Background: an optimization exercise with open tools, aiming at small area and a short achievable clock period. Do not read the settings as production practice. At most, simulation tests tie the RTL to the original design; equivalence was not proved. Some runs may be left out. An edit can pass the tests and still lose a function that they never use. Function not checked in run 2: the RTL went through the layout flow alone. No activity file was given, so power comes from the tool's default toggle rates.

**flow/design.v**
```verilog
module FA_Struct(a, b, cin, cout, sum);
    input  a, b, cin;       
    output cout, sum;       
    assign sum = a^b^cin;
    assign cout = (a&b) | ((a^b)&cin);
endmodule
module rca32(A, B, cin, S, cout);
    input[31:0] A, B;
    input cin;
    output[31:0] S;
    output cout;
    wire[31:0] c;
    assign c[0] = cin;
    FA_Struct fa[31:0](A, B, c, {cout, c[31:1]}, S);
endmodule 
module Multiplexer(
		input x,
		input u,
		input v,
		output z
	 );
		assign z = x ? u : v;
endmodule
module BarrelShifter(
		input [31:0] in,
		input [4:0] shamt,
		input dir,  
		input feedinbit,
		output [31:0] out
	 );
	 wire[31:0] in1_u, in1_v, in2_u, in2_v, in3_u, in3_v, in4_u, in4_v, in5_u, in5_v;
	 wire[31:0] out1, out2, out3, out4, out5;
	 wire[31:0] temp1, temp2, temp3, temp4;
	 assign in1_u = {in[15:0], 16'b0};	 
	 assign in1_v = {{16{feedinbit}}, in[31:16]};  
	 Multiplexer mux_choose1[31:0](dir, in1_u, in1_v, out1);	 
	 Multiplexer mux_shift1[31:0](shamt[4], out1, in, temp1);	 
	 assign in2_u = {temp1[23:0], 8'b0};	 
	 assign in2_v = {{8{feedinbit}}, temp1[31:8]}; 	 
	 Multiplexer mux_choose2[31:0](dir, in2_u, in2_v, out2);	 
	 Multiplexer mux_shift2[31:0](shamt[3], out2, temp1, temp2);	 
	 assign in3_u = {temp2[27:0], 4'b0};	 
	 assign in3_v = {{4{feedinbit}}, temp2[31:4]}; 	 
	 Multiplexer mux_choose3[31:0](dir, in3_u, in3_v, out3);	 
	 Multiplexer mux_shift3[31:0](shamt[2], out3, temp2, temp3);	 
	 assign in4_u = {temp3[29:0], 2'b0};	 
	 assign in4_v = {{2{feedinbit}}, temp3[31:2]};	 
	 Multiplexer mux_choose4[31:0](dir, in4_u, in4_v, out4);	
	 Multiplexer mux_shift4[31:0](shamt[1], out4, temp3, temp4);	
	 assign in5_u = {temp4[30:0], 1'b0};	 
	 assign in5_v = {{feedinbit}, temp4[31:1]}; 	 
	 Multiplexer mux_choose5[31:0](dir, in5_u, in5_v, out5);	
	 Multiplexer mux_shift5[31:0](shamt[0], out5, temp4, out);
endmodule
module TwosComp (
            input[31:0] B, 
            output[31:0] TwosCompOut
            );
    wire[31:0] BXOR;
    assign BXOR = 32'b11111111111111111111111111111111 ^ B;
    wire cout;
    rca32 R1(32'b0, BXOR, 1'b1, TwosCompOut, cout);
endmodule
module AND(
            input[31:0] A, 
            input[31:0] B,
            output[31:0] And_out
            );
    assign And_out = A & B;
endmodule  
module XOR (
            input[31:0] A, 
            input[31:0] B,
            output[31:0] Xor_out
            );
    assign Xor_out = A ^ B;
endmodule
module LeftShift (
            input[31:0] A,
            input[31:0] B, 
            output reg[31:0] LeftShifted_A
            );
    reg [4:0] shamt;
    wire[31:0] BarrelOut;
    BarrelShifter b1(.in(A), .shamt(shamt), .dir(1'b1), .feedinbit(1'b0), .out(BarrelOut));
    always @(*) begin
        if( B > 31)
            begin
                shamt = B[4:0];
                LeftShifted_A = 0;
            end
        else
            begin
                shamt = B[4:0];
                LeftShifted_A = BarrelOut;
            end
    end
endmodule
module RightShift (
            input[31:0] A,
            input[31:0] B, 
            output reg[31:0] RightShifted_A
            );
    reg [4:0] shamt;
    wire[31:0] BarrelOut;
	 BarrelShifter b1(.in(A), .shamt(shamt), .dir(1'b0),.feedinbit(1'b0), .out(BarrelOut));
    always @(*) begin
        if( B > 31)
            begin
                shamt = B[4:0];
                RightShifted_A = 0;
            end
        else
            begin
                shamt = B[4:0];
                RightShifted_A = BarrelOut;
            end
    end
endmodule
module RightShiftArithmetic (
            input[31:0] A,
            input[31:0] B, 
            output reg[31:0] RightShiftedArithmetic_A
            );
    reg [4:0] shamt;
    wire[31:0] BarrelOut;
    BarrelShifter b1(.in(A), .shamt(shamt), .dir(1'b0), .feedinbit(A[31]), .out(BarrelOut));
    always @(*) begin
        if(B > 31)
            begin
                shamt = B[4:0];
                RightShiftedArithmetic_A = {32{A[31]}};
            end
        else
            begin
                shamt = B[4:0];
                RightShiftedArithmetic_A = BarrelOut;
            end
    end
endmodule
module LessThanZero (
            input[31:0] A, 
            output LessThanZeroFlag
            );
    assign LessThanZeroFlag = (A[31] == 1) ? 1'b1 : 1'b0;
endmodule
module EqualToZero (
            input[31:0] A, 
            output ZeroFlag
            );
    assign ZeroFlag = (A == 32'b0) ? 1'b1 : 1'b0;
endmodule
module Mux7To1 (
        input[31:0] i_a,
        input[31:0] i_b,
        input[31:0] i_c,
        input[31:0] i_d,
        input[31:0] i_e,
        input[31:0] i_f,
        input[31:0] i_g,
        input[3:0] i_sel,
        output reg[31:0] o
    );
    always @(*) begin
        case (i_sel)
            0: o = i_a;
            1: o = i_b;
            2: o = i_c;
            3: o = i_d;
            4: o = i_e;
            5: o = i_f;
            6: o = i_g;
            default: o = i_a;
        endcase
    end
endmodule
module ALU (
            input[31:0] A,
            input[31:0] B,
            input[3:0] Sel,
            output[31:0] result,
            output sign,
            output carry,
            output zero
            );
    wire [31:0] Add_out, TwosComp_out, And_out, Xor_out, LeftShift_out, RightShift_out, RightShiftArr_out; 
    wire carryInternal;
    rca32 adder(.A(A), .B(B), .cin(1'b0), .S(Add_out), .cout(carryInternal));
    TwosComp twosComp(.B(B), .TwosCompOut(TwosComp_out));
    AND and1(.A(A), .B(B), .And_out(And_out));
    XOR xor1(.A(A), .B(B), .Xor_out(Xor_out));
    LeftShift leftShift(.A(A), .B(B), .LeftShifted_A(LeftShift_out));
    RightShift rightShift(.A(A), .B(B), .RightShifted_A(RightShift_out));
    RightShiftArithmetic rightShiftArithmetic(.A(A), .B(B), .RightShiftedArithmetic_A(RightShiftArr_out));
    LessThanZero lessThanZero(.A(A), .LessThanZeroFlag(sign));
    EqualToZero equalToZero(.A(A), .ZeroFlag(zero));
    Mux7To1 muxSevenToOne(
        .i_a(Add_out),
        .i_b(TwosComp_out),
        .i_c(And_out),
        .i_d(Xor_out),
        .i_e(LeftShift_out),
        .i_f(RightShift_out),
        .i_g(RightShiftArr_out),
        .i_sel(Sel),
        .o(result)
    );
    assign carry = carryInternal;
endmodule
module ALU_control(
    input [1:0] AluOp,
    input [4:0] FuncCode,
    output reg[3:0] AluControlLine
);
    always @(*) begin
        case (AluOp)
            0:  AluControlLine = 4'b0000;
            1:  AluControlLine = {FuncCode[3:0]};
            2:  AluControlLine = 4'b0001;
            default: AluControlLine = 4'b0000;
        endcase
    end
endmodule 
module Control(
        input [4:0] opCode,
        output reg WriteData,
        output reg [1:0] Branch,
        output reg MemWrite,
        output reg MemReg,
        output reg MemRead,
        output reg [1:0] AluOp,
        output reg [1:0] AluSrc,
        output reg RegWrite,
        output reg [1:0] RegDest
    );
    always @(opCode) begin
        case (opCode)
            0: begin
                WriteData = 1'b0;
                AluSrc = 2'b00;
                MemReg = 1'b0;
                RegWrite = 1'b1;
                MemRead = 1'b1;
                MemWrite = 1'b0;
                Branch = 2'b0;
                AluOp = 2'b01;
                RegDest = 2'b00;
            end
            1: begin
                WriteData = 1'b0;
                AluSrc = 2'b10;
                MemReg = 1'b0;
                RegWrite = 1'b1;
                MemRead = 1'b1;
                MemWrite = 1'b0;
                Branch = 2'b0;
                AluOp = 2'b01;
                RegDest = 2'b00;
            end
            2: begin
                WriteData = 1'b0;
                AluSrc = 2'b01;
                MemReg = 1'b1;
                RegWrite = 1'b1;
                MemRead = 1'b1;
                MemWrite = 1'b0;
                Branch = 2'b00;
                AluOp = 2'b00;
                RegDest = 2'b01;
            end
            3: begin
                WriteData = 1'b0;
                AluSrc = 2'b01;
                MemReg = 1'b0;
                RegWrite = 1'b0;
                MemRead = 1'b1;
                MemWrite = 1'b1;
                Branch = 2'b00;
                AluOp = 2'b00;
                RegDest = 2'b00;
            end
            4: begin
                WriteData = 1'b0;
                AluSrc = 2'b01;
                MemReg = 1'b0;
                RegWrite = 1'b1;
                MemRead = 1'b1;
                MemWrite = 1'b0;
                Branch = 2'b00;
                AluOp = 2'b00;
                RegDest = 2'b00;
            end
            5: begin
                WriteData = 1'b0;
                AluSrc = 2'b01;
                MemReg = 1'b0;
                RegWrite = 1'b1;
                MemRead = 1'b1;
                MemWrite = 1'b0;
                Branch = 2'b00;
                AluOp = 2'b10;
                RegDest = 2'b00;
            end 
            6: begin
                WriteData = 1'b0;
                AluSrc = 2'b00;
                MemReg = 1'b0;
                RegWrite = 1'b0;
                MemRead = 1'b1;
                MemWrite = 1'b0;
                Branch = 2'b11;
                AluOp = 2'b00;
                RegDest = 2'b00;
            end  
            7: begin
                WriteData = 1'b0;
                AluSrc = 2'b00;
                MemReg = 1'b0;
                RegWrite = 1'b0;
                MemRead = 1'b1;
                MemWrite = 1'b0;
                Branch = 2'b01;
                AluOp = 2'b00;
                RegDest = 2'b00;
            end
            8: begin
                WriteData = 1'b0;
                AluSrc = 2'b00;
                MemReg = 1'b0;
                RegWrite = 1'b0;
                MemRead = 1'b1;
                MemWrite = 1'b0;
                Branch = 2'b11;
                AluOp = 2'b00;
                RegDest = 2'b00;
            end
            9: begin
                WriteData = 1'b1;
                AluSrc = 2'b00;
                MemReg = 1'b0;
                RegWrite = 1'b1;
                MemRead = 1'b1;
                MemWrite = 1'b0;
                Branch = 2'b11;
                AluOp = 2'b00;
                RegDest = 2'b10;
            end
            default:  begin
                WriteData = 1'b0;
                AluSrc = 2'b00;
                MemReg = 1'b0;
                RegWrite = 1'b1;
                MemRead = 1'b1;
                MemWrite = 1'b0;
                Branch = 2'b0;
                AluOp = 2'b01;
                RegDest = 2'b00;
            end
        endcase
    end
endmodule 
module Register(
        input[31:0] writeToReg,
        input enable,
        input clk,
        input reset,
        output reg [31:0] data
    );
    always @(posedge clk or posedge reset) begin
        if (reset) begin
            data <= 32'b0;
        end else begin
            if (enable) begin
                data <= writeToReg;
            end
        end
    end
endmodule 
module RegisterFile(
        input reg_write,
        input clk,
        input reset,
        input[4:0] read_register1,
        input[4:0] read_register2,
        input[4:0] write_register,
        input[31:0] write_data,
        output reg[31:0] read_data1,
        output reg[31:0] read_data2
    );
    reg[0:31] enableSignals;
    wire[31:0] data_bus[0:31];
	 always @(*) begin
			enableSignals = {32{1'b0}};
			if (reg_write) begin
					enableSignals[write_register] = 1'b1;
			end
			read_data1 = data_bus[read_register1];
         read_data2 = data_bus[read_register2];
	 end
    Register register0 (write_data, enableSignals[0], clk, reset, data_bus[0]);
    Register register1 (write_data, enableSignals[1], clk, reset, data_bus[1]);
    Register register2 (write_data, enableSignals[2], clk, reset, data_bus[2]);
    Register register3 (write_data, enableSignals[3], clk, reset, data_bus[3]);
    Register register4 (write_data, enableSignals[4], clk, reset, data_bus[4]);
    Register register5 (write_data, enableSignals[5], clk, reset, data_bus[5]);
    Register register6 (write_data, enableSignals[6], clk, reset, data_bus[6]);
    Register register7 (write_data, enableSignals[7], clk, reset, data_bus[7]);
    Register register8 (write_data, enableSignals[8], clk, reset, data_bus[8]);
    Register register9 (write_data, enableSignals[9], clk, reset, data_bus[9]);
    Register register10 (write_data, enableSignals[10], clk, reset, data_bus[10]);
    Register register11 (write_data, enableSignals[11], clk, reset, data_bus[11]);
    Register register12 (write_data, enableSignals[12], clk, reset, data_bus[12]);
    Register register13 (write_data, enableSignals[13], clk, reset, data_bus[13]);
    Register register14 (write_data, enableSignals[14], clk, reset, data_bus[14]);
    Register register15 (write_data, enableSignals[15], clk, reset, data_bus[15]);
    Register register16 (write_data, enableSignals[16], clk, reset, data_bus[16]);
    Register register17 (write_data, enableSignals[17], clk, reset, data_bus[17]);
    Register register18 (write_data, enableSignals[18], clk, reset, data_bus[18]);
    Register register19 (write_data, enableSignals[19], clk, reset, data_bus[19]);
    Register register20 (write_data, enableSignals[20], clk, reset, data_bus[20]);
    Register register21 (write_data, enableSignals[21], clk, reset, data_bus[21]);
    Register register22 (write_data, enableSignals[22], clk, reset, data_bus[22]);
    Register register23 (write_data, enableSignals[23], clk, reset, data_bus[23]);
    Register register24 (write_data, enableSignals[24], clk, reset, data_bus[24]);
    Register register25 (write_data, enableSignals[25], clk, reset, data_bus[25]);
    Register register26 (write_data, enableSignals[26], clk, reset, data_bus[26]);
    Register register27 (write_data, enableSignals[27], clk, reset, data_bus[27]);
    Register register28 (write_data, enableSignals[28], clk, reset, data_bus[28]);
    Register register29 (write_data, enableSignals[29], clk, reset, data_bus[29]);
    Register register30 (write_data, enableSignals[30], clk, reset, data_bus[30]);
    Register register31 (write_data, enableSignals[31], clk, reset, data_bus[31]);
endmodule 
module ProgramCounter(
        input[31:0] in,
        input clk,
		  input reset,
        output reg [31:0] out
    );
    always @(posedge clk or posedge reset) begin
			if (reset) begin
				out <= 32'b0;
			end
			else begin
				out <= in;
			end
	 end
endmodule 
module SignExtend17to32(input [16:0] in, output [31:0] out);
    assign out = {{15{in[16]}}, in};
endmodule
module WidthExtend5to32(input [4:0] in, output [31:0] out);
    assign out = {27'b0, in};
endmodule
module Mux3To1_5 (
        input[4:0] i_a,
        input[4:0] i_b,
        input[4:0] i_c,
        input[1:0] i_sel,
        output reg[4:0] o
    );
    always @(*) begin
        case (i_sel)
            0: o = i_a; 
            1: o = i_b; 
            2: o = i_c; 
            default: o = i_a;    
        endcase
    end
endmodule 
module Mux3To1_32 (
        input[31:0] i_a,
        input[31:0] i_b,
        input[31:0] i_c,
        input[1:0] i_sel,
        output reg[31:0] o
    );
    always @(*) begin
        case (i_sel)
            0: o = i_a; 
            1: o = i_b; 
            2: o = i_c; 
            default: o = i_a;    
        endcase
    end
endmodule 
module Mux2To1 (
        input[31:0] i_a,
        input[31:0] i_b,
        input i_sel,
        output [31:0] o
    ); 
    assign o = (i_sel)? i_a : i_b;
endmodule 
module Mux6To1 (
        input i_a,
        input i_b,
        input i_c,
        input i_d,
        input i_e,
        input i_f,
        input[4:0] i_sel,
        output reg o
    );
    always @(*) begin
        case (i_sel)
            1: o = i_b;  
            2: o = i_a;  
            3: o = i_e;  
            4: o = i_c;  
            5: o = i_f;  
            default: o = i_d;    
        endcase
    end
endmodule 
module branching(
        input [31:0] pc,
        input [31:0] read_data1,
        input [31:0] label,
        input [4:0] fcode,
        input branch,
        input branchSrc,
        input sign,
        input zero,
        input carry,
        output [31:0] next_pc,
        output [31:0] writeRegData
    );
    wire [31:0] w1, w2, w3;
    wire w4, w5;
    wire t1, t2;
    Mux2To1 branchtype(.i_a(label), .i_b(read_data1), .i_sel(branchSrc), .o(w1));
    rca32 full_adder_1(.A(32'b100), .B(pc), .cin(1'b0), .S(w2), .cout(t1));
    rca32 full_adder_2(.A(w2), .B(w1), .cin(1'b0), .S(w3), .cout(t2));
    Mux6To1 mux_6to1(.i_a(~carry), .i_b(carry), .i_c(sign), .i_d(1'b1), .i_e(zero), .i_f(~zero), .i_sel(fcode), .o(w4));
    assign w5 = w4&branch;
    Mux2To1 mux_2to1(.i_a(w3), .i_b(w2), .i_sel(w5), .o(next_pc));
    assign writeRegData = w2;    
endmodule 
module risc_kgp(input clk,
                input reset,
                output [31:0] imem_addr,
                input [31:0] imem_data,
                output [31:0] dmem_addr,
                output [31:0] dmem_wdata,
                output dmem_we,
                input [31:0] dmem_rdata);
        wire[31:0] next_pc, curr_pc;
        ProgramCounter pc(.in(next_pc), 
                        .clk(clk),
                        .reset(reset),
                        .out(curr_pc));
        wire[31:0] instr;
        assign imem_addr = curr_pc;
        assign instr = imem_data;
        wire WriteData;
        wire[1:0] Branch;
        wire MemWrite, MemReg, MemRead;
        wire[1:0] AluOp, AluSrc;
        wire RegWrite;
        wire[1:0] RegDest;
        Control cu(.opCode(instr[31:27]), 
                .WriteData(WriteData), 
                .Branch(Branch), 
                .MemWrite(MemWrite), 
                .MemReg(MemReg), 
                .MemRead(MemRead), 
                .AluOp(AluOp), 
                .AluSrc(AluSrc), 
                .RegWrite(RegWrite), 
                .RegDest(RegDest) );
        wire[4:0] write_reg_source;
        Mux3To1_5 mux3to1_5(
                        .i_a(instr[26:22]), 
                        .i_b(instr[21:17]), 
                        .i_c(5'b11111), 
                        .i_sel(RegDest), 
                        .o(write_reg_source));
        wire[31:0] read_data1, read_data2, write_back_data;
        RegisterFile rf(.reg_write(RegWrite), 
                        .clk(clk), .reset(reset), 
                        .read_register1(instr[26:22]), 
                        .read_register2(instr[21:17]), 
                        .write_register(write_reg_source), 
                        .write_data(write_back_data), 
                        .read_data1(read_data1), 
                        .read_data2(read_data2));
        wire[3:0] ALUControlLine_e;
		  wire [3:0] myAryanWire;
        ALU_control aluc(.AluOp(AluOp), 
                        .FuncCode(instr[11:7]), 
                        .AluControlLine(myAryanWire));
        wire[31:0] extendedOutput1;
        WidthExtend5to32 we5to32(.in(instr[16:12]), .out(extendedOutput1));
        wire[31:0] extendedOutput2;
        SignExtend17to32 se17to32(.in(instr[16:0]), .out(extendedOutput2));
        wire[31:0] AluInput2;
        Mux3To1_32 mux3to1_32(.i_a(read_data2), 
                                .i_b(extendedOutput2), 
                                .i_c(extendedOutput1), 
                                .i_sel(AluSrc), 
                                .o(AluInput2));
        wire[31:0] ALUResult;
        wire sign, carry, zero;
        ALU alu(.A(read_data1), 
                .B(AluInput2), 
                .Sel(myAryanWire), 
                .result(ALUResult), 
                .sign(sign), 
                .carry(carry), 
                .zero(zero));
        wire[31:0] writeRegData;
        branching branchmodule(.pc(curr_pc), 
                                .read_data1(read_data1), 
                                .label(extendedOutput2), 
                                .fcode(instr[21:17]), 
                                .branch(Branch[0]), 
                                .branchSrc(Branch[1]), 
                                .sign(sign), 
                                .zero(zero), 
                                .carry(carry), 
                                .next_pc(next_pc), 
                                .writeRegData(writeRegData));
        wire[31:0] read_data_mem;
        assign dmem_addr = ALUResult;
        assign dmem_wdata = read_data2;
        assign dmem_we = MemWrite;
        assign read_data_mem = dmem_rdata;
        wire [31:0] mux2to1_out1;
        Mux2To1 mux2to1_1(.i_a(read_data_mem), 
                        .i_b(ALUResult), 
                        .i_sel(MemReg), 
                        .o(mux2to1_out1)); 
        Mux2To1 mux2to1_2(.i_a(writeRegData), 
                        .i_b(mux2to1_out1), 
                        .i_sel(WriteData), 
                        .o(write_back_data));
endmodule
```
**flow/run.sh**
```bash
#!/bin/bash
# synth_recipe.tcl (not shown) runs the flow's synth.tcl, then flattens the netlist and writes it again
# the make line also repeats each setting of config.mk as NAME=value (left out here)
make -C /OpenROAD-flow-scripts/flow DESIGN_CONFIG=/design/flow/config.mk WORK_HOME=/design/flow/orfs CLKGATE_MAP_FILE= SYNTH_SCRIPT=/design/flow/synth_recipe.tcl finish
```
**flow/config.mk**
```make
export PLATFORM = sky130hd
export DESIGN_NAME = risc_kgp
export DESIGN_NICKNAME = risc_kgp
export VERILOG_FILES = /design/flow/design.v
export SDC_FILE = /design/flow/constraint.sdc
export NUM_CORES = 4
export LEC_CHECK = 0
export CAP_MARGIN = 20
export CORE_MARGIN = 2
export CORE_UTILIZATION = 30
export SLEW_MARGIN = 20
```
**flow/constraint.sdc**
```tcl
create_clock -name core_clock -period 30.0 [get_ports {clk}]
set_input_delay 6.0000 -clock core_clock [delete_from_list [all_inputs] [get_ports {clk}]]
set_output_delay 6.0000 -clock core_clock [all_outputs]
set_load 0.01 [all_outputs]
```
**Run 1: nets reached from selected ports**

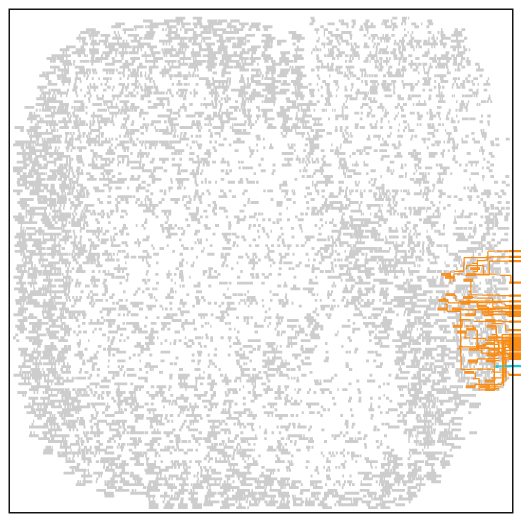
port	color	bits	direction	edge	end cells	buffers	wire
reset	cyan	1	input	right	1	1	18.6 microns
imem_addr	orange	32	output	right	32	32	1,670 microns
num ports: 163
quantity of I/O buffers inserted on ports: 162

**Run 1: wiring by layer**

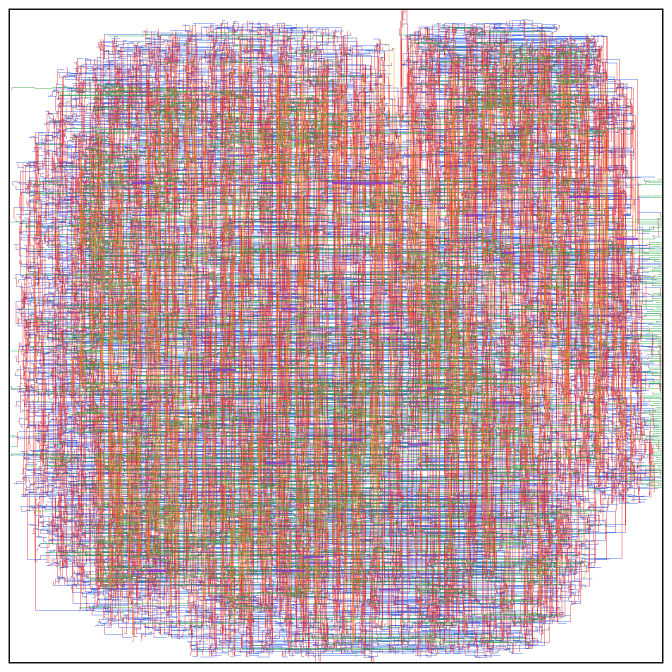
layer	color	wire length
met2	red	207 mm
met4	orange	41.7 mm
met5	purple	313 microns
met3	green	64.5 mm
met1	blue	203 mm
Via Count: 74,123
DR WL/cell: 48.0 microns
Total Routing Usage GR: 0.447
detailed-route wire length: 517,000 microns

==> flow_metrics.env, run 1 <==
export IMPL_worst_path_largest_cell_delay_ns=0.60
export IMPL_root_buffer="clkbuf_16"
export IMPL_timing_setup_tns_ns=0
export IMPL_met1_usage=0.577
export IMPL_cts_repair_timing_setup_buffer_count=0
export IMPL_slew_limit_headroom=0.0824
export IMPL_holdPathStages=2
export IMPL_placeableCoreArea_sq_um=220000
export IMPL_place_hpwl_microns=374000
export IMPL_hold_end="rf.register23.data[24]$_DFFE_PP0P_"
export IMPL_finalCritPeriodShare=0.958
export IMPL_finalCoreUtilization=0.346
export IMPL_layout_drive_gt1_share=0.141
export IMPL_cts_reportedPaths_clkPinSlew_ns=0.06
export IMPL_cts_repair_resizes=0
export IMPL_async_flop_share=1.00
export IMPL_hold_violations=0
export IMPL_peakVddDrop_mv=0.0711
export IMPL_number_of_levels_the_h_tree_was_split_into=3
export IMPL_synthTopCellsByCount="dfrtp_1 (1,056), nor2_1 (873), nand3_1 (839)"
export IMPL_die_area_sq_um=225000
export IMPL_grt_start_max_net_pins=161
export IMPL_rows=172
export IMPL_required_ns=24.00
export IMPL_post_synth_top_count_cell="dfrtp_1"
export IMPL_timing_critical_path_fanout_max=32
export IMPL_synth_seq_area_share=0.398
export IMPL_rsz0062_at_grt="no"
export IMPL_worst_clock_skew_ns=0.0840
export IMPL_final_antenna_net_count=0
export IMPL_grt_antenna_before_repair=74
export IMPL_post_synth_inst_count=7782
export IMPL_top_usage_layer_grt="met2"
export IMPL_ys_warn_count=12
export IMPL_tightest_slew_ns=1.36
export IMPL_leakage_nw=31.4
export IMPL_synth_main_ff_cell="dfrtp_1"
export IMPL_worstSkewPairLatency_ns=0.88
export IMPL_layout_filler_cells=22881
export IMPL_status="complete, no violations"
export IMPL_detail_route_iter0_violations=12487
export IMPL_hold_start="rf.register23.data[24]$_DFFE_PP0P_"
export IMPL_synth_area_leader_cell="dfrtp_1"
export IMPL_synth_cell_area_sq_um=66300
export IMPL_dr_pass1_iters=9
export IMPL_fin_crit_ns=28.73
export IMPL_synthesis_area_per_instance_sq_um=8.52
export IMPL_layout_setup_ws_ns=1.27
export IMPL_ys_types=115
export IMPL_area_growth_pct=14.6
export IMPL_end_kind="primary output"
export IMPL_globalRouteMet3Util=0.157
export IMPL_synth_enable_flop_cells=0
export IMPL_regToRegSetupSlack_ns=12.01
export IMPL_aggregate_global_routing_overflow=0
export IMPL_cts_sinks=1056
export IMPL_grt_use_met2=0.627
export IMPL_cts_bufs_inserted=120
export IMPL_crit_path_frequent_cell="fa_1"
export IMPL_start_util=0.302
export IMPL_gp_congestion=1.08
export IMPL_setup_viol=0
export IMPL_worst_ep_arrival_time_ns=22.73
export IMPL_final_net_count=7906
export IMPL_crit_path_start_kind="input port"
export IMPL_tritoncts="yes"
export IMPL_route_detailed_vias_per_inst=6.88
export IMPL_pre_cts_ws_ns=1.78
export IMPL_slowest_stage="buf_4"
export IMPL_grt_first_pass_wirelength_microns=674000
export IMPL_slew_viol_final=0
export IMPL_remaining_drc_errors=0
export IMPL_timing_fmax_mhz=34.8
export IMPL_rr_startpoint="rf.register31.data[1]$_DFFE_PP0P_"
export IMPL_fin_worst_hold_slack_ns=0.513
export IMPL_regToRegEndpoint="pc.out[0]$_DFFE_PP0P_"
export IMPL_die_w_microns=474
export IMPL_cts_buffer_depth=3
export IMPL_synth_top_area_share=0.398
export IMPL_netlist_top_cells_area="dfrtp_1 (40%), nand3_1 (6.3%), a21oi_1 (5.9%)"
export IMPL_hold_path_class="reg -> reg"
export IMPL_number_of_maximum_capacitance_constraint_violations=0
export IMPL_rr_worst_depth=45
export IMPL_cellPowerDensity_nw_per_um2=114
export IMPL_first_global_vias=67902
export IMPL_postCtsHoldBufs=0
export IMPL_synth_seq_cells=1056
export IMPL_dieHeight_microns=474
export IMPL_crit_type="in -> out"
**Run 1: ports around the boundary**

Bar = 100 microns. Pins as bars across the die edge, other pins in gray.
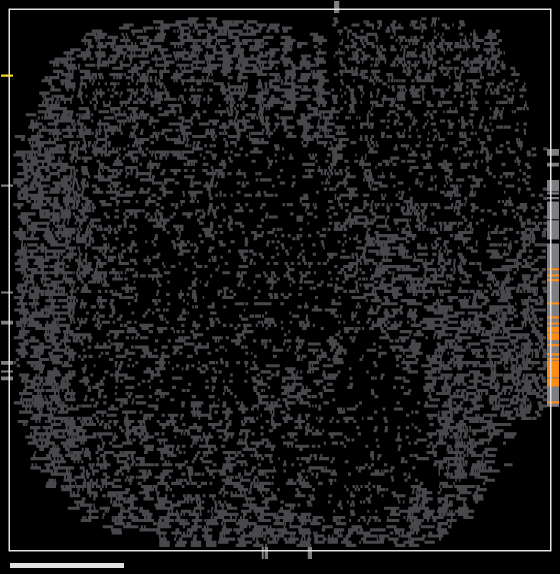
port	color	pins	direction	edge
imem_addr	orange	32	output	right
clk	yellow	1	input	left

## run 1: cell type report
class / count / area (sq um) / share of cell area
antenna: 41 / 103 / 0.00135
inverter: 131 / 498 / 0.00655
multi-input combinational: 5808 / 36500 / 0.480
sequential: 1056 / 26400 / 0.348
clock inverter: 71 / 828 / 0.0109
tap: 2958 / 3700 / 0.0487
timing repair buffer: 559 / 4720 / 0.0621
clock buffer: 151 / 3280 / 0.0432
## run 1: power breakdown
part	switching (W)	internal [W]	leakage, nW
logic	0.00261	0.00117	16.5
registers	0.00119	0.00209	12.9
clock network	0.000706	0.000874	2.00
## run 1: cells in the final DEF, fill, tap and decap left out, types with 30 or more instances in the layout
| master | Yosys | routed |
|---|---|---|
| a2111oi_0 | 67 | 65 |
| a211oi_1 | 41 | 40 |
| a21oi_1 | 786 | 771 |
| a221oi_1 | 36 | 34 |
| a22o_1 | 48 | 45 |
| a22oi_1 | 306 | 303 |
| a31oi_1 | 83 | 83 |
| and3_1 | 218 | 216 |
| buf_4 | 76 | 390 |
| clkbuf_16 | 0 | 121 |
| clkdlybuf4s50_1 | 0 | 152 |
| clkinv_2 | 0 | 30 |
| dfrtp_1 | 1056 | 1056 |
| diode_2 | 0 | 41 |
| fa_1 | 61 | 61 |
| ha_1 | 103 | 102 |
| inv_1 | 120 | 118 |
| mux2_2 | 220 | 220 |
| mux2i_1 | 137 | 137 |
| nand2_1 | 525 | 520 |
| nand3_1 | 839 | 839 |
| nand4_1 | 272 | 272 |
| nor2_1 | 873 | 807 |
| nor2_2 | 3 | 34 |
| nor2_4 | 4 | 39 |
| nor3_1 | 67 | 55 |
| nor4_1 | 72 | 65 |
| o211ai_1 | 68 | 68 |
| o21ai_0 | 320 | 319 |
| o21ai_1 | 62 | 62 |
## run 1: metrics by stage
| stage | cells | power, W | cell area (sq um) |
|---|---|---|---|
| global route | 10737 | 0.00879 | 75900 |
| global placement | 10508 | 0.00679 | 71700 |
| floorplan | 7782 | 0.00459 | 66300 |
| CTS | 10732 | 0.00837 | 75800 |
| detailed placement | 10510 | 0.00679 | 71700 |
| finish | 10775 | 0.00864 | 76000 |
## run 1: routing by layer
metal / vias to the layer above / share of wire / wire [microns]
li1: 28531 / - / -
met1: 37541 / 0.39 / 203000
met2: 6301 / 0.40 / 207000
met3: 1708 / 0.12 / 64500
met4: 42 / 0.081 / 41700
met5: - / 0.00060 / 312
## run 1: critical path, delay by kind of cell
family	cells	cell delay (ns)
AO/OA/AOI/OAI	2	0.52
AND/OR/NAND/NOR	5	0.81
adder cells (fa/ha/maj)	30	12.48
buffers and inverters	7	2.68
## run 1: kinds of logic after synthesis
group / synth area share
DFF: 0.398
xor gates and xnor gates: 0.000924
AOI/OAI and AO/OA: 0.211
and+or+nand+nor: 0.229
adders and majority gates: 0.0378
buffers and inverters: 0.0638
muxes: 0.0591
## run 1: worst max-delay path by stage
stage | from | end | slack (ns) | cells after the start
3_5_place_dp | imem_data[24] | dmem_addr[31] | 1.78 | 44
3_3_place_gp | imem_data[24] | dmem_addr[31] | 1.84 | 44
6_report | imem_data[24] | dmem_addr[31] | 1.27 | 44
4_1_cts | imem_data[24] | dmem_addr[31] | 1.73 | 44
2_1_floorplan | imem_data[20] | dmem_addr[31] | 3.31 | 51
5_1_grt | imem_data[24] | dmem_addr[31] | 1.28 | 44
**Run 1: zoomed window**

Bar = 5 microns. Window x 227 to 247, y 227 to 247 microns. Cells in gray, sequential cells in the stronger gray; small squares are vias.
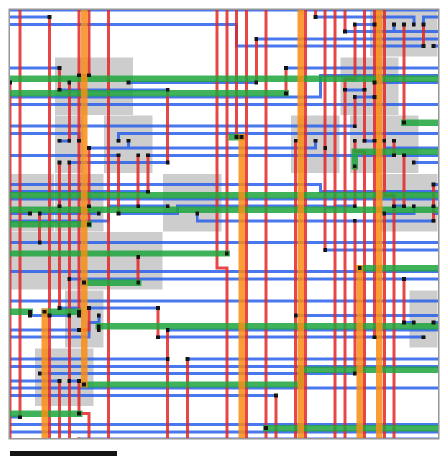

## Run 2: files that changed since run 1, shown whole
==> flow/design.v <==
module rf_aoi222(input s0, input s1, input s2,
                 input [31:0] d0, input [31:0] d1, input [31:0] d2,
                 output [31:0] y);
    assign y = ~(({32{s0}} & d0) | ({32{s1}} & d1) | ({32{s2}} & d2));
endmodule
module rf_aoi22(input s0, input s1, input [31:0] d0, input [31:0] d1,
                output [31:0] y);
    assign y = ~(({32{s0}} & d0) | ({32{s1}} & d1));
endmodule
module rf_nand11(input [351:0] a, output [31:0] y);
    genvar i;
    generate
        for (i = 0; i < 32; i = i + 1) begin : g
            assign y[i] = ~&{a[i], a[32+i], a[64+i], a[96+i], a[128+i], a[160+i],
                             a[192+i], a[224+i], a[256+i], a[288+i], a[320+i]};
        end
    endgenerate
endmodule
module rf_read(input [31:0] sel, input [1023:0] q, output [31:0] y);
    wire [351:0] p;
    genvar k;
    generate
        for (k = 0; k < 10; k = k + 1) begin : g
            rf_aoi222 u(.s0(sel[3*k]), .s1(sel[3*k+1]), .s2(sel[3*k+2]),
                        .d0(q[3*k*32 +: 32]), .d1(q[(3*k+1)*32 +: 32]), .d2(q[(3*k+2)*32 +: 32]),
                        .y(p[k*32 +: 32]));
        end
    endgenerate
    rf_aoi22 u10(.s0(sel[30]), .s1(sel[31]), .d0(q[30*32 +: 32]), .d1(q[31*32 +: 32]),
                 .y(p[320 +: 32]));
    rf_nand11 un(.a(p), .y(y));
endmodule
module add32(input [31:0] a, input [31:0] b, output [31:0] s);
    assign s = a + b;
endmodule
module add32c(input [31:0] a, input [31:0] b, output [31:0] s, output co);
    assign {co, s} = {1'b0, a} + {1'b0, b};
endmodule
module neg32(input [31:0] x, output [31:0] y);
    assign y = 32'd0 - x;
endmodule
module risc_kgp(input clk,
                input reset,
                output [31:0] imem_addr,
                input [31:0] imem_data,
                output [31:0] dmem_addr,
                output [31:0] dmem_wdata,
                output dmem_we,
                input [31:0] dmem_rdata);
    wire [31:0] instr = imem_data;
    wire [4:0]  op = instr[31:27];
    wire [4:0]  rs = instr[26:22];
    wire [4:0]  rt = instr[21:17];
    wire [4:0]  sh = instr[16:12];
    wire [3:0]  fn = instr[10:7];
    wire [31:0] imm = {{15{instr[16]}}, instr[16:0]};
    wire op_sh   = (op == 5'd1);
    wire op_lw   = (op == 5'd2);
    wire op_sw   = (op == 5'd3);
    wire op_addi = (op == 5'd4);
    wire op_comp = (op == 5'd5);
    wire op_br   = (op == 5'd7);
    wire op_bal  = (op == 5'd9);
    wire is_branch = (op == 5'd6) | op_br | (op == 5'd8) | op_bal;
    wire op_fn   = (op == 5'd0) | op_sh | op[4] | (op[3] & op[1]) | (op[3] & op[2]);
    reg [31:0] pc;
    assign imem_addr = pc;
    wire [31:0] pc4 = {pc[31:2] + 30'd1, pc[1:0]};
    reg  [31:0]   valid;
    wire [1023:0] rfq;
    wire        rf_we = ~(op_sw | (op == 5'd6) | op_br | (op == 5'd8));
    wire [4:0]  rf_wa = op_lw ? rt : (op_bal ? 5'd31 : rs);
    wire [31:0] rf_wd;
    wire [31:0] sel_a, sel_b;
    genvar gi;
    generate
        for (gi = 0; gi < 32; gi = gi + 1) begin : g_reg
            reg [31:0] q;
            always @(posedge clk)
                if (rf_we & (rf_wa == gi)) q <= rf_wd;
            assign rfq[gi*32 +: 32] = q;
            assign sel_a[gi] = valid[gi] & (rs == gi);
            assign sel_b[gi] = valid[gi] & (rt == gi);
        end
    endgenerate
    always @(posedge clk or posedge reset) begin
        if (reset)
            valid <= 32'd0;
        else if (rf_we)
            valid[rf_wa] <= 1'b1;
    end
    wire [31:0] ra, rb;
    rf_read rda(.sel(sel_a), .q(rfq), .y(ra));
    rf_read rdb(.sel(sel_b), .q(rfq), .y(rb));
    wire [31:0] addr;
    add32 aadd(.a(ra), .b(imm), .s(addr));
    wire [31:0] X = op_sh ? {27'd0, sh} : rb;
    wire [31:0] sum;
    wire        carry;
    add32c alu_add(.a(ra), .b(X), .s(sum), .co(carry));
    wire [31:0] neg;
    neg32 alu_neg(.x(op_comp ? imm : X), .y(neg));
    wire        sh_left = (fn == 4'd4);
    wire        sh_arith = (fn == 4'd6);
    wire        sh_big = |X[31:5];
    wire        fill = sh_arith & ra[31];
    reg  [31:0] ra_rev;
    integer j;
    always @(*) for (j = 0; j < 32; j = j + 1) ra_rev[j] = ra[31 - j];
    wire [31:0] sh_in = sh_left ? ra_rev : ra;
    wire [63:0] sh_ext = {{32{fill}}, sh_in};
    wire [31:0] sh_r = sh_ext >> X[4:0];
    wire [31:0] sh_rr = sh_big ? {32{fill}} : sh_r;
    reg  [31:0] sh_out_rev;
    always @(*) for (j = 0; j < 32; j = j + 1) sh_out_rev[j] = sh_rr[31 - j];
    wire [31:0] sh_out = sh_left ? sh_out_rev : sh_rr;
    reg [31:0] alu;
    always @(*) begin
        if (op_fn) begin
            case (fn)
                4'd1: alu = neg;
                4'd2: alu = ra & X;
                4'd3: alu = ra ^ X;
                4'd4, 4'd5, 4'd6: alu = sh_out;
                default: alu = sum;
            endcase
        end else if (op_comp)
            alu = neg;
        else
            alu = addr;
    end
    assign rf_wd = op_lw ? dmem_rdata : (op_bal ? pc4 : alu);
    assign dmem_addr  = addr;
    assign dmem_wdata = rb;
    assign dmem_we    = op_sw;
    wire zero = (ra == 32'd0);
    wire sign = ra[31];
    reg  cond;
    always @(*) begin
        case (rt)
            5'd1: cond = carry;
            5'd2: cond = ~carry;
            5'd3: cond = zero;
            5'd4: cond = sign;
            5'd5: cond = ~zero;
            default: cond = 1'b1;
        endcase
    end
    wire taken = is_branch & cond;
    wire [31:0] target;
    add32 tadd(.a(pc4), .b(op_br ? ra : imm), .s(target));
    always @(posedge clk or posedge reset) begin
        if (reset)
            pc <= 32'd0;
        else
            pc <= taken ? target : pc4;
    end
endmodule
==> flow/config.mk <==
export PLATFORM = sky130hd
export DESIGN_NAME = risc_kgp
export DESIGN_NICKNAME = risc_kgp
export VERILOG_FILES = /design/flow/design.v
export SDC_FILE = /design/flow/constraint.sdc
export NUM_CORES = 4
export LEC_CHECK = 0
export CAP_MARGIN = 20
export CORE_MARGIN = 2
export CORE_UTILIZATION = 50
export SLEW_MARGIN = 20
export SYNTH_HIERARCHICAL = 1
**Run 2: zoomed window**

Bar = 5 microns. Window x 162 to 182, y 162 to 182 microns. Cells in gray, sequential cells in the stronger gray; small squares are vias.
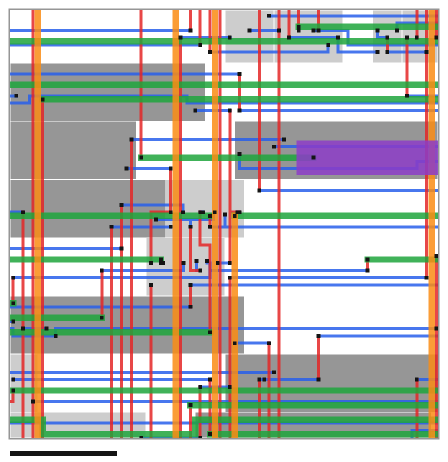
layer	color
met2	red
met5	purple
met1	blue
met4	orange
met3	green
most frequent	edfxtp_1 (6), a222oi_1 (2)
sequential cells in the window	6
netlist names of flops here include	g_reg.q (6)
cells with their middle in the window	13

**Run 2: wiring by layer**

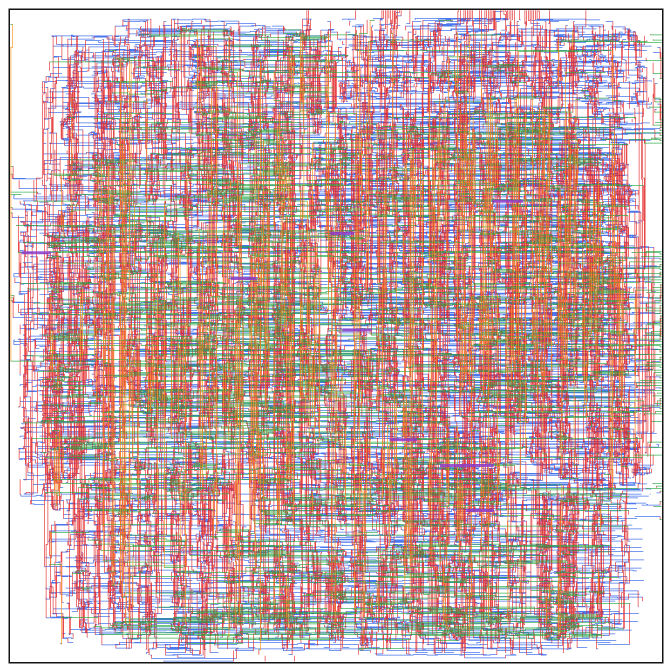
layer	color	wire length
met4	orange	21.8 mm
met2	red	104 mm
met5	purple	118 microns
met3	green	40.1 mm
met1	blue	89.4 mm
detailed-route wire length: 255,000 microns
Total Routing Usage GR: 0.422
Via Count: 49,164

==> run 2 against run 1 <==
Net effect: still clean; design area fell by 15%; sequential cell count is 32 higher; non-clock buffer count is 222 lower; power shrank 40%; count of clock-buffer cells in the layout down 9; hold slack worse by 0.033 ns; sequential share of layout area increased by 15 points; clock skew down 0.034 ns; core utilization grew 22 points; fmax grew 57%; final cell count fell by 42%; critical endpoint is now dmem_addr[18]; largest power group is now sequential cells.
==> flow_metrics.env, run 2 <==
export IMPL_cellPowerDensity_nw_per_um2=80.9
export IMPL_synth_area_leader_cell="edfxtp_1"
export IMPL_end_kind="primary output"
export IMPL_layout_filler_cells=9454
export IMPL_gp_congestion=1.07
export IMPL_final_net_count=4828
export IMPL_cts_buffer_depth=3
export IMPL_tightest_slew_ns=1.24
export IMPL_top_register="g.q"
export IMPL_crit_type="in -> out"
export IMPL_start_util=0.505
export IMPL_synth_top_area_share=0.532
export IMPL_fin_crit_ns=18.35
export IMPL_peakVddDrop_mv=0.0615
export IMPL_finalCritPeriodShare=0.612
export IMPL_finalCoreUtilization=0.562
export IMPL_cts_repair_timing_setup_buffer_count=0
export IMPL_netlist_top_cells_area="edfxtp_1 (53%), a222oi_1 (12%), ha_1 (2.9%)"
export IMPL_place_hpwl_microns=166000
export IMPL_most_common_cell_after_layout_fill_and_taps_aside="edfxtp_1"
export IMPL_route_detailed_wl_per_inst_microns=40.9
export IMPL_detail_route_iter0_violations=11430
export IMPL_leakage_nw=22.2
export IMPL_dr_pass1_iters=14
export IMPL_ys_types=110
export IMPL_ys_warn_count=7
export IMPL_cts_repair_resizes=0
export IMPL_grt_antenna_before_repair=18
export IMPL_final_antenna_net_count=0
export IMPL_layout_top_registers="g.q x1024, pc x32, valid x32"
export IMPL_timing_fmax_mhz=54.5
export IMPL_route_detailed_vias_per_inst=7.89
export IMPL_async_flop_share=0.0588
export IMPL_rsz0062_at_grt="no"
export IMPL_num_ports=163
export IMPL_fin_worst_hold_slack_ns=0.479
export IMPL_first_global_vias=45218
export IMPL_worstSkewPairLatency_ns=0.74
export IMPL_synth_seq_area_share=0.560
export IMPL_cts_bufs_inserted=109
export IMPL_dieHeight_microns=344
export IMPL_cts_reportedPaths_clkPinSlew_ns=0.06
export IMPL_slew_limit_headroom=0.163
export IMPL_worst_clock_skew_ns=0.0499
export IMPL_grt_first_pass_wirelength_microns=351000
export IMPL_port_buffer_count=162
export IMPL_timing_critical_path_fanout_max=32
export IMPL_die_w_microns=344
export IMPL_hold_path_class="reg -> reg"
export IMPL_synthesis_area_per_instance_sq_um=12.8
export IMPL_die_area_sq_um=118000
export IMPL_tritoncts="yes"
export IMPL_remaining_drc_errors=0
export IMPL_status="complete, no violations"
export IMPL_number_of_maximum_capacitance_constraint_violations=0
export IMPL_layout_cells_most_common_list="edfxtp_1 (1,024), a222oi_1 (669), nand2_1 (274), a21oi_1 (186), nand3_1 (183)"
export IMPL_area_growth_pct=11.4
export IMPL_root_buffer="clkbuf_16"
export IMPL_synth_cell_area_sq_um=57800
export IMPL_synth_main_ff_cell="edfxtp_1"
export IMPL_required_ns=24.00
export IMPL_grt_start_max_net_pins=65
export IMPL_synth_seq_cells=1088
export IMPL_setup_viol=0
export IMPL_crit_path_start_kind="input port"
export IMPL_layout_drive_gt1_share=0.126
export IMPL_post_synth_top_count_cell="edfxtp_1"
export IMPL_rows=124
export IMPL_postCtsHoldBufs=0
export IMPL_largest_reg_flops=1024
export IMPL_timing_setup_tns_ns=0
export IMPL_synthTopCellsByCount="edfxtp_1 (1,024), a222oi_1 (669), nand2_1 (274)"
export IMPL_hold_violations=0
export IMPL_number_of_levels_the_h_tree_was_split_into=3
export IMPL_cts_sinks=1088
export IMPL_slew_viol_final=0
export IMPL_post_synth_inst_count=4530
export IMPL_placeableCoreArea_sq_um=115000
export IMPL_aggregate_global_routing_overflow=0
export IMPL_synth_enable_flop_cells=1024
export IMPL_worst_ep_arrival_time_ns=12.35
## run 2: changes by cell type after synthesis, sizes merged, moves of 600 or more
cell and change:
nand3 -656, nor2 -709, dfrtp -992, a21oi -600
edfxtp +1024, a222oi +651
## run 2: Yosys stat by module (local to each module, per instance), excerpt
module	cells inside	copies in the design
add32c	272	1
rf_aoi222	41	20
rf_aoi22	38	2
neg32	88	1
rf_nand11	128	2
add32	241	2
risc_kgp	2536	1
## run 2: critical path: stages
cell and delay (ns):
clkdlybuf4s50_1 0.78, nor2b_1 0.47, nor2b_1 0.20, and3_2 0.94, a222oi_1 0.22, nand4_1 0.25
or3_1 0.56, ha_1 0.32, fa_1 0.22, a21o_1 0.17, a31o_2 0.21, nand4_1 0.13
a21oi_1 0.33, nand3_1 0.16, a311oi_1 0.32, xor2_1 0.41, clkdlybuf4s50_1 0.63
## run 2: logic make-up (layout without fill, tap and decap cells)
logic type               count (synthesis)  count (layout)  synth area share
XOR/XNOR                               144             144            0.0218
AND/OR/NAND/NOR                       1210            1210             0.111
buffers and inverters                  396             577            0.0455
multiplexers                           119             119            0.0243
AO/OA/AOI/OAI                         1436            1436             0.208
adder cells (fa/ha/maj)                137             137            0.0301
other                                    0              12                 0
flip-flops                            1088            1088             0.560
## run 2: cell type report
class / count / area [sq um] / area share
Clock buffer: 142 / 2990 / 0.0464
Inverter: 43 / 161 / 0.00251
Antenna cell: 12 / 30.0 / 0.000466
Sequential cell: 1088 / 32400 / 0.503
Clock inverter: 55 / 551 / 0.00855
Multi-Input combinational cell: 3046 / 23400 / 0.364
Timing Repair Buffer: 337 / 2980 / 0.0462
Tap cell: 1512 / 1890 / 0.0294
## run 2: through the flow
stage               total power, W  std cells  setup slack, ns  cell area (sq um)
finish                     0.00521       6235            11.65              64400
global route               0.00535       6223            11.50              64300
CTS                        0.00513       6221            11.93              64300
detailed placement         0.00378       6024            11.94              60800
global placement           0.00378       6024            12.01              60800
floorplan                  0.00298       4530            14.26              57800
## run 2: layer usage
layer	wire length (microns)	global-route usage
met2	104000	0.593
met4	21800	0.291
met3	40100	0.133
met1	89400	0.557
met5	117	0
## run 2: report_power, final
part           total (W)  internal, W  switching, W  leakage, nW
logic            0.00188     0.000599       0.00128         10.4
registers        0.00196      0.00190     0.0000645         10.1
clock network    0.00137     0.000769      0.000599         1.71
## run 2: path summary, 6_finish.rpt
check / from / to / slack, ns / cells after the start
max in group asynchronous: reset / valid[25]$_DFFE_PP0P_ / 23.42 / 3
worst max register to register: valid[4]$_DFFE_PP0P_ / g_reg[15].q[25]$_DFFE_PP_ / 21.99 / 23
min in group asynchronous: reset / pc[29]$_DFF_PP0_ / 5.84 / 3
worst min-delay path: valid[10]$_DFFE_PP0P_ / valid[10]$_DFFE_PP0P_ / 0.48 / 1
worst max-delay path: imem_data[26] / dmem_addr[18] / 11.65 / 17
worst min register to register: valid[10]$_DFFE_PP0P_ / valid[10]$_DFFE_PP0P_ / 0.48 / 1
**Run 2: congestion heat map**

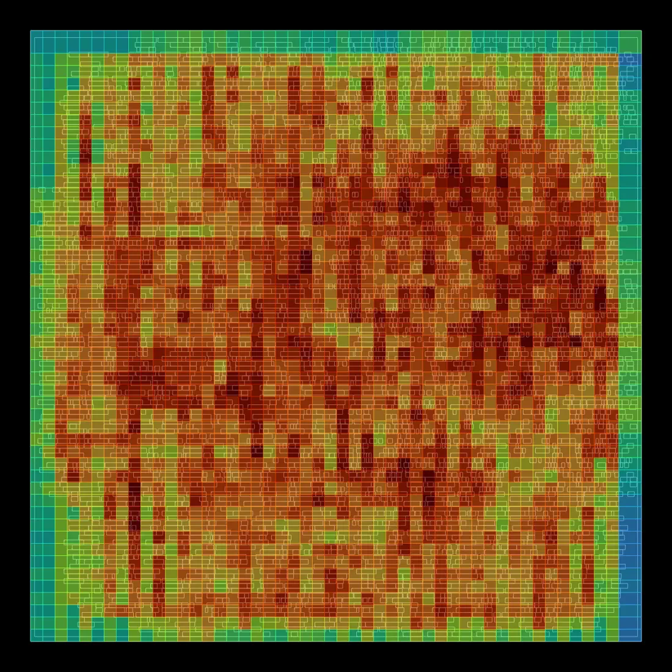

==> run 3: a larger rewrite; changed files in full <==
removed: flow/run.sh
==> flow/design.v <==
module rf_aoi222(input s0, input s1, input s2,
                 input [31:0] d0, input [31:0] d1, input [31:0] d2,
                 output [31:0] y);
    assign y = ~(({32{s0}} & d0) | ({32{s1}} & d1) | ({32{s2}} & d2));
endmodule
module rf_aoi22(input s0, input s1, input [31:0] d0, input [31:0] d1,
                output [31:0] y);
    assign y = ~(({32{s0}} & d0) | ({32{s1}} & d1));
endmodule
module rf_nand11(input [351:0] a, output [95:0] h);
    genvar i;
    generate
        for (i = 0; i < 32; i = i + 1) begin : g
            assign h[i]      = ~&{a[i], a[32+i], a[64+i], a[96+i]};
            assign h[32+i]   = ~&{a[128+i], a[160+i], a[192+i], a[224+i]};
            assign h[64+i]   = ~&{a[256+i], a[288+i], a[320+i]};
        end
    endgenerate
endmodule
module or3x32(input [95:0] h, output [31:0] y);
    assign y = h[31:0] | h[63:32] | h[95:64];
endmodule
module rf_read(input [31:0] sel, input [1023:0] q, output [95:0] h);
    wire [351:0] p;
    genvar k;
    generate
        for (k = 0; k < 10; k = k + 1) begin : g
            rf_aoi222 u(.s0(sel[3*k]), .s1(sel[3*k+1]), .s2(sel[3*k+2]),
                        .d0(q[3*k*32 +: 32]), .d1(q[(3*k+1)*32 +: 32]), .d2(q[(3*k+2)*32 +: 32]),
                        .y(p[k*32 +: 32]));
        end
    endgenerate
    rf_aoi22 u10(.s0(sel[30]), .s1(sel[31]), .d0(q[30*32 +: 32]), .d1(q[31*32 +: 32]),
                 .y(p[320 +: 32]));
    rf_nand11 un(.a(p), .h(h));
endmodule
module pg32(input [31:0] a, input [31:0] b, output [31:0] g, output [31:0] p);
    assign g = a & b;
    assign p = a ^ b;
endmodule
module xor32(input [31:0] a, input [31:0] b, output [31:0] y);
    assign y = a ^ b;
endmodule
module sk32(input [31:0] g0, input [31:0] p0, output [31:0] G);
    reg [31:0] g, p;
    integer l, i;
    always @(*) begin
        g = g0;
        p = p0;
        for (l = 0; l < 5; l = l + 1)
            for (i = 0; i < 32; i = i + 1)
                if ((i >> l) & 1) begin
                    g[i] = g[i] | (p[i] & g[((i >> l) << l) - 1]);
                    p[i] = p[i] & p[((i >> l) << l) - 1];
                end
    end
    assign G = g;
endmodule
module skand32(input [31:0] x, output [31:0] A);
    reg [31:0] p;
    integer l, i;
    always @(*) begin
        p = x;
        for (l = 0; l < 5; l = l + 1)
            for (i = 0; i < 32; i = i + 1)
                if ((i >> l) & 1)
                    p[i] = p[i] & p[((i >> l) << l) - 1];
    end
    assign A = p;
endmodule
module add32(input [31:0] a, input [31:0] b, output [31:0] s);
    wire [31:0] g, p, G;
    pg32 u0(.a(a), .b(b), .g(g), .p(p));
    sk32 u1(.g0(g), .p0(p), .G(G));
    xor32 u2(.a(p), .b({G[30:0], 1'b0}), .y(s));
endmodule
module add32c(input [31:0] a, input [31:0] b, output [31:0] s, output co);
    wire [31:0] g, p, G;
    pg32 u0(.a(a), .b(b), .g(g), .p(p));
    sk32 u1(.g0(g), .p0(p), .G(G));
    xor32 u2(.a(p), .b({G[30:0], 1'b0}), .y(s));
    assign co = G[31];
endmodule
module neg32(input [31:0] x, output [31:0] y);
    wire [31:0] z;
    skand32 u0(.x(~x), .A(z));
    xor32 u1(.a(x), .b({~z[30:0], 1'b0}), .y(y));
endmodule
module inc4(input [31:0] x, output [31:0] y);
    wire [31:0] z;
    skand32 u0(.x({2'b11, x[31:2]}), .A(z));
    xor32 u1(.a(x), .b({z[28:0], 3'b100}), .y(y));
endmodule
module risc_kgp(input clk,
                input reset,
                output [31:0] imem_addr,
                input [31:0] imem_data,
                output [31:0] dmem_addr,
                output [31:0] dmem_wdata,
                output dmem_we,
                input [31:0] dmem_rdata);
    wire [31:0] instr = imem_data;
    wire [4:0]  op = instr[31:27];
    wire [4:0]  rs = instr[26:22];
    wire [4:0]  rt = instr[21:17];
    wire [4:0]  sh = instr[16:12];
    wire [3:0]  fn = instr[10:7];
    wire [31:0] imm = {{15{instr[16]}}, instr[16:0]};
    wire op_sh   = (op == 5'd1);
    wire op_lw   = (op == 5'd2);
    wire op_sw   = (op == 5'd3);
    wire op_addi = (op == 5'd4);
    wire op_comp = (op == 5'd5);
    wire op_br   = (op == 5'd7);
    wire op_bal  = (op == 5'd9);
    wire is_branch = (op == 5'd6) | op_br | (op == 5'd8) | op_bal;
    wire op_fn   = (op == 5'd0) | op_sh | op[4] | (op[3] & op[1]) | (op[3] & op[2]);
    reg [31:0] pc;
    assign imem_addr = pc;
    wire [31:0] pc4;
    inc4 pcinc(.x(pc), .y(pc4));
    reg  [31:0]   valid;
    wire [1023:0] rfq;
    wire        rf_we = ~(op_sw | (op == 5'd6) | op_br | (op == 5'd8));
    wire [4:0]  rf_wa = op_lw ? rt : (op_bal ? 5'd31 : rs);
    wire [31:0] rf_wd;
    wire [31:0] sel_a, sel_b;
    genvar gi;
    generate
        for (gi = 0; gi < 32; gi = gi + 1) begin : g_reg
            reg [31:0] q;
            always @(posedge clk)
                if (rf_we & (rf_wa == gi)) q <= rf_wd;
            assign rfq[gi*32 +: 32] = q;
            assign sel_a[gi] = valid[gi] & (rs == gi);
            assign sel_b[gi] = valid[gi] & (rt == gi);
        end
    endgenerate
    always @(posedge clk or posedge reset) begin
        if (reset)
            valid <= 32'd0;
        else if (rf_we)
            valid[rf_wa] <= 1'b1;
    end
    wire [95:0] ha, hb;
    wire [31:0] ra, rb, ra_addr;
    rf_read rda(.sel(sel_a), .q(rfq), .h(ha));
    rf_read rdb(.sel(sel_b), .q(rfq), .h(hb));
    or3x32 ora(.h(ha), .y(ra));
    or3x32 ora2(.h(ha), .y(ra_addr));
    or3x32 orb(.h(hb), .y(rb));
    wire [31:0] addr;
    add32 aadd(.a(ra_addr), .b(imm), .s(addr));
    wire [31:0] X = op_sh ? {27'd0, sh} : rb;
    wire [31:0] sum;
    wire        carry;
    add32c alu_add(.a(ra), .b(X), .s(sum), .co(carry));
    wire [31:0] neg;
    neg32 alu_neg(.x(op_comp ? imm : X), .y(neg));
    wire        sh_left = (fn == 4'd4);
    wire        sh_arith = (fn == 4'd6);
    wire        sh_big = |X[31:5];
    wire        fill = sh_arith & ra[31];
    reg  [31:0] ra_rev;
    integer j;
    always @(*) for (j = 0; j < 32; j = j + 1) ra_rev[j] = ra[31 - j];
    wire [31:0] sh_in = sh_left ? ra_rev : ra;
    wire [63:0] sh_ext = {{32{fill}}, sh_in};
    wire [31:0] sh_r = sh_ext >> X[4:0];
    wire [31:0] sh_rr = sh_big ? {32{fill}} : sh_r;
    reg  [31:0] sh_out_rev;
    always @(*) for (j = 0; j < 32; j = j + 1) sh_out_rev[j] = sh_rr[31 - j];
    wire [31:0] sh_out = sh_left ? sh_out_rev : sh_rr;
    reg [31:0] alu;
    always @(*) begin
        if (op_fn) begin
            case (fn)
                4'd1: alu = neg;
                4'd2: alu = ra & X;
                4'd3: alu = ra ^ X;
                4'd4, 4'd5, 4'd6: alu = sh_out;
                default: alu = sum;
            endcase
        end else if (op_comp)
            alu = neg;
        else
            alu = addr;
    end
    assign rf_wd = op_lw ? dmem_rdata : (op_bal ? pc4 : alu);
    assign dmem_addr  = addr;
    assign dmem_wdata = rb;
    assign dmem_we    = op_sw;
    wire zero = (ra == 32'd0);
    wire sign = ra[31];
    reg  cond;
    always @(*) begin
        case (rt)
            5'd1: cond = carry;
            5'd2: cond = ~carry;
            5'd3: cond = zero;
            5'd4: cond = sign;
            5'd5: cond = ~zero;
            default: cond = 1'b1;
        endcase
    end
    wire taken = is_branch & cond;
    wire [31:0] target;
    add32 tadd(.a(pc4), .b(op_br ? ra : imm), .s(target));
    always @(posedge clk or posedge reset) begin
        if (reset)
            pc <= 32'd0;
        else
            pc <= taken ? target : pc4;
    end
endmodule
==> flow/flow/run.sh <==
#!/bin/bash
# Own layout flow: the standard ORFS flow (standard.sh, standard synthesis
# unchanged) with different optimisation settings:
#  - timing repair aims for a setup margin, so that the resizer works on the
#    input-to-output paths even though the 30 ns clock is met without it;
#  - ports are buffered with buf_4 rather than the default delay cell;
#  - a clock tree of clkbuf_8 leaf buffers without dummy loads.
# Every ORFS step keeps its own full log under orfs/logs/; make's output is in
# run_make.log.
set -euo pipefail
cd "$(dirname "$0")/.."
MARGIN=${MARGIN:-15}
export CTS_ARGS="-sink_clustering_enable -repair_clock_nets -dont_use_dummy_load -buf_list {sky130_fd_sc_hd__clkbuf_8 sky130_fd_sc_hd__clkbuf_16} -root_buf sky130_fd_sc_hd__clkbuf_16"
bash standard.sh \
    SETUP_SLACK_MARGIN=$MARGIN \
    "BUFFER_PORTS_ARGS=-buffer_cell sky130_fd_sc_hd__buf_4" \
    finish > run_make.log 2>&1
==> flow/standard.sh <==
#!/bin/bash
# synth_recipe.tcl (not shown) runs the flow's synth.tcl, then flattens the netlist and writes it again
# the make line also repeats each setting of config.mk as NAME=value (left out here)
make -C /OpenROAD-flow-scripts/flow DESIGN_CONFIG=/design/flow/config.mk WORK_HOME=/design/flow/orfs CLKGATE_MAP_FILE= SYNTH_SCRIPT=/design/flow/synth_recipe.tcl "${@:-finish}"
==> flow/config.mk <==
export PLATFORM = sky130hd
export DESIGN_NAME = risc_kgp
export DESIGN_NICKNAME = risc_kgp
export VERILOG_FILES = /design/flow/design.v
export SDC_FILE = /design/flow/constraint.sdc
export NUM_CORES = 4
export LEC_CHECK = 0
export CAP_MARGIN = 20
export CORE_MARGIN = 2
export CORE_UTILIZATION = 45
export SLEW_MARGIN = 20
export SYNTH_HIERARCHICAL = 1
**Run 3: congestion heat map**

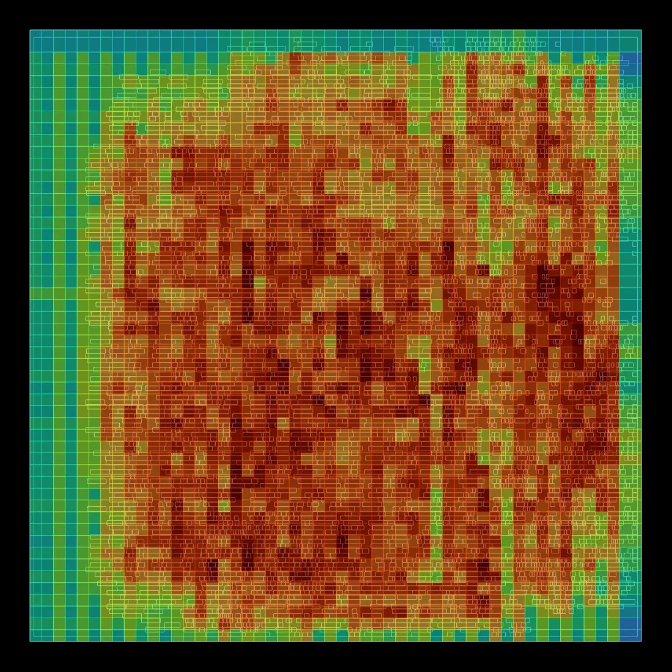
met3 usage: 0.124
share of the core filled with cells in the final layout: 0.529
DR WL/cell: 40.5 microns

==> run 3 against run 2 <==
Net effect: design area increased by 1.9%; first-iteration DRC count increased by 0.68%; fmax grew 14%; still clean on timing, DRC and antenna; non-clock buffer count up 169; sequential power rose by 3%.
==> flow_metrics.env, run 3 <==
export IMPL_rsz0062_at_grt="yes"
export IMPL_holdPathStages=1
export IMPL_num_ports=163
export IMPL_layout_setup_ws_ns=13.89
export IMPL_route_detailed_vias_per_inst=7.67
export IMPL_timing_fmax_mhz=62.1
export IMPL_critical_path_endpoint="dmem_addr[23]"
export IMPL_number_of_levels_the_h_tree_was_split_into=3
export IMPL_regToRegSetupSlack_ns=20.83
export IMPL_peakVddDrop_mv=0.0464
export IMPL_place_hpwl_microns=147000
export IMPL_worst_clock_skew_ns=0.0534
export IMPL_grt_start_max_net_pins=65
export IMPL_rows=129
export IMPL_largest_reg_flops=1024
export IMPL_layout_top_registers="g.q x1024, pc x32, valid x32"
export IMPL_gp_congestion=1.04
export IMPL_placed_cells_incl_taps=5949
export IMPL_hold_violations=0
export IMPL_final_antenna_net_count=0
export IMPL_most_common_cell_after_layout_fill_and_taps_aside="edfxtp_1"
export IMPL_layout_filler_cells=10311
export IMPL_detail_route_iter0_violations=11508
export IMPL_slew_limit_headroom=0.0557
export IMPL_crit_path_start_kind="input port"
export IMPL_first_global_vias=44855
export IMPL_setup_viol=0
export IMPL_number_of_maximum_capacitance_constraint_violations=0
export IMPL_required_ns=24.00
export IMPL_timing_setup_tns_ns=0
export IMPL_worst_ep_arrival_time_ns=10.11
export IMPL_fin_crit_ns=16.11
export IMPL_worstSkewPairLatency_ns=0.74
export IMPL_area_sequential_sq_um=32400
export IMPL_route_final_wire_length_microns=255000
export IMPL_final_area_sq_um=65600
export IMPL_status="complete, no violations"
export IMPL_end_kind="primary output"
export IMPL_vias=48266
export IMPL_finalCritPeriodShare=0.537
export IMPL_grt_first_pass_wirelength_microns=347000
export IMPL_top_register="g.q"
export IMPL_grt_antenna_before_repair=22
export IMPL_groute_usage_overall=0.387
export IMPL_die_w_microns=358
export IMPL_die_area_sq_um=128000
export IMPL_root_buffer="clkbuf_16"
export IMPL_leakage_nw=23.6
export IMPL_worstSetupStartpoint="imem_data[24]"
export IMPL_multi_input_area_sq_um=23100
export IMPL_final_net_count=4853
export IMPL_start_util=0.455
export IMPL_layout_cells_most_common_list="edfxtp_1 (1,024), a222oi_1 (658), buf_4 (412), nand2_1 (167), nand4_1 (157)"
export IMPL_postCtsHoldBufs=0
export IMPL_timing_critical_path_fanout_max=8
export IMPL_layout_drive_gt1_share=0.222
export IMPL_slew_viol_final=0
export IMPL_layout_cells_non_filler=6296
export IMPL_placed_area_sq_um=59200
export IMPL_placeableCoreArea_sq_um=124000
export IMPL_remaining_drc_errors=0
export IMPL_area_growth_pct=16.4
export IMPL_cts_bufs_inserted=108
export IMPL_cts_reportedPaths_clkPinSlew_ns=0.06
export IMPL_aggregate_global_routing_overflow=0
export IMPL_cts_buffer_depth=3
export IMPL_cts_sinks=1088
export IMPL_pre_cts_ws_ns=13.31
export IMPL_dieHeight_microns=358
export IMPL_cellPowerDensity_nw_per_um2=73.5
export IMPL_synthesis_area_per_instance_sq_um=13.1
export IMPL_rr_worst_depth=20
export IMPL_post_synth_inst_count=4319
export IMPL_tritoncts="yes"
export IMPL_tightest_slew_ns=1.41
export IMPL_dr_pass1_iters=14
export IMPL_hold_path_class="reg -> reg"
export IMPL_port_buffer_count=162
export IMPL_ys_warn_count=9
**Run 3: nets reached from selected ports**

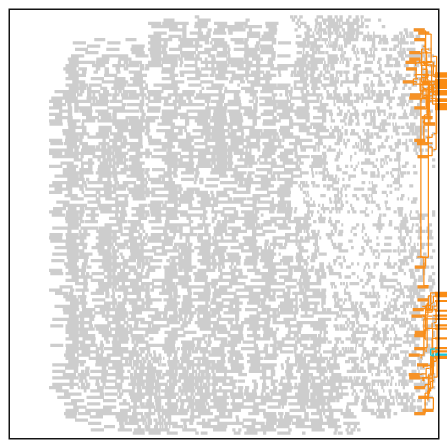

==> run 3: cell types whose count changed in the layout (fill, tap and decap cells not counted), moves of 80 or more <==
| cell | delta |
|---|---|
| buf_4 | +239 |
| clkdlybuf4s50_1 | -162 |
| nand2_1 | -107 |
| xnor2_1 | -86 |
| xor2_1 | +83 |
| a21oi_1 | -80 |
==> run 3: worst min-delay path by stage <==
stage | from | end | slack [ns]
floorplan | valid[24]$_DFFE_PP0P_ | valid[24]$_DFFE_PP0P_ | 0.43
global placement | valid[17]$_DFFE_PP0P_ | valid[17]$_DFFE_PP0P_ | 0.49
detailed placement | valid[11]$_DFFE_PP0P_ | valid[11]$_DFFE_PP0P_ | 0.49
CTS | valid[26]$_DFFE_PP0P_ | valid[26]$_DFFE_PP0P_ | 0.51
global route | valid[17]$_DFFE_PP0P_ | valid[17]$_DFFE_PP0P_ | 0.53
finish | valid[25]$_DFFE_PP0P_ | valid[25]$_DFFE_PP0P_ | 0.51
==> run 3: timing repair <==
action | in CTS | in global routing
gates cloned | 49 | 2
pin swaps | 131 | 70
resized for setup | 168 | 63
setup endpoints to repair | 38 | 43
setup buffers | 146 | 33
==> run 3: cell type report <==
cell class                 count  area share
clock buffer                 108      0.0412
antenna                        8    0.000305
tap                         1637      0.0312
inverter                     118     0.00687
multi-input combinational   2831       0.352
timing repair buffer         506      0.0748
sequential                  1088       0.493
==> run 3: per-layer routing <==
layer  vias up  share of wire  track usage
met5         -        0.00041            0
met4        16          0.092        0.281
met3      1088           0.15        0.124
met2      4631           0.43        0.587
met1     23395           0.33        0.464
li1      19136              -            -
==> run 3: critical path: stages <==
cell,delay (ns)
clkbuf_16,0.14
nor3_4,0.07
buf_6,0.16
and3_4,0.23
buf_4,0.18
a222oi_1,0.33
nand4_1,0.33
or3_4,0.51
ha_4,0.32
nand4_1,0.20
o31ai_4,0.56
buf_4,0.22
nand3_4,0.08
and3_4,0.17
o31ai_4,0.27
xor2_2,0.18
buf_4,0.15
==> run 3: per-stage QoR <==
stage	hold slack, ns	util
2_1_floorplan	0.433	-
3_3_place_gp	0.485	0.478
3_5_place_dp	0.487	0.478
4_1_cts	0.506	0.524
5_1_grt	0.525	0.529
6_report	0.506	0.529
==> run 3: where the power goes <==
part	internal, W	switching [W]
Combinational	0.000576	0.00107
Clock	0.000625	0.000538
Sequential	0.00191	0.000104
Total	0.00311	0.00172
**Run 3: zoomed window**

Bar = 5 microns. Window x 169 to 189, y 169 to 189 microns. Cells in gray, sequential cells in the stronger gray; small squares are vias.
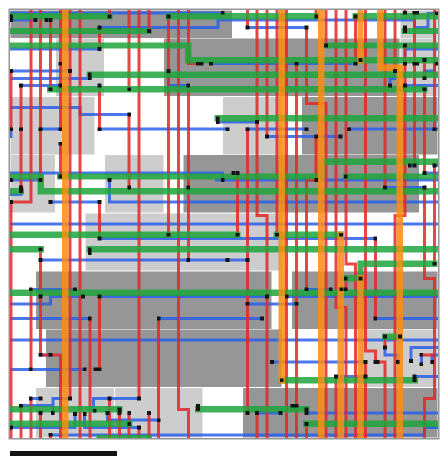

--- run 4 (diff from run 3) ---
==> flow/flow/run.sh (replaced) <==
#!/bin/bash
# Own layout flow: the standard ORFS flow (standard.sh, standard synthesis
# unchanged) with different optimisation settings:
#  - timing repair aims for a setup margin, so that the resizer works on the
#    input-to-output paths even though the 30 ns clock is met without it;
#  - ports are buffered with buf_2 rather than the default delay cell (the
#    resizer upsizes the ones on critical paths);
#  - a clock tree with fewer, larger leaf clusters and no dummy loads.
# Every ORFS step keeps its own full log under orfs/logs/; make's output is in
# run_make.log.
set -euo pipefail
cd "$(dirname "$0")/.."
MARGIN=${MARGIN:-15}
export CTS_ARGS="-sink_clustering_enable -repair_clock_nets -dont_use_dummy_load -buf_list {sky130_fd_sc_hd__clkbuf_16} -root_buf sky130_fd_sc_hd__clkbuf_16 -sink_clustering_size 24 -sink_clustering_max_diameter 120"
bash standard.sh \
    SETUP_SLACK_MARGIN=$MARGIN \
    "BUFFER_PORTS_ARGS=-buffer_cell sky130_fd_sc_hd__buf_2" \
    finish > run_make.log 2>&1
**Run 4: zoomed window**

Bar = 5 microns. Window x 169 to 189, y 169 to 189 microns. Cells in gray, sequential cells in the stronger gray; small squares are vias.
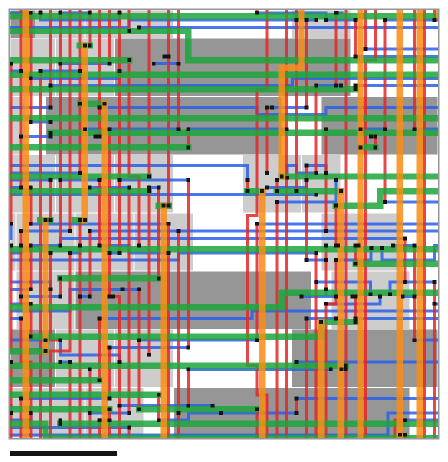
layer	color
met1	blue
met3	green
met4	orange
met2	red
sequential cells in the window	5
cells with their middle in the window	22
most frequent	buf_4 (12), edfxtp_1 (5), a222oi_1 (2)
netlist names of flops here include	g_reg.q (5)

==> run 4 against run 3 <==
Net effect: now fails the layout checks on max-capacitance violations, max-slew violations; highest routed layer unchanged; non-clock buffer count grew 32; worst setup slack lost 0.050 ns; first-iteration DRC count shrank 4.3%; via count is essentially flat; largest power group unchanged; power shrank 8.0%; routed wire length shrank 0.47%; hold slack gained 0.0066 ns.
==> flow_metrics.env, run 4 <==
export IMPL_power_switching_w=0.00166
export IMPL_crit_type="in -> out"
export IMPL_power_share_combinational=0.370
export IMPL_most_common_cell_after_layout_fill_and_taps_aside="edfxtp_1"
export IMPL_layout_cells_most_common_list="edfxtp_1 (1,024), a222oi_1 (658), buf_4 (303), nand2_1 (166), nand4_1 (157)"
export IMPL_synth_cell_area_sq_um=56400
export IMPL_leakage_nw=22.9
export IMPL_timing_setup_tns_ns=0
export IMPL_fin_crit_ns=16.16
export IMPL_port_buffer_count=162
export IMPL_final_net_count=4829
export IMPL_fin_worst_hold_slack_ns=0.513
export IMPL_rsz0062_at_grt="yes"
export IMPL_area_growth_pct=13.1
export IMPL_placeableCoreArea_sq_um=124000
export IMPL_final_antenna_net_count=0
export IMPL_cts_sinks=1088
export IMPL_detail_route_iter0_violations=11017
export IMPL_worstSkewPairLatency_ns=0.70
export IMPL_finalCritPeriodShare=0.539
export IMPL_largest_reg_flops=1024
export IMPL_layout_filler_cells=10508
export IMPL_cts_bufs_inserted=53
export IMPL_failed_checks="max-capacitance violations, max-slew violations"
export IMPL_cts_reportedPaths_clkPinSlew_ns=0.11
export IMPL_grt_start_max_net_pins=65
export IMPL_tritoncts="yes"
export IMPL_power_share_sequential=0.453
export IMPL_synthesis_area_per_instance_sq_um=13.1
export IMPL_crit_path_start_kind="input port"
export IMPL_remaining_drc_errors=0
export IMPL_num_ports=163
export IMPL_layout_top_registers="g.q x1024, pc x32, valid x32"
export IMPL_worstSetupStartpoint="imem_data[22]"
export IMPL_top_register="g.q"
export IMPL_timing_critical_path_fanout_max=16
export IMPL_hold_path_class="reg -> reg"
export IMPL_dieHeight_microns=358
export IMPL_status="failed layout checks"
export IMPL_hold_violations=0
export IMPL_postCtsHoldBufs=0
export IMPL_number_of_levels_the_h_tree_was_split_into=2
export IMPL_worst_clock_skew_ns=0.0582
export IMPL_gp_congestion=1.03
export IMPL_number_of_maximum_capacitance_constraint_violations=1
export IMPL_first_global_vias=45033
export IMPL_rows=129
export IMPL_cts_buffer_depth=3
export IMPL_die_area_sq_um=128000
export IMPL_root_buffer="clkbuf_16"
export IMPL_power_switching_fraction=0.375
export IMPL_start_util=0.455
export IMPL_dr_pass1_iters=15
export IMPL_aggregate_global_routing_overflow=0
export IMPL_total_power_w=0.00444
export IMPL_required_ns=24.00
export IMPL_rr_startpoint="valid[12]$_DFFE_PP0P_"
export IMPL_slew_viol_final=3
export IMPL_timing_fmax_mhz=61.9
export IMPL_route_detailed_vias_per_inst=7.68
export IMPL_peakVddDrop_mv=0.0441
**Run 4: congestion heat map**

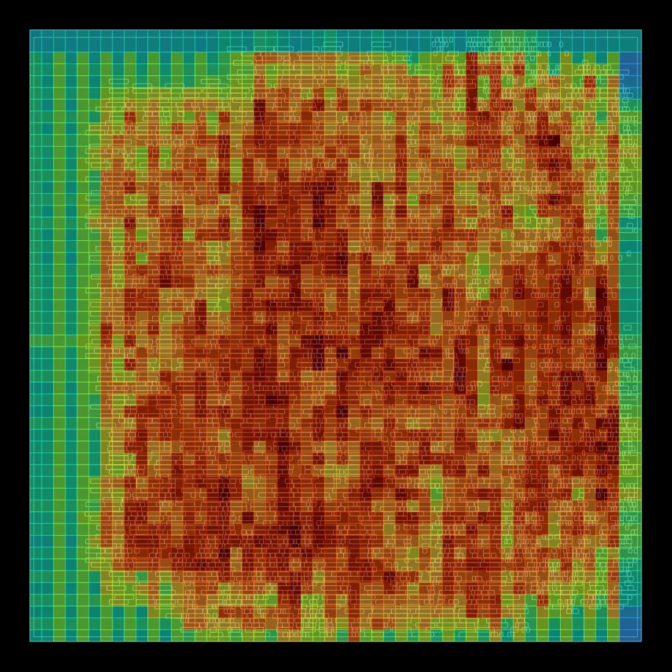
share of the core filled with cells in the final layout: 0.515
met3 usage: 0.120

run 4: through the flow:
stage | setup slack, ns | instances
finish | 13.84 | 6280
global route | 13.79 | 6267
CTS | 14.05 | 6227
detailed placement | 13.27 | 5945
global placement | 13.36 | 5945
floorplan | 14.74 | 4320
run 4: routing by layer:
| layer | vias up | part of all wire | wire length (microns) | global-route usage |
|---|---|---|---|---|
| met5 | - | 0.00047 | 119 | 0 |
| met1 | 23647 | 0.33 | 84100 | 0.459 |
| met3 | 1069 | 0.14 | 36600 | 0.120 |
| li1 | 19074 | - | - | - |
| met4 | 18 | 0.093 | 23600 | 0.281 |
| met2 | 4427 | 0.43 | 110000 | 0.579 |
run 4: power by group through the flow:
stage               sequential [W]  combinational, W  clock, W
floorplan                  0.00200          0.000863         0
global placement           0.00200           0.00144         0
detailed placement         0.00200           0.00144         0
CTS                        0.00200           0.00154  0.000784
global route               0.00201           0.00172  0.000833
finish                     0.00201           0.00164  0.000786
run 4: critical path, stage by stage:
cell and delay, ns:
buf_12 0.11, nor2b_4 0.16, buf_8 0.15, and3_2 0.34, a222oi_1 0.56, nand4_1 0.34
or3_4 0.50, ha_1 0.38, nand3_1 0.14, o221ai_1 0.23, a21o_1 0.19, a31oi_4 0.06
o211a_1 0.27, o31ai_2 0.27, xor2_1 0.24, buf_2 0.17
run 4: final timing paths:
| kind | end | slack (ns) | cells after the start |
|---|---|---|---|
| max in group asynchronous | valid[3]$_DFFE_PP0P_ | 23.72 | 3 |
| max reg2reg | pc[14]$_DFF_PP0_ | 19.90 | 47 |
| min in group asynchronous | pc[9]$_DFF_PP0_ | 5.60 | 3 |
| max | dmem_addr[31] | 13.84 | 16 |
| min | valid[25]$_DFFE_PP0P_ | 0.51 | 1 |
| min reg2reg | valid[25]$_DFFE_PP0P_ | 0.51 | 1 |
run 4: repair_timing:
| item | CTS | global route |
|---|---|---|
| setup endpoints to repair | 34 | 234 |
| pin swaps | 148 | 68 |
| resized for setup | 188 | 50 |
| setup buffers | 189 | 36 |
| gates cloned | 40 | 1 |
run 4: final cells by class:
type,count,area [sq um],area share
Timing Repair Buffer,538,4480,0.0702
Inverter,118,445,0.00698
Multi-Input combinational cell,2830,23100,0.362
Clock buffer,53,1330,0.0208
Tap cell,1637,2050,0.0321
Sequential cell,1088,32400,0.507
Antenna cell,16,40.0,0.000628
**Run 4: wiring by layer**

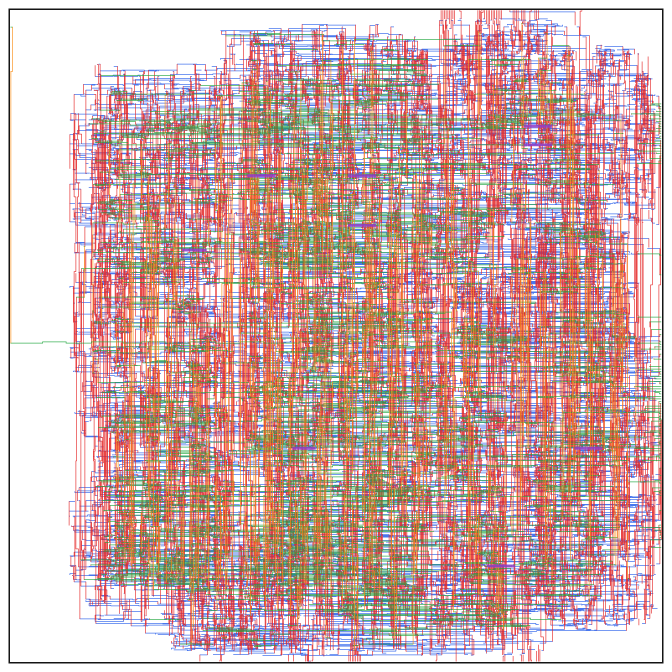

--- run 5 (diff from run 4) ---
--- a/flow/design.v
+++ b/flow/design.v
@@ -151,12 +151,12 @@
     or3x32 orb(.h(hb), .y(rb));
     wire [31:0] addr;
     add32 aadd(.a(ra_addr), .b(imm), .s(addr));
-    wire [31:0] X = op_sh ? {27'd0, sh} : rb;
+    wire [31:0] X = op_sh ? {27'd0, sh} : ((op_addi | op_comp) ? imm : rb);
     wire [31:0] sum;
     wire        carry;
     add32c alu_add(.a(ra), .b(X), .s(sum), .co(carry));
     wire [31:0] neg;
-    neg32 alu_neg(.x(op_comp ? imm : X), .y(neg));
+    neg32 alu_neg(.x(X), .y(neg));
     wire        sh_left = (fn == 4'd4);
     wire        sh_arith = (fn == 4'd6);
     wire        sh_big = |X[31:5];
@@ -184,7 +184,7 @@
         end else if (op_comp)
             alu = neg;
         else
-            alu = addr;
+            alu = sum;
     end
     assign rf_wd = op_lw ? dmem_rdata : (op_bal ? pc4 : alu);
     assign dmem_addr  = addr;
--- a/flow/flow/run.sh
+++ b/flow/flow/run.sh
@@ -10,7 +10,7 @@
 # run_make.log.
 set -euo pipefail
 cd "$(dirname "$0")/.."
-MARGIN=${MARGIN:-15}
+MARGIN=${MARGIN:-13.9}
 export CTS_ARGS="-sink_clustering_enable -repair_clock_nets -dont_use_dummy_load -buf_list {sky130_fd_sc_hd__clkbuf_16} -root_buf sky130_fd_sc_hd__clkbuf_16 -sink_clustering_size 24 -sink_clustering_max_diameter 120"
 bash standard.sh \
     SETUP_SLACK_MARGIN=$MARGIN \
--- a/flow/config.mk
+++ b/flow/config.mk
@@ -7,6 +7,6 @@
 export LEC_CHECK = 0
 export CAP_MARGIN = 20
 export CORE_MARGIN = 2
-export CORE_UTILIZATION = 45
+export CORE_UTILIZATION = 40
 export SLEW_MARGIN = 20
 export SYNTH_HIERARCHICAL = 1
**Run 5: wiring by layer**

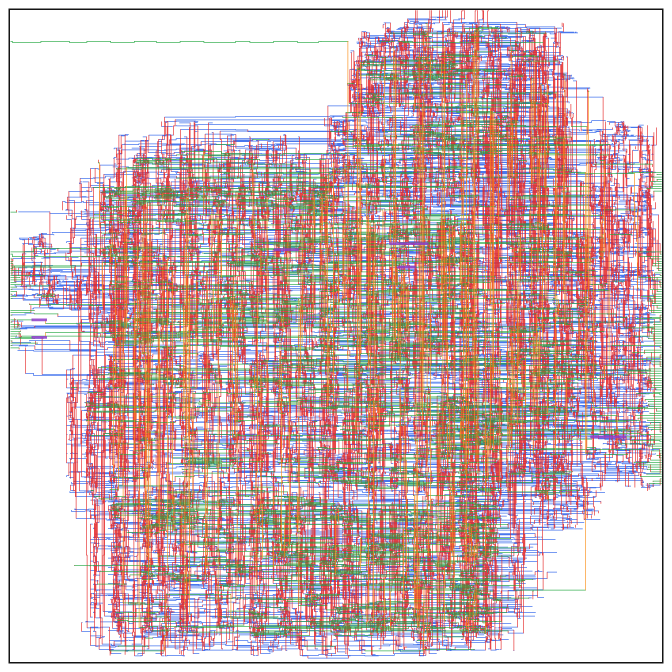
detailed-route wire length: 242,000 microns
Total Routing Usage GR: 0.327
Via Count: 46,063
DR WL/cell: 38.5 microns

**Run 5: congestion heat map**

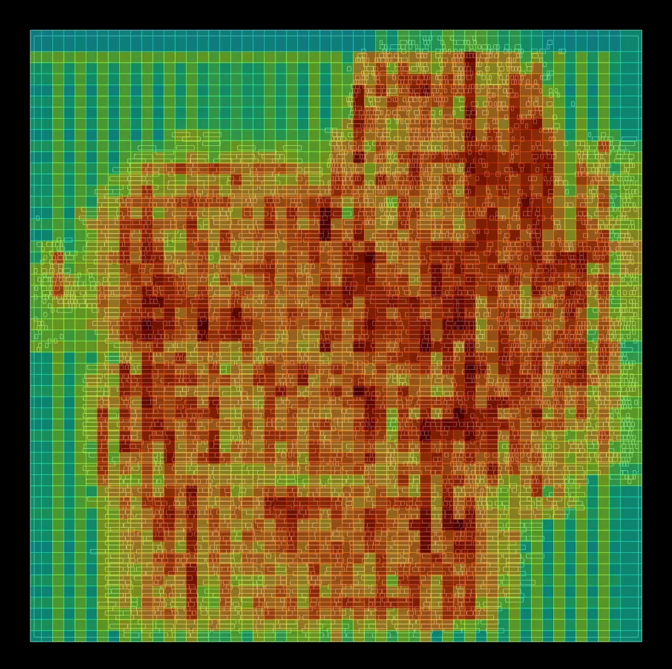
met1 Track Usage GR: 0.448
met3 usage: 0.0869
Top Usage Layer GRT: met2

==> run 5 against run 4 <==
Net effect: the run now finishes clean; synthesized cell count down 0.65%; power up 0.59%; core utilization down 7.5 points; synthesized area down 0.25%; critical endpoint is now dmem_addr[15].
==> flow_metrics.env, run 5 <==
export IMPL_route_detailed_vias_per_inst=7.31
export IMPL_port_buffer_count=162
export IMPL_rsz0062_at_grt="yes"
export IMPL_rows=137
export IMPL_final_net_count=4620
export IMPL_layout_filler_cells=12853
export IMPL_finalCoreUtilization=0.440
export IMPL_largest_reg_flops=1024
export IMPL_pre_cts_ws_ns=13.15
export IMPL_final_antenna_net_count=0
export IMPL_cts_reportedPaths_clkPinSlew_ns=0.09
export IMPL_root_buffer="clkbuf_16"
export IMPL_placed_area_sq_um=58800
export IMPL_dieHeight_microns=379
export IMPL_status="complete, no violations"
export IMPL_hold_path_class="reg -> reg"
export IMPL_first_global_vias=42062
export IMPL_cts_buffer_depth=3
export IMPL_dr_pass1_iters=17
export IMPL_cts_sinks=1088
export IMPL_detail_route_iter0_violations=11254
export IMPL_number_of_maximum_capacitance_constraint_violations=0
export IMPL_crit_type="in -> out"
export IMPL_end_kind="primary output"
export IMPL_layout_top_registers="g.q x1024, pc x32, valid x32"
export IMPL_layout_cells_most_common_list="edfxtp_1 (1,024), a222oi_1 (641), nand2_1 (226), buf_4 (194), nand4_1 (158)"
export IMPL_slew_limit_headroom=0.193
export IMPL_timing_fmax_mhz=62.2
export IMPL_area_growth_pct=9.07
export IMPL_hold_violations=0
export IMPL_aggregate_global_routing_overflow=0
export IMPL_layout_setup_ws_ns=13.92
export IMPL_finalCritPeriodShare=0.536
export IMPL_placeableCoreArea_sq_um=140000
export IMPL_fin_crit_ns=16.08
export IMPL_synth_cell_area_sq_um=56200
export IMPL_num_ports=163
export IMPL_tritoncts="yes"
export IMPL_final_area_sq_um=61300
export IMPL_peakVddDrop_mv=0.0499
export IMPL_timing_critical_path_fanout_max=32
export IMPL_remaining_drc_errors=0
export IMPL_grt_first_pass_wirelength_microns=332000
export IMPL_leakage_nw=21.5
export IMPL_required_ns=24.00
export IMPL_layout_drive_gt1_share=0.170
export IMPL_die_area_sq_um=144000
export IMPL_tightest_slew_ns=1.18
export IMPL_crit_path_start_kind="input port"
export IMPL_cellPowerDensity_nw_per_um2=72.8
export IMPL_grt_start_max_net_pins=65
export IMPL_start_util=0.403
export IMPL_worstSkewPairLatency_ns=0.71
export IMPL_number_of_levels_the_h_tree_was_split_into=2
export IMPL_ys_warn_count=9
export IMPL_die_w_microns=379
export IMPL_cts_bufs_inserted=53
export IMPL_most_common_cell_after_layout_fill_and_taps_aside="edfxtp_1"
export IMPL_top_register="g.q"
export IMPL_slew_viol_final=0
export IMPL_post_synth_inst_count=4291
export IMPL_regToRegSetupSlack_ns=21.29
export IMPL_synthesis_area_per_instance_sq_um=13.1
export IMPL_grt_antenna_before_repair=19
export IMPL_timing_setup_tns_ns=0
export IMPL_setup_viol=0
export IMPL_place_hpwl_microns=159000
export IMPL_gp_congestion=1.06
export IMPL_worst_clock_skew_ns=0.0743
export IMPL_worst_ep_arrival_time_ns=10.08
[run 5: what timing repair did]
action	CTS	global route
gates resized for setup	97	32
buffers inserted	31	11
hold buffers	0	0
gates cloned	10	2
setup endpoints to repair	24	18
pin swaps	55	45
[run 5: through the flow]
stage               std cells  hold WS (ns)  total power, W
finish                   6303         0.589         0.00446
global route             6295         0.588         0.00460
CTS                      6280         0.569         0.00439
detailed placement       6186         0.524         0.00360
global placement         6186         0.529         0.00359
floorplan                4292         0.442         0.00289
[run 5: layout make-up]
| type | count | area (sq um) | share of cell area |
|---|---|---|---|
| Antenna cell | 9 | 22.5 | 0.000367 |
| Clock buffer | 53 | 1330 | 0.0216 |
| Inverter | 111 | 419 | 0.00683 |
| Multi-Input combinational cell | 2788 | 22100 | 0.361 |
| Sequential cell | 1088 | 32400 | 0.527 |
| Tap cell | 1876 | 2350 | 0.0383 |
| Timing Repair Buffer | 378 | 2740 | 0.0446 |
[run 5: metal layers]
layer  vias to the layer above  track usage  wire length, microns
li1                      18541            -                     -
met1                     22677        0.448                 88300
met2                      4173        0.466                 99000
met3                       660       0.0869                 37700
met4                        12        0.185                 17400
met5                         -      0.00206                    77
[run 5: path summary, 6_finish.rpt]
path / from / end / cells after the start
max in group asynchronous: reset / pc[15]$_DFF_PP0_ / 3
max reg2reg: valid[22]$_DFFE_PP0P_ / g_reg[17].q[31]$_DFFE_PP_ / 23
min: valid[24]$_DFFE_PP0P_ / valid[24]$_DFFE_PP0P_ / 1
max: imem_data[23] / dmem_addr[15] / 17
min in group asynchronous: reset / pc[7]$_DFF_PP0_ / 3
min reg2reg: valid[24]$_DFFE_PP0P_ / valid[24]$_DFFE_PP0P_ / 1
[run 5: worst max-delay path: stages]
cell and delay, ns:
buf_6 0.14, nor2b_4 0.20, and3_2 0.24, buf_6 0.22, a222oi_1 0.34, nand4_1 0.32, or3_4 0.47, ha_4 0.26
a21o_1 0.19, a31o_4 0.22, a31oi_4 0.28, o21bai_2 0.13, a21o_1 0.18, a21o_1 0.18, a21o_1 0.19, xor2_2 0.29
buf_2 0.20
[run 5: where the power goes]
group | total (W) | internal (W) | switching [W]
registers | 0.00201 | 0.00192 | 0.0000877
clock network | 0.000775 | 0.000314 | 0.000461
logic | 0.00168 | 0.000503 | 0.00118
**Run 5: zoomed window**

Bar = 5 microns. Window x 179 to 199, y 179 to 199 microns. Cells in gray, sequential cells in the stronger gray; small squares are vias.
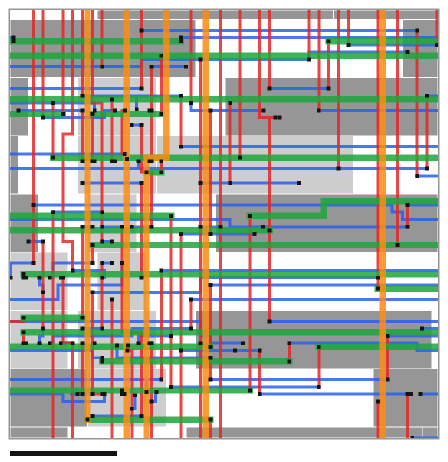

--- run 6 (diff from run 5) ---
--- a/flow/flow/run.sh
+++ b/flow/flow/run.sh
@@ -5,7 +5,9 @@
 #    input-to-output paths even though the 30 ns clock is met without it;
 #  - ports are buffered with buf_2 rather than the default delay cell (the
 #    resizer upsizes the ones on critical paths);
-#  - a clock tree with fewer, larger leaf clusters and no dummy loads.
+#  - a clock tree with fewer, larger leaf clusters and no dummy loads;
+#  - no gate cloning in timing repair: after global routing nothing repairs
+#    the slew of a net that a far-placed clone lengthens.
 # Every ORFS step keeps its own full log under orfs/logs/; make's output is in
 # run_make.log.
 set -euo pipefail
@@ -14,5 +16,6 @@
 export CTS_ARGS="-sink_clustering_enable -repair_clock_nets -dont_use_dummy_load -buf_list {sky130_fd_sc_hd__clkbuf_16} -root_buf sky130_fd_sc_hd__clkbuf_16 -sink_clustering_size 24 -sink_clustering_max_diameter 120"
 bash standard.sh \
     SETUP_SLACK_MARGIN=$MARGIN \
+    SKIP_GATE_CLONING=1 \
     "BUFFER_PORTS_ARGS=-buffer_cell sky130_fd_sc_hd__buf_2" \
     finish > run_make.log 2>&1
**Run 6: zoomed window**

Bar = 5 microns. Window x 179 to 199, y 179 to 199 microns. Cells in gray, sequential cells in the stronger gray; small squares are vias.
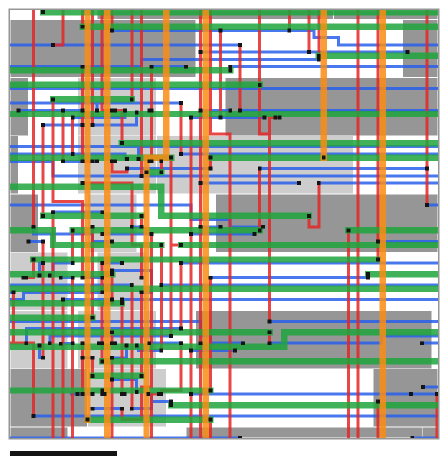
layer	color
met1	blue
met2	red
met3	green
met4	orange
sequential cells in the window	4
most frequent	a222oi_1 (6), edfxtp_1 (4), nand4_1 (2)
cells with their middle in the window	13
netlist names of flops here include	g_reg.q (4)

==> run 6 against run 5 <==
Net effect: still clean on timing, DRC and antenna; routed wire length up 0.48%; die area unchanged; clock skew up 0.0053 ns; final cell count up 0.27%; core utilization up 0.37 points; critical path depth up 2; worst setup slack worse by 0.12 ns; sequential share of layout area down 0.44 points; critical endpoint is now dmem_addr[31]; largest power group unchanged.
==> flow_metrics.env, run 6 <==
export IMPL_internal_power_component_w=0.00275
export IMPL_largest_reg_flops=1024
export IMPL_route_final_wire_length_microns=244000
export IMPL_multi_input_area_sq_um=22200
export IMPL_worst_ep_arrival_time_ns=10.20
export IMPL_layout_filler_cells=12782
export IMPL_tightest_slew_ns=1.18
export IMPL_worst_clock_skew_ns=0.0796
export IMPL_detail_route_iter0_violations=11353
export IMPL_grt_antenna_before_repair=20
export IMPL_fin_worst_hold_slack_ns=0.586
export IMPL_route_detailed_vias_per_inst=7.33
export IMPL_vias=46339
export IMPL_grt_first_pass_wirelength_microns=332000
export IMPL_port_buffer_count=162
export IMPL_place_hpwl_microns=159000
export IMPL_synthesis_area_per_instance_sq_um=13.1
export IMPL_layout_cells_most_common_list="edfxtp_1 (1,024), a222oi_1 (641), nand2_1 (225), buf_4 (194)"
export IMPL_most_common_cell_after_layout_fill_and_taps_aside="edfxtp_1"
export IMPL_post_synth_inst_count=4291
export IMPL_final_antenna_net_count=0
export IMPL_top_register="g.q"
export IMPL_leakage_nw=21.7
export IMPL_power_share_sequential=0.448
export IMPL_postCtsHoldBufs=0
export IMPL_dr_pass1_iters=14
export IMPL_crit_type="in -> out"
export IMPL_cts_reportedPaths_clkPinSlew_ns=0.10
export IMPL_aggregate_global_routing_overflow=0
export IMPL_num_ports=163
export IMPL_power_switching_w=0.00172
export IMPL_timing_setup_tns_ns=0
export IMPL_gp_congestion=1.06
export IMPL_root_buffer="clkbuf_16"
export IMPL_start_util=0.403
export IMPL_status="complete, no violations"
export IMPL_crit_path_start_kind="input port"
export IMPL_slew_viol_final=0
export IMPL_cts_sinks=1088
export IMPL_peakVddDrop_mv=0.0503
export IMPL_rsz0062_at_grt="yes"
export IMPL_number_of_levels_the_h_tree_was_split_into=2
export IMPL_area_sequential_sq_um=32400
export IMPL_end_kind="primary output"
export IMPL_first_global_vias=42087
export IMPL_setup_viol=0
export IMPL_number_of_maximum_capacitance_constraint_violations=0
export IMPL_power_share_combinational=0.379
export IMPL_die_w_microns=379
export IMPL_final_net_count=4637
export IMPL_slew_limit_headroom=0.213
export IMPL_cellPowerDensity_nw_per_um2=72.3
export IMPL_required_ns=24.00
export IMPL_area_growth_pct=9.99
export IMPL_placed_cells_incl_taps=6186
export IMPL_hold_path_class="reg -> reg"
export IMPL_placeableCoreArea_sq_um=140000
export IMPL_grt_start_max_net_pins=65
export IMPL_finalCritPeriodShare=0.540
export IMPL_cts_buffer_depth=3
export IMPL_synth_cell_area_sq_um=56200
export IMPL_hold_violations=0
export IMPL_layout_top_registers="g.q x1024, pc x32, valid x32"
export IMPL_rows=137
export IMPL_worstSkewPairLatency_ns=0.71
export IMPL_cts_bufs_inserted=53
export IMPL_remaining_drc_errors=0
export IMPL_ys_warn_count=9
export IMPL_die_area_sq_um=144000
export IMPL_dieHeight_microns=379
export IMPL_fin_crit_ns=16.20
export IMPL_tritoncts="yes"
export IMPL_power_switching_fraction=0.385
export IMPL_share_of_power_burned_in_the_clock_network=0.174
export IMPL_layout_cells_non_filler=6320
export IMPL_timing_fmax_mhz=61.7
export IMPL_layout_drive_gt1_share=0.176
export IMPL_timing_critical_path_fanout_max=16
**Run 6: congestion heat map**

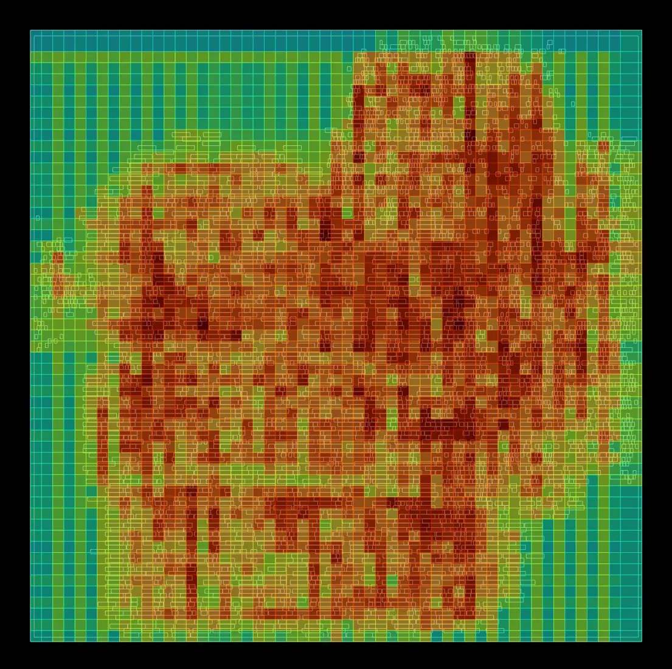
DR WL/cell: 38.5 microns
share of the core filled with cells in the final layout: 0.443
met2 usage: 0.465
met3 usage: 0.0906
Total Routing Usage GR: 0.328

[run 6: final cells by class]
cell class | instances | area share
inverters | 111 | 0.00678
well taps | 1876 | 0.0380
diodes | 9 | 0.000364
multi-input cells | 2780 | 0.358
repair buffers | 403 | 0.0520
flip-flops and latches | 1088 | 0.523
clock buffers | 53 | 0.0214
[run 6: timing repair]
action,CTS,global route
resized for setup,109,44
pin swaps,66,54
gates cloned,0,0
setup endpoints to repair,24,16
buffers inserted,48,24
[run 6: worst max-delay path, stage by stage]
cell and delay (ns):
buf_12 0.11, buf_12 0.14, and3b_2 0.25, and3_4 0.26, buf_16 0.20, a222oi_1 0.32
nand4_1 0.26, or3_4 0.48, ha_4 0.31, and3_4 0.21, a31oi_4 0.11, buf_6 0.14
o31ai_4 0.25, buf_12 0.18, a31oi_4 0.12, o211a_1 0.26, o31ai_2 0.24, xor2_1 0.16
buf_2 0.15
[run 6: power groups by stage]
stage / sequential (W) / combinational (W) / clock, W
after floorplan: 0.00202 / 0.000871 / 0
after global placement: 0.00203 / 0.00156 / 0
after detailed placement: 0.00203 / 0.00157 / 0
after CTS: 0.00200 / 0.00161 / 0.000784
after global routing: 0.00201 / 0.00177 / 0.000834
final: 0.00200 / 0.00169 / 0.000776
[run 6: path summary, 6_finish.rpt]
check | startpoint | end | slack [ns] | depth (start not counted)
worst min-delay path | valid[24]$_DFFE_PP0P_ | valid[24]$_DFFE_PP0P_ | 0.59 | 1
max in group asynchronous | reset | pc[15]$_DFF_PP0_ | 23.85 | 3
worst min register to register | valid[24]$_DFFE_PP0P_ | valid[24]$_DFFE_PP0P_ | 0.59 | 1
worst max-delay path | imem_data[25] | dmem_addr[31] | 13.80 | 19
worst max register to register | valid[18]$_DFFE_PP0P_ | g_reg[29].q[21]$_DFFE_PP_ | 21.48 | 24
min in group asynchronous | reset | pc[7]$_DFF_PP0_ | 5.56 | 3
[run 6: metrics by stage]
step | power, W | setup slack [ns] | utilization | instance area [sq um]
floorplan | 0.00289 | 14.40 | - | 56200
global placement | 0.00359 | 13.17 | 0.422 | 58800
detailed placement | 0.00360 | 13.15 | 0.422 | 58800
CTS | 0.00439 | 13.89 | 0.439 | 61300
global route | 0.00461 | 13.82 | 0.443 | 61800
finish | 0.00447 | 13.80 | 0.443 | 61800
[run 6: per-layer routing]
metal	vias up	wire length, microns	GRT usage
met4	14	18100	0.193
met3	712	38900	0.0906
met2	4362	98900	0.465
met5	-	76	0.00103
met1	22676	87700	0.445
li1	18575	-	-
**Run 6: nets reached from selected ports**

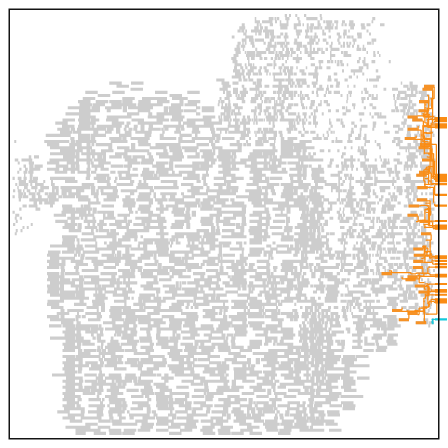

--- run 7 (diff from run 6) ---
==> flow/flow/run.sh (replaced) <==
#!/bin/bash
# Own layout flow: the standard ORFS flow (standard.sh, standard synthesis
# unchanged) with different optimisation settings:
#  - timing repair aims for a setup margin, so that the resizer works on the
#    input-to-output paths even though the 30 ns clock is met without it;
#  - ports are buffered with buf_1 rather than the default delay cell (the
#    resizer upsizes the ones on critical paths);
#  - a clock tree with fewer, larger leaf clusters and no dummy loads.
# Every ORFS step keeps its own full log under orfs/logs/; make's output is in
# run_make.log.
set -euo pipefail
cd "$(dirname "$0")/.."
MARGIN=${MARGIN:-13.9}
export CTS_ARGS="-sink_clustering_enable -repair_clock_nets -dont_use_dummy_load -buf_list {sky130_fd_sc_hd__clkbuf_16} -root_buf sky130_fd_sc_hd__clkbuf_16 -sink_clustering_size 24 -sink_clustering_max_diameter 120"
bash standard.sh \
    SETUP_SLACK_MARGIN=$MARGIN \
    "BUFFER_PORTS_ARGS=-buffer_cell sky130_fd_sc_hd__buf_1" \
    finish > run_make.log 2>&1
==> flow/config.mk (replaced) <==
export PLATFORM = sky130hd
export DESIGN_NAME = risc_kgp
export DESIGN_NICKNAME = risc_kgp
export VERILOG_FILES = /design/flow/design.v
export SDC_FILE = /design/flow/constraint.sdc
export NUM_CORES = 4
export LEC_CHECK = 0
export CAP_MARGIN = 10
export CORE_MARGIN = 2
export CORE_UTILIZATION = 45
export SLEW_MARGIN = 10
export SYNTH_HIERARCHICAL = 1
**Run 7: nets reached from selected ports**

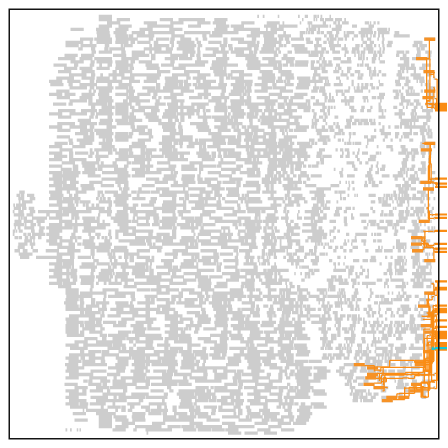
port	color	bits	direction	edge	end cells	buffers	wire
reset	cyan	1	input	right	1	1	6.60 microns
imem_addr	orange	32	output	right	32	32	1,830 microns

==> run 7 against run 6 <==
Net effect: power shrank 0.48%; combinational power about the same; worst setup slack improved by 0.011 ns; largest power group unchanged; still clean; via count decreased by 0.49%; count of clock-buffer cells in the layout rose by 1.
==> flow_metrics.env, run 7 <==
export IMPL_status="complete, no violations"
export IMPL_post_synth_inst_count=4291
export IMPL_number_of_levels_the_h_tree_was_split_into=2
export IMPL_fin_worst_hold_slack_ns=0.507
export IMPL_pre_cts_ws_ns=12.93
export IMPL_layout_setup_ws_ns=13.81
export IMPL_worstPathCellList="buf_12 -> nor3b_4 -> and3_4 -> a222oi_1 -> nand4_1 -> or3_4 -> ha_4 -> a21o_4 -> a31o_4 -> a31oi_4 -> inv_2 -> a21o_1 -> a21o_1 -> a21o_1 -> xor2_2 -> buf_2"
export IMPL_crit_path_start_kind="input port"
export IMPL_setup_viol=0
export IMPL_detail_route_iter0_violations=10778
export IMPL_dr_pass1_iters=13
export IMPL_rows=129
export IMPL_synth_cell_area_sq_um=56200
export IMPL_timing_critical_path_fanout_max=32
export IMPL_worst_path_largest_cell_delay_ns=0.73
export IMPL_worstSkewPairLatency_ns=0.71
export IMPL_root_buffer="clkbuf_16"
export IMPL_number_of_maximum_capacitance_constraint_violations=0
export IMPL_dieHeight_microns=357
export IMPL_route_detailed_wl_per_inst_microns=40.2
export IMPL_slew_limit_headroom=0.192
export IMPL_placeableCoreArea_sq_um=124000
export IMPL_slew_viol_final=0
export IMPL_cts_bufs_inserted=54
export IMPL_fin_crit_ns=16.19
export IMPL_grt_antenna_before_repair=27
export IMPL_first_global_vias=41983
export IMPL_worst_ep_arrival_time_ns=10.19
export IMPL_layout_cells_most_common_list="edfxtp_1 (1,024), a222oi_1 (641), nand2_1 (227), buf_4 (221)"
export IMPL_most_common_cell_after_layout_fill_and_taps_aside="edfxtp_1"
export IMPL_hold_path_class="reg -> reg"
export IMPL_ys_warn_count=9
export IMPL_placed_cells_incl_taps=5962
export IMPL_worst_clock_skew_ns=0.0898
export IMPL_timing_setup_tns_ns=0
export IMPL_end_kind="primary output"
export IMPL_aggregate_global_routing_overflow=0
export IMPL_crit_path_frequent_cell="a21o_1"
export IMPL_route_final_wire_length_microns=246000
export IMPL_synthesis_area_per_instance_sq_um=13.1
export IMPL_port_buffer_count=162
export IMPL_peakVddDrop_mv=0.0575
export IMPL_layout_drive_gt1_share=0.148
export IMPL_num_ports=163
export IMPL_largest_reg_flops=1024
export IMPL_layout_filler_cells=10718
export IMPL_required_ns=24.00
export IMPL_crit_type="in -> out"
export IMPL_cp_buffers_inverters=3
export IMPL_crit_family="simple AND/OR/NAND/NOR gates"
export IMPL_grt_first_pass_wirelength_microns=330000
export IMPL_final_antenna_net_count=0
export IMPL_finalCritPeriodShare=0.540
export IMPL_finalCoreUtilization=0.498
export IMPL_rsz0062_at_grt="yes"
export IMPL_die_w_microns=357
export IMPL_grt_start_max_net_pins=65
export IMPL_die_area_sq_um=128000
export IMPL_groute_usage_overall=0.367
export IMPL_gp_congestion=1.11
export IMPL_hold_violations=0
export IMPL_cts_buffer_depth=3
export IMPL_remaining_drc_errors=0
export IMPL_final_net_count=4666
export IMPL_tightest_slew_ns=1.21
export IMPL_route_detailed_vias_per_inst=7.53
export IMPL_tritoncts="yes"
export IMPL_slowest_stage="and3_4"
export IMPL_area_growth_pct=9.54
export IMPL_postCtsHoldBufs=0
export IMPL_cts_sinks=1088
**Run 7: zoomed window**

Bar = 5 microns. Window x 169 to 189, y 169 to 189 microns. Cells in gray, sequential cells in the stronger gray; small squares are vias.
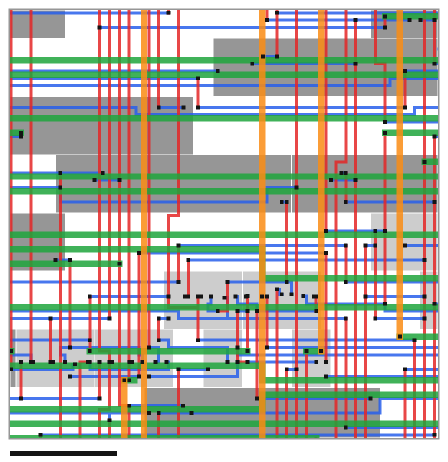
layer	color
met4	orange
met3	green
met1	blue
met2	red
cells with their middle in the window	12
most frequent	edfxtp_1 (5), a222oi_1 (4), nand3_1 (2)
netlist names of flops here include	g_reg.q (5)
sequential cells in the window	5

==> run 7: power by group <==
group	leakage, nW	internal [W]	switching, W
sequential	10.1	0.00192	0.0000773
clock	0.666	0.000320	0.000466
combinational	10.7	0.000499	0.00117
==> run 7: final timing paths <==
kind,start,end,slack [ns],depth (start not counted)
min in group asynchronous,reset,pc[18]$_DFF_PP0_,5.57,3
max in group asynchronous,reset,valid[14]$_DFFE_PP0P_,23.65,3
max,imem_data[26],dmem_addr[11],13.81,16
max reg2reg,valid[13]$_DFFE_PP0P_,g_reg[3].q[10]$_DFFE_PP_,21.66,25
min,valid[27]$_DFFE_PP0P_,valid[27]$_DFFE_PP0P_,0.51,1
min reg2reg,valid[27]$_DFFE_PP0P_,valid[27]$_DFFE_PP0P_,0.51,1
==> run 7: per-stage QoR <==
step | cell area [sq um] | total power (W)
4_1_cts | 60700 | 0.00436
6_report | 61600 | 0.00445
3_5_place_dp | 58400 | 0.00356
5_1_grt | 61600 | 0.00459
3_3_place_gp | 58400 | 0.00355
2_1_floorplan | 56200 | 0.00289
==> run 7: repair_timing <==
item,in CTS,in global routing
buffers inserted,36,32
setup endpoints to repair,26,19
cloned,7,10
pin swaps,68,64
resized for setup,109,91
==> run 7: final cells by class <==
type / instances / area [sq um] / area share
tap: 1637 / 2050 / 0.0333
antenna: 21 / 52.6 / 0.000853
sequential: 1088 / 32400 / 0.525
clock buffer: 54 / 1350 / 0.0219
multi-input combinational: 2788 / 22300 / 0.361
inverter: 111 / 419 / 0.00681
timing repair buffer: 423 / 3110 / 0.0506
==> run 7: per-layer routing <==
layer / up-vias / share of wire / global-route usage
met5: - / 0.0012 / 0.000370
met3: 836 / 0.15 / 0.114
met1: 22617 / 0.33 / 0.450
met2: 4002 / 0.43 / 0.561
met4: 14 / 0.084 / 0.243
li1: 18642 / - / -
**Run 7: congestion heat map**

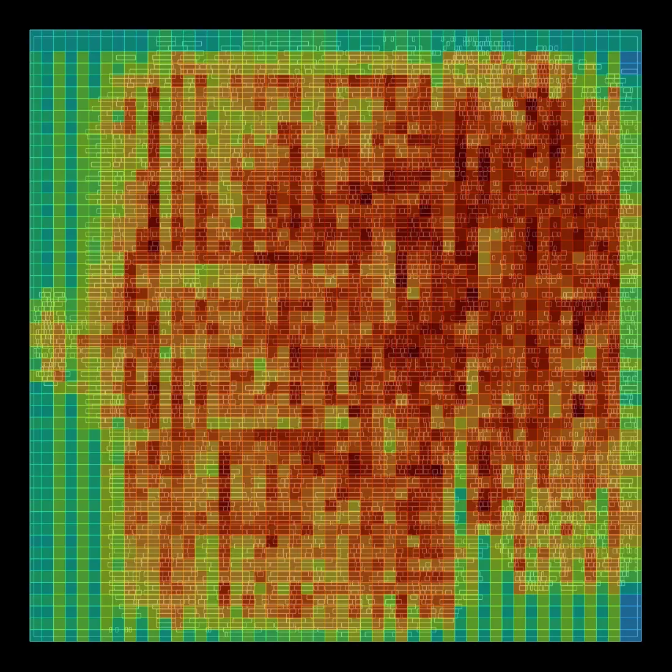

--- run 8 (diff from run 7) ---
--- a/flow/design.v
+++ b/flow/design.v
@@ -74,17 +74,12 @@
     sk32 u1(.g0(g), .p0(p), .G(G));
     xor32 u2(.a(p), .b({G[30:0], 1'b0}), .y(s));
 endmodule
-module add32c(input [31:0] a, input [31:0] b, output [31:0] s, output co);
+module add32c(input [31:0] a, input [31:0] b, input ci, output [31:0] s, output co);
     wire [31:0] g, p, G;
     pg32 u0(.a(a), .b(b), .g(g), .p(p));
-    sk32 u1(.g0(g), .p0(p), .G(G));
-    xor32 u2(.a(p), .b({G[30:0], 1'b0}), .y(s));
+    sk32 u1(.g0({g[31:1], g[0] | (p[0] & ci)}), .p0(p), .G(G));
+    xor32 u2(.a(p), .b({G[30:0], ci}), .y(s));
     assign co = G[31];
-endmodule
-module neg32(input [31:0] x, output [31:0] y);
-    wire [31:0] z;
-    skand32 u0(.x(~x), .A(z));
-    xor32 u1(.a(x), .b({~z[30:0], 1'b0}), .y(y));
 endmodule
 module inc4(input [31:0] x, output [31:0] y);
     wire [31:0] z;
@@ -152,11 +147,10 @@
     wire [31:0] addr;
     add32 aadd(.a(ra_addr), .b(imm), .s(addr));
     wire [31:0] X = op_sh ? {27'd0, sh} : ((op_addi | op_comp) ? imm : rb);
+    wire        op_neg = (op_fn & (fn == 4'd1)) | op_comp;
     wire [31:0] sum;
     wire        carry;
-    add32c alu_add(.a(ra), .b(X), .s(sum), .co(carry));
-    wire [31:0] neg;
-    neg32 alu_neg(.x(X), .y(neg));
+    add32c alu_add(.a(ra & {32{~op_neg}}), .b(X ^ {32{op_neg}}), .ci(op_neg), .s(sum), .co(carry));
     wire        sh_left = (fn == 4'd4);
     wire        sh_arith = (fn == 4'd6);
     wire        sh_big = |X[31:5];
@@ -175,15 +169,12 @@
     always @(*) begin
         if (op_fn) begin
             case (fn)
-                4'd1: alu = neg;
                 4'd2: alu = ra & X;
                 4'd3: alu = ra ^ X;
                 4'd4, 4'd5, 4'd6: alu = sh_out;
                 default: alu = sum;
             endcase
-        end else if (op_comp)
-            alu = neg;
-        else
+        end else
             alu = sum;
     end
     assign rf_wd = op_lw ? dmem_rdata : (op_bal ? pc4 : alu);
@@ -204,12 +195,13 @@
         endcase
     end
     wire taken = is_branch & cond;
-    wire [31:0] target;
-    add32 tadd(.a(pc4), .b(op_br ? ra : imm), .s(target));
+    wire [31:0] pc_off = taken ? (op_br ? ra : imm) : 32'd0;
+    wire [31:0] next_pc;
+    add32 tadd(.a(pc4), .b(pc_off), .s(next_pc));
     always @(posedge clk or posedge reset) begin
         if (reset)
             pc <= 32'd0;
         else
-            pc <= taken ? target : pc4;
-    end
-endmodule
+            pc <= next_pc;
+    end
+endmodule
==> flow/flow/run.sh (replaced) <==
#!/bin/bash
# Own layout flow: the standard ORFS flow (standard.sh, standard synthesis
# unchanged) with different optimisation settings:
#  - timing repair aims for a setup margin, so that the resizer works on the
#    input-to-output paths even though the 30 ns clock is met without it;
#  - ports are buffered with buf_2 rather than the default delay cell (the
#    resizer upsizes the ones on critical paths);
#  - a clock tree with fewer, larger leaf clusters and no dummy loads;
#  - no gate cloning in timing repair: after global routing nothing repairs
#    the slew of a net that a far-placed clone lengthens.
# Every ORFS step keeps its own full log under orfs/logs/; make's output is in
# run_make.log.
set -euo pipefail
cd "$(dirname "$0")/.."
MARGIN=${MARGIN:-13.9}
export CTS_ARGS="-sink_clustering_enable -repair_clock_nets -dont_use_dummy_load -buf_list {sky130_fd_sc_hd__clkbuf_16} -root_buf sky130_fd_sc_hd__clkbuf_16 -sink_clustering_size 24 -sink_clustering_max_diameter 120"
bash standard.sh \
    SETUP_SLACK_MARGIN=$MARGIN \
    SKIP_GATE_CLONING=1 \
    "BUFFER_PORTS_ARGS=-buffer_cell sky130_fd_sc_hd__buf_2" \
    finish > run_make.log 2>&1
==> flow/config.mk (replaced) <==
export PLATFORM = sky130hd
export DESIGN_NAME = risc_kgp
export DESIGN_NICKNAME = risc_kgp
export VERILOG_FILES = /design/flow/design.v
export SDC_FILE = /design/flow/constraint.sdc
export NUM_CORES = 4
export LEC_CHECK = 0
export CAP_MARGIN = 20
export CORE_MARGIN = 2
export CORE_UTILIZATION = 40
export SLEW_MARGIN = 20
export SYNTH_HIERARCHICAL = 1
**Run 8: congestion heat map**

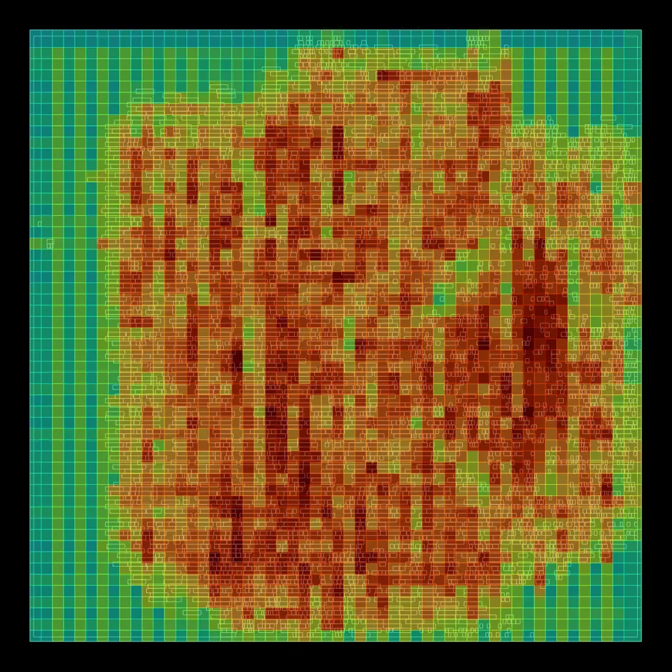
Total Routing Usage GR: 0.312
DR WL/cell: 38.4 microns

**Run 8: wiring by layer**

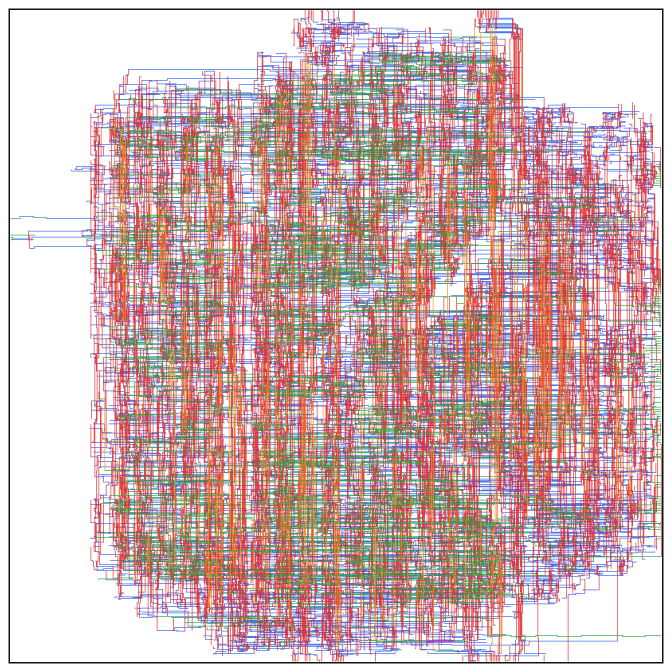
layer	color	wire length
met1	blue	82.9 mm
met3	green	32.6 mm
met4	orange	15,400 microns
met5	purple	13.8 microns
met2	red	103 mm
Via Count: 45,120
detailed-route wire length: 234,000 microns

==> run 8 against run 7 <==
Net effect: synthesized area down 1.3%; sequential share of layout area grew 0.43 points; power fell by 1.4%; largest cell class unchanged; global-route usage decreased by 5.6 points.
==> flow_metrics.env, run 8 <==
export IMPL_rr_worst_depth=32
export IMPL_synthesis_area_per_instance_sq_um=13.4
export IMPL_dieHeight_microns=376
export IMPL_cellPowerDensity_nw_per_um2=71.8
export IMPL_timing_critical_path_fanout_max=8
export IMPL_rsz0062_at_grt="yes"
export IMPL_worst_ep_arrival_time_ns=10.20
export IMPL_grt_first_pass_wirelength_microns=317000
export IMPL_layout_drive_gt1_share=0.166
export IMPL_detail_route_iter0_violations=9605
export IMPL_area_growth_pct=10.1
export IMPL_layout_setup_ws_ns=13.80
export IMPL_timing_fmax_mhz=61.7
export IMPL_peakVddDrop_mv=0.0574
export IMPL_worstSkewPairLatency_ns=0.72
export IMPL_cts_buffer_depth=3
export IMPL_num_ports=163
export IMPL_gp_congestion=1.02
export IMPL_final_antenna_net_count=0
export IMPL_placed_area_sq_um=57900
export IMPL_route_detailed_vias_per_inst=7.40
export IMPL_rows=136
export IMPL_hold_path_class="reg -> reg"
export IMPL_place_hpwl_microns=148000
export IMPL_cp_depth=18
export IMPL_tritoncts="yes"
export IMPL_regToRegSetupSlack_ns=19.66
export IMPL_final_area_sq_um=61100
export IMPL_status="complete, no violations"
export IMPL_number_of_levels_the_h_tree_was_split_into=2
export IMPL_slew_limit_headroom=0.246
export IMPL_grt_antenna_before_repair=19
export IMPL_timing_setup_tns_ns=0
export IMPL_slowest_stage="o31ai_4"
export IMPL_fin_crit_ns=16.20
export IMPL_hold_violations=0
export IMPL_crit_path_start_kind="input port"
export IMPL_cts_reportedPaths_clkPinSlew_ns=0.10
export IMPL_worst_path_largest_cell_delay_ns=0.62
export IMPL_cts_bufs_inserted=54
export IMPL_synth_cell_area_sq_um=55500
export IMPL_crit_family="compound AO/OA/AOI/OAI gates"
export IMPL_die_w_microns=376
export IMPL_first_global_vias=41827
export IMPL_worst_clock_skew_ns=0.0872
export IMPL_number_of_maximum_capacitance_constraint_violations=0
export IMPL_end_kind="primary output"
export IMPL_dr_pass1_iters=14
export IMPL_worstPathCellList="buf_6 -> and2_4 -> and3_4 -> buf_12 -> buf_12 -> a222oi_1 -> nand4_1 -> buf_6 -> or3_4 -> ha_4 -> and3_4 -> a31oi_4 -> o31ai_4 -> a31oi_4 -> o211a_1 -> o31ai_2 -> xor2_1 -> buf_2"
export IMPL_regToRegEndpoint="pc[29]$_DFF_PP0_"
export IMPL_largest_reg_flops=1024
export IMPL_placeableCoreArea_sq_um=137000
export IMPL_setup_viol=0
export IMPL_layout_top_registers="g.q x1024, pc x32, valid x32"
export IMPL_hold_start="valid[17]$_DFFE_PP0P_"
export IMPL_finalCritPeriodShare=0.540
export IMPL_cts_sinks=1088
export IMPL_grt_start_max_net_pins=65
export IMPL_final_net_count=4498
export IMPL_hold_end="valid[17]$_DFFE_PP0P_"
export IMPL_tightest_slew_ns=1.12
export IMPL_top_register="g.q"
export IMPL_layout_cells_most_common_list="edfxtp_1 (1,024), a222oi_1 (641), nand2_1 (230), buf_4 (186), nand4_1 (156)"
export IMPL_postCtsHoldBufs=0
export IMPL_die_area_sq_um=142000
export IMPL_most_common_cell_after_layout_fill_and_taps_aside="edfxtp_1"
export IMPL_start_util=0.404
export IMPL_required_ns=24.00
export IMPL_pre_cts_ws_ns=13.25
export IMPL_root_buffer="clkbuf_16"
export IMPL_post_synth_inst_count=4150
export IMPL_rr_startpoint="valid[10]$_DFFE_PP0P_"
export IMPL_ys_warn_count=9
export IMPL_aggregate_global_routing_overflow=0
export IMPL_port_buffer_count=162
export IMPL_leakage_nw=21.6
export IMPL_holdPathStages=1
export IMPL_slew_viol_final=0
export IMPL_cp_buffers_inverters=5
export IMPL_crit_type="in -> out"
export IMPL_remaining_drc_errors=0
==> run 8: cell type report <==
class / instances / area (sq um)
timing repair buffer: 407 / 3410
sequential: 1088 / 32400
antenna: 10 / 25.0
multi-input combinational: 2704 / 21500
clock buffer: 54 / 1350
inverter: 43 / 166
tap: 1794 / 2240
fill: 12343 / 76400
==> run 8: what timing repair did <==
| item | in CTS | in global routing |
|---|---|---|
| buffers inserted | 14 | 57 |
| setup endpoints to repair | 24 | 22 |
| gates resized for setup | 80 | 112 |
| pin swaps | 33 | 100 |
==> run 8: per-stage QoR <==
step	instances	hold WS, ns	utilization	power, W
finish	6100	0.489	0.444	0.00439
global route	6091	0.516	0.444	0.00453
CTS	6033	0.491	0.435	0.00431
detailed placement	5965	0.470	0.421	0.00352
global placement	5965	0.465	0.421	0.00351
floorplan	4151	0.433	-	0.00288
==> run 8: where the power goes <==
part | switching, W | internal (W) | leakage (nW)
Clock | 0.000467 | 0.000320 | 0.665
Combinational | 0.00108 | 0.000468 | 10.9
Sequential | 0.0000690 | 0.00198 | 10.0
==> run 8: how the worst max path moves through the flow <==
stage                        startpoint             to  slack, ns
after floorplan           imem_data[25]  dmem_addr[31]      14.40
after global placement    imem_data[23]  dmem_addr[18]      13.28
after detailed placement  imem_data[23]  dmem_addr[31]      13.25
after CTS                 imem_data[25]  dmem_addr[31]      13.88
after global routing      imem_data[24]  dmem_addr[31]      13.77
final                     imem_data[22]  dmem_addr[31]      13.80
==> run 8: routing by layer <==
| layer | global-route usage | part of all wire | vias up |
|---|---|---|---|
| met2 | 0.480 | 0.44 | 3921 |
| met4 | 0.155 | 0.066 | 2 |
| li1 | - | - | 18098 |
| met1 | 0.405 | 0.35 | 22387 |
| met3 | 0.0843 | 0.14 | 712 |
| met5 | 0 | 0.000056 | - |

==> gallery <==
Nets reached from selected ports.
Plate I
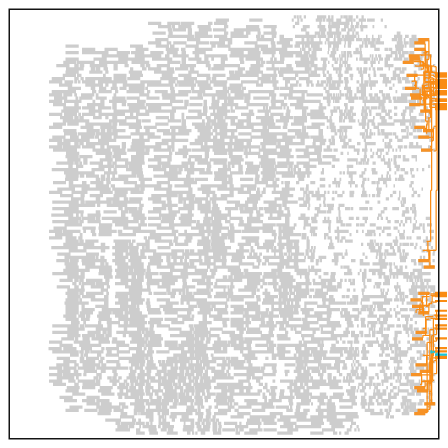
Plate II
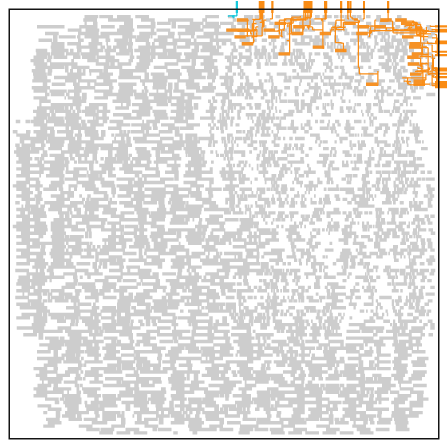
Plate III
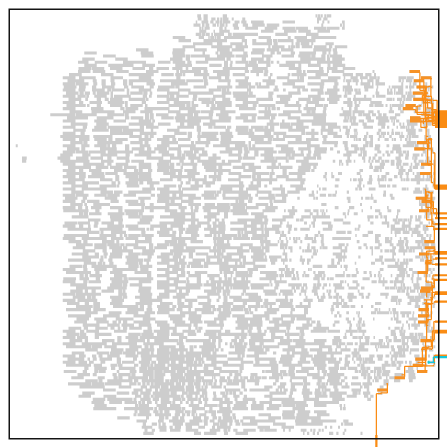
Plate IV
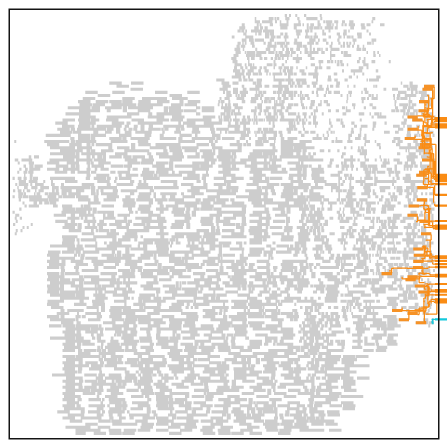
- Plate I = run 4
- Plate IV = run 5
- Plate III = run 8
- Plate II = run 2


## Gallery

Ports around the boundary.
Bar = 100 microns. Pins as bars across the die edge, other pins in gray.
picture 1
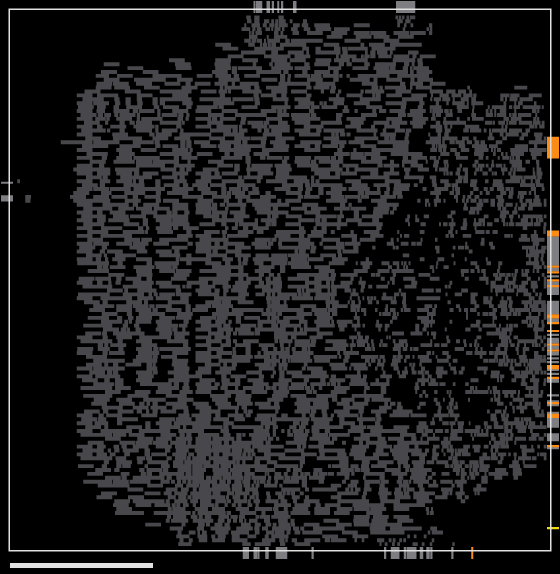
picture 2
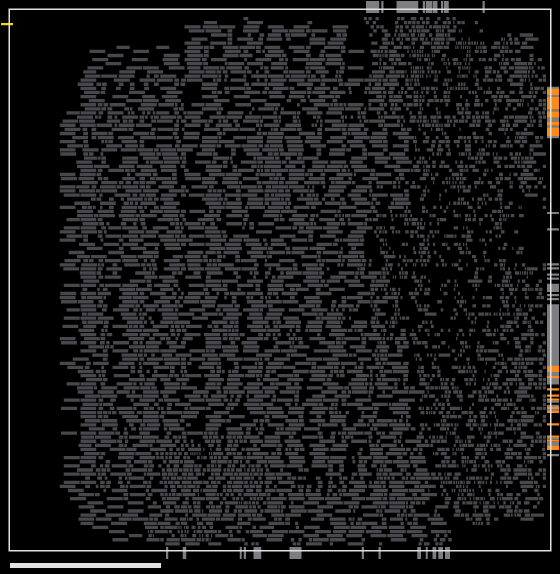
picture 3
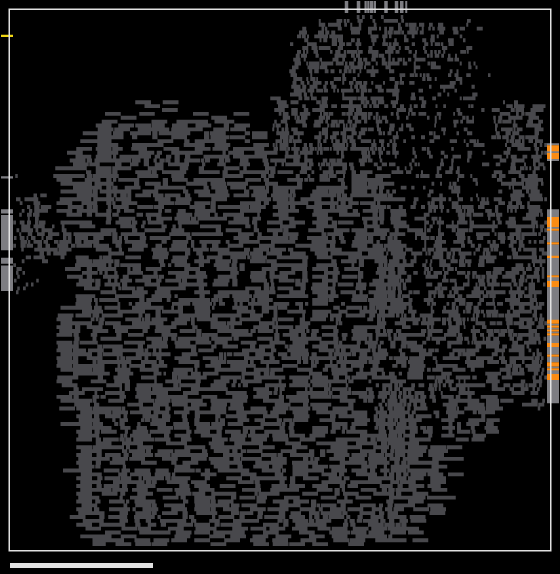
picture 4
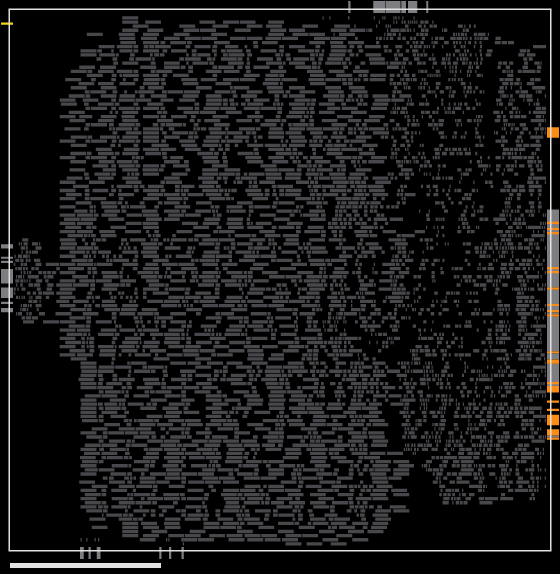
picture 5
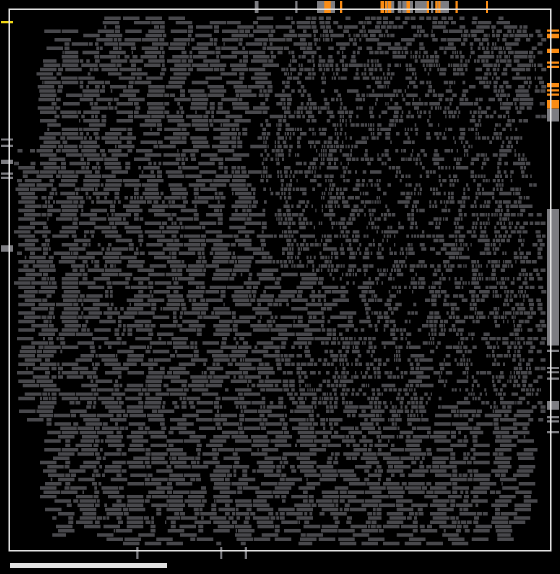
- run 7 = picture 4
- run 3 = picture 2
- run 6 = picture 3
- run 8 = picture 1
- run 2 = picture 5

Key to picture 1:
port	color	pins	direction	edge
imem_addr	orange	32	output	31 right, 1 bottom
clk	yellow	1	input	right
all pins by edge	93 right, 40 bottom, 26 top, 4 left

## re-timing with driven ports
How much do the figures lean on ideal ports? The routed layouts below were timed once more, with nothing changed but the port constraints.
Step 1: set_driving_cell puts a clkbuf_16 on clk and a buf_2 on each other input, an assumption about the parent block.
Step 2 also shifts input and output timing later by t, the mid clock arrival at the registers, as if the neighbouring blocks saw the same clock.
a / b / c = ideal / step 1 / step 2; a / b = the first two.
run	shift t [ns]	setup slack, ns	clock arrival spread, ns	slew at the worst register clock pin (ns)
run 1	0.933	1.274 / 1.242 / 1.242	0.084 / 0.084	0.08 / 0.08
run 2	0.788	11.650 / 11.489 / 11.489	0.050 / 0.049	0.09 / 0.09
run 3	0.786	13.887 / 13.714 / 13.714	0.054 / 0.054	0.07 / 0.07
run 4	0.750	13.837 / 13.723 / 13.723	0.058 / 0.058	0.11 / 0.11
run 5	0.758	13.917 / 13.675 / 13.675	0.074 / 0.075	0.10 / 0.10
run 6	0.757	13.801 / 13.640 / 13.640	0.080 / 0.080	0.10 / 0.10
run 7	0.740	13.812 / 13.674 / 13.674	0.090 / 0.090	0.10 / 0.10
run 8	0.750	13.798 / 13.595 / 13.595	0.087 / 0.087	0.11 / 0.11
The setup slack of run 5, which loses most, moves by -0.242 ns with the drivers and by -0.242 ns with both steps.
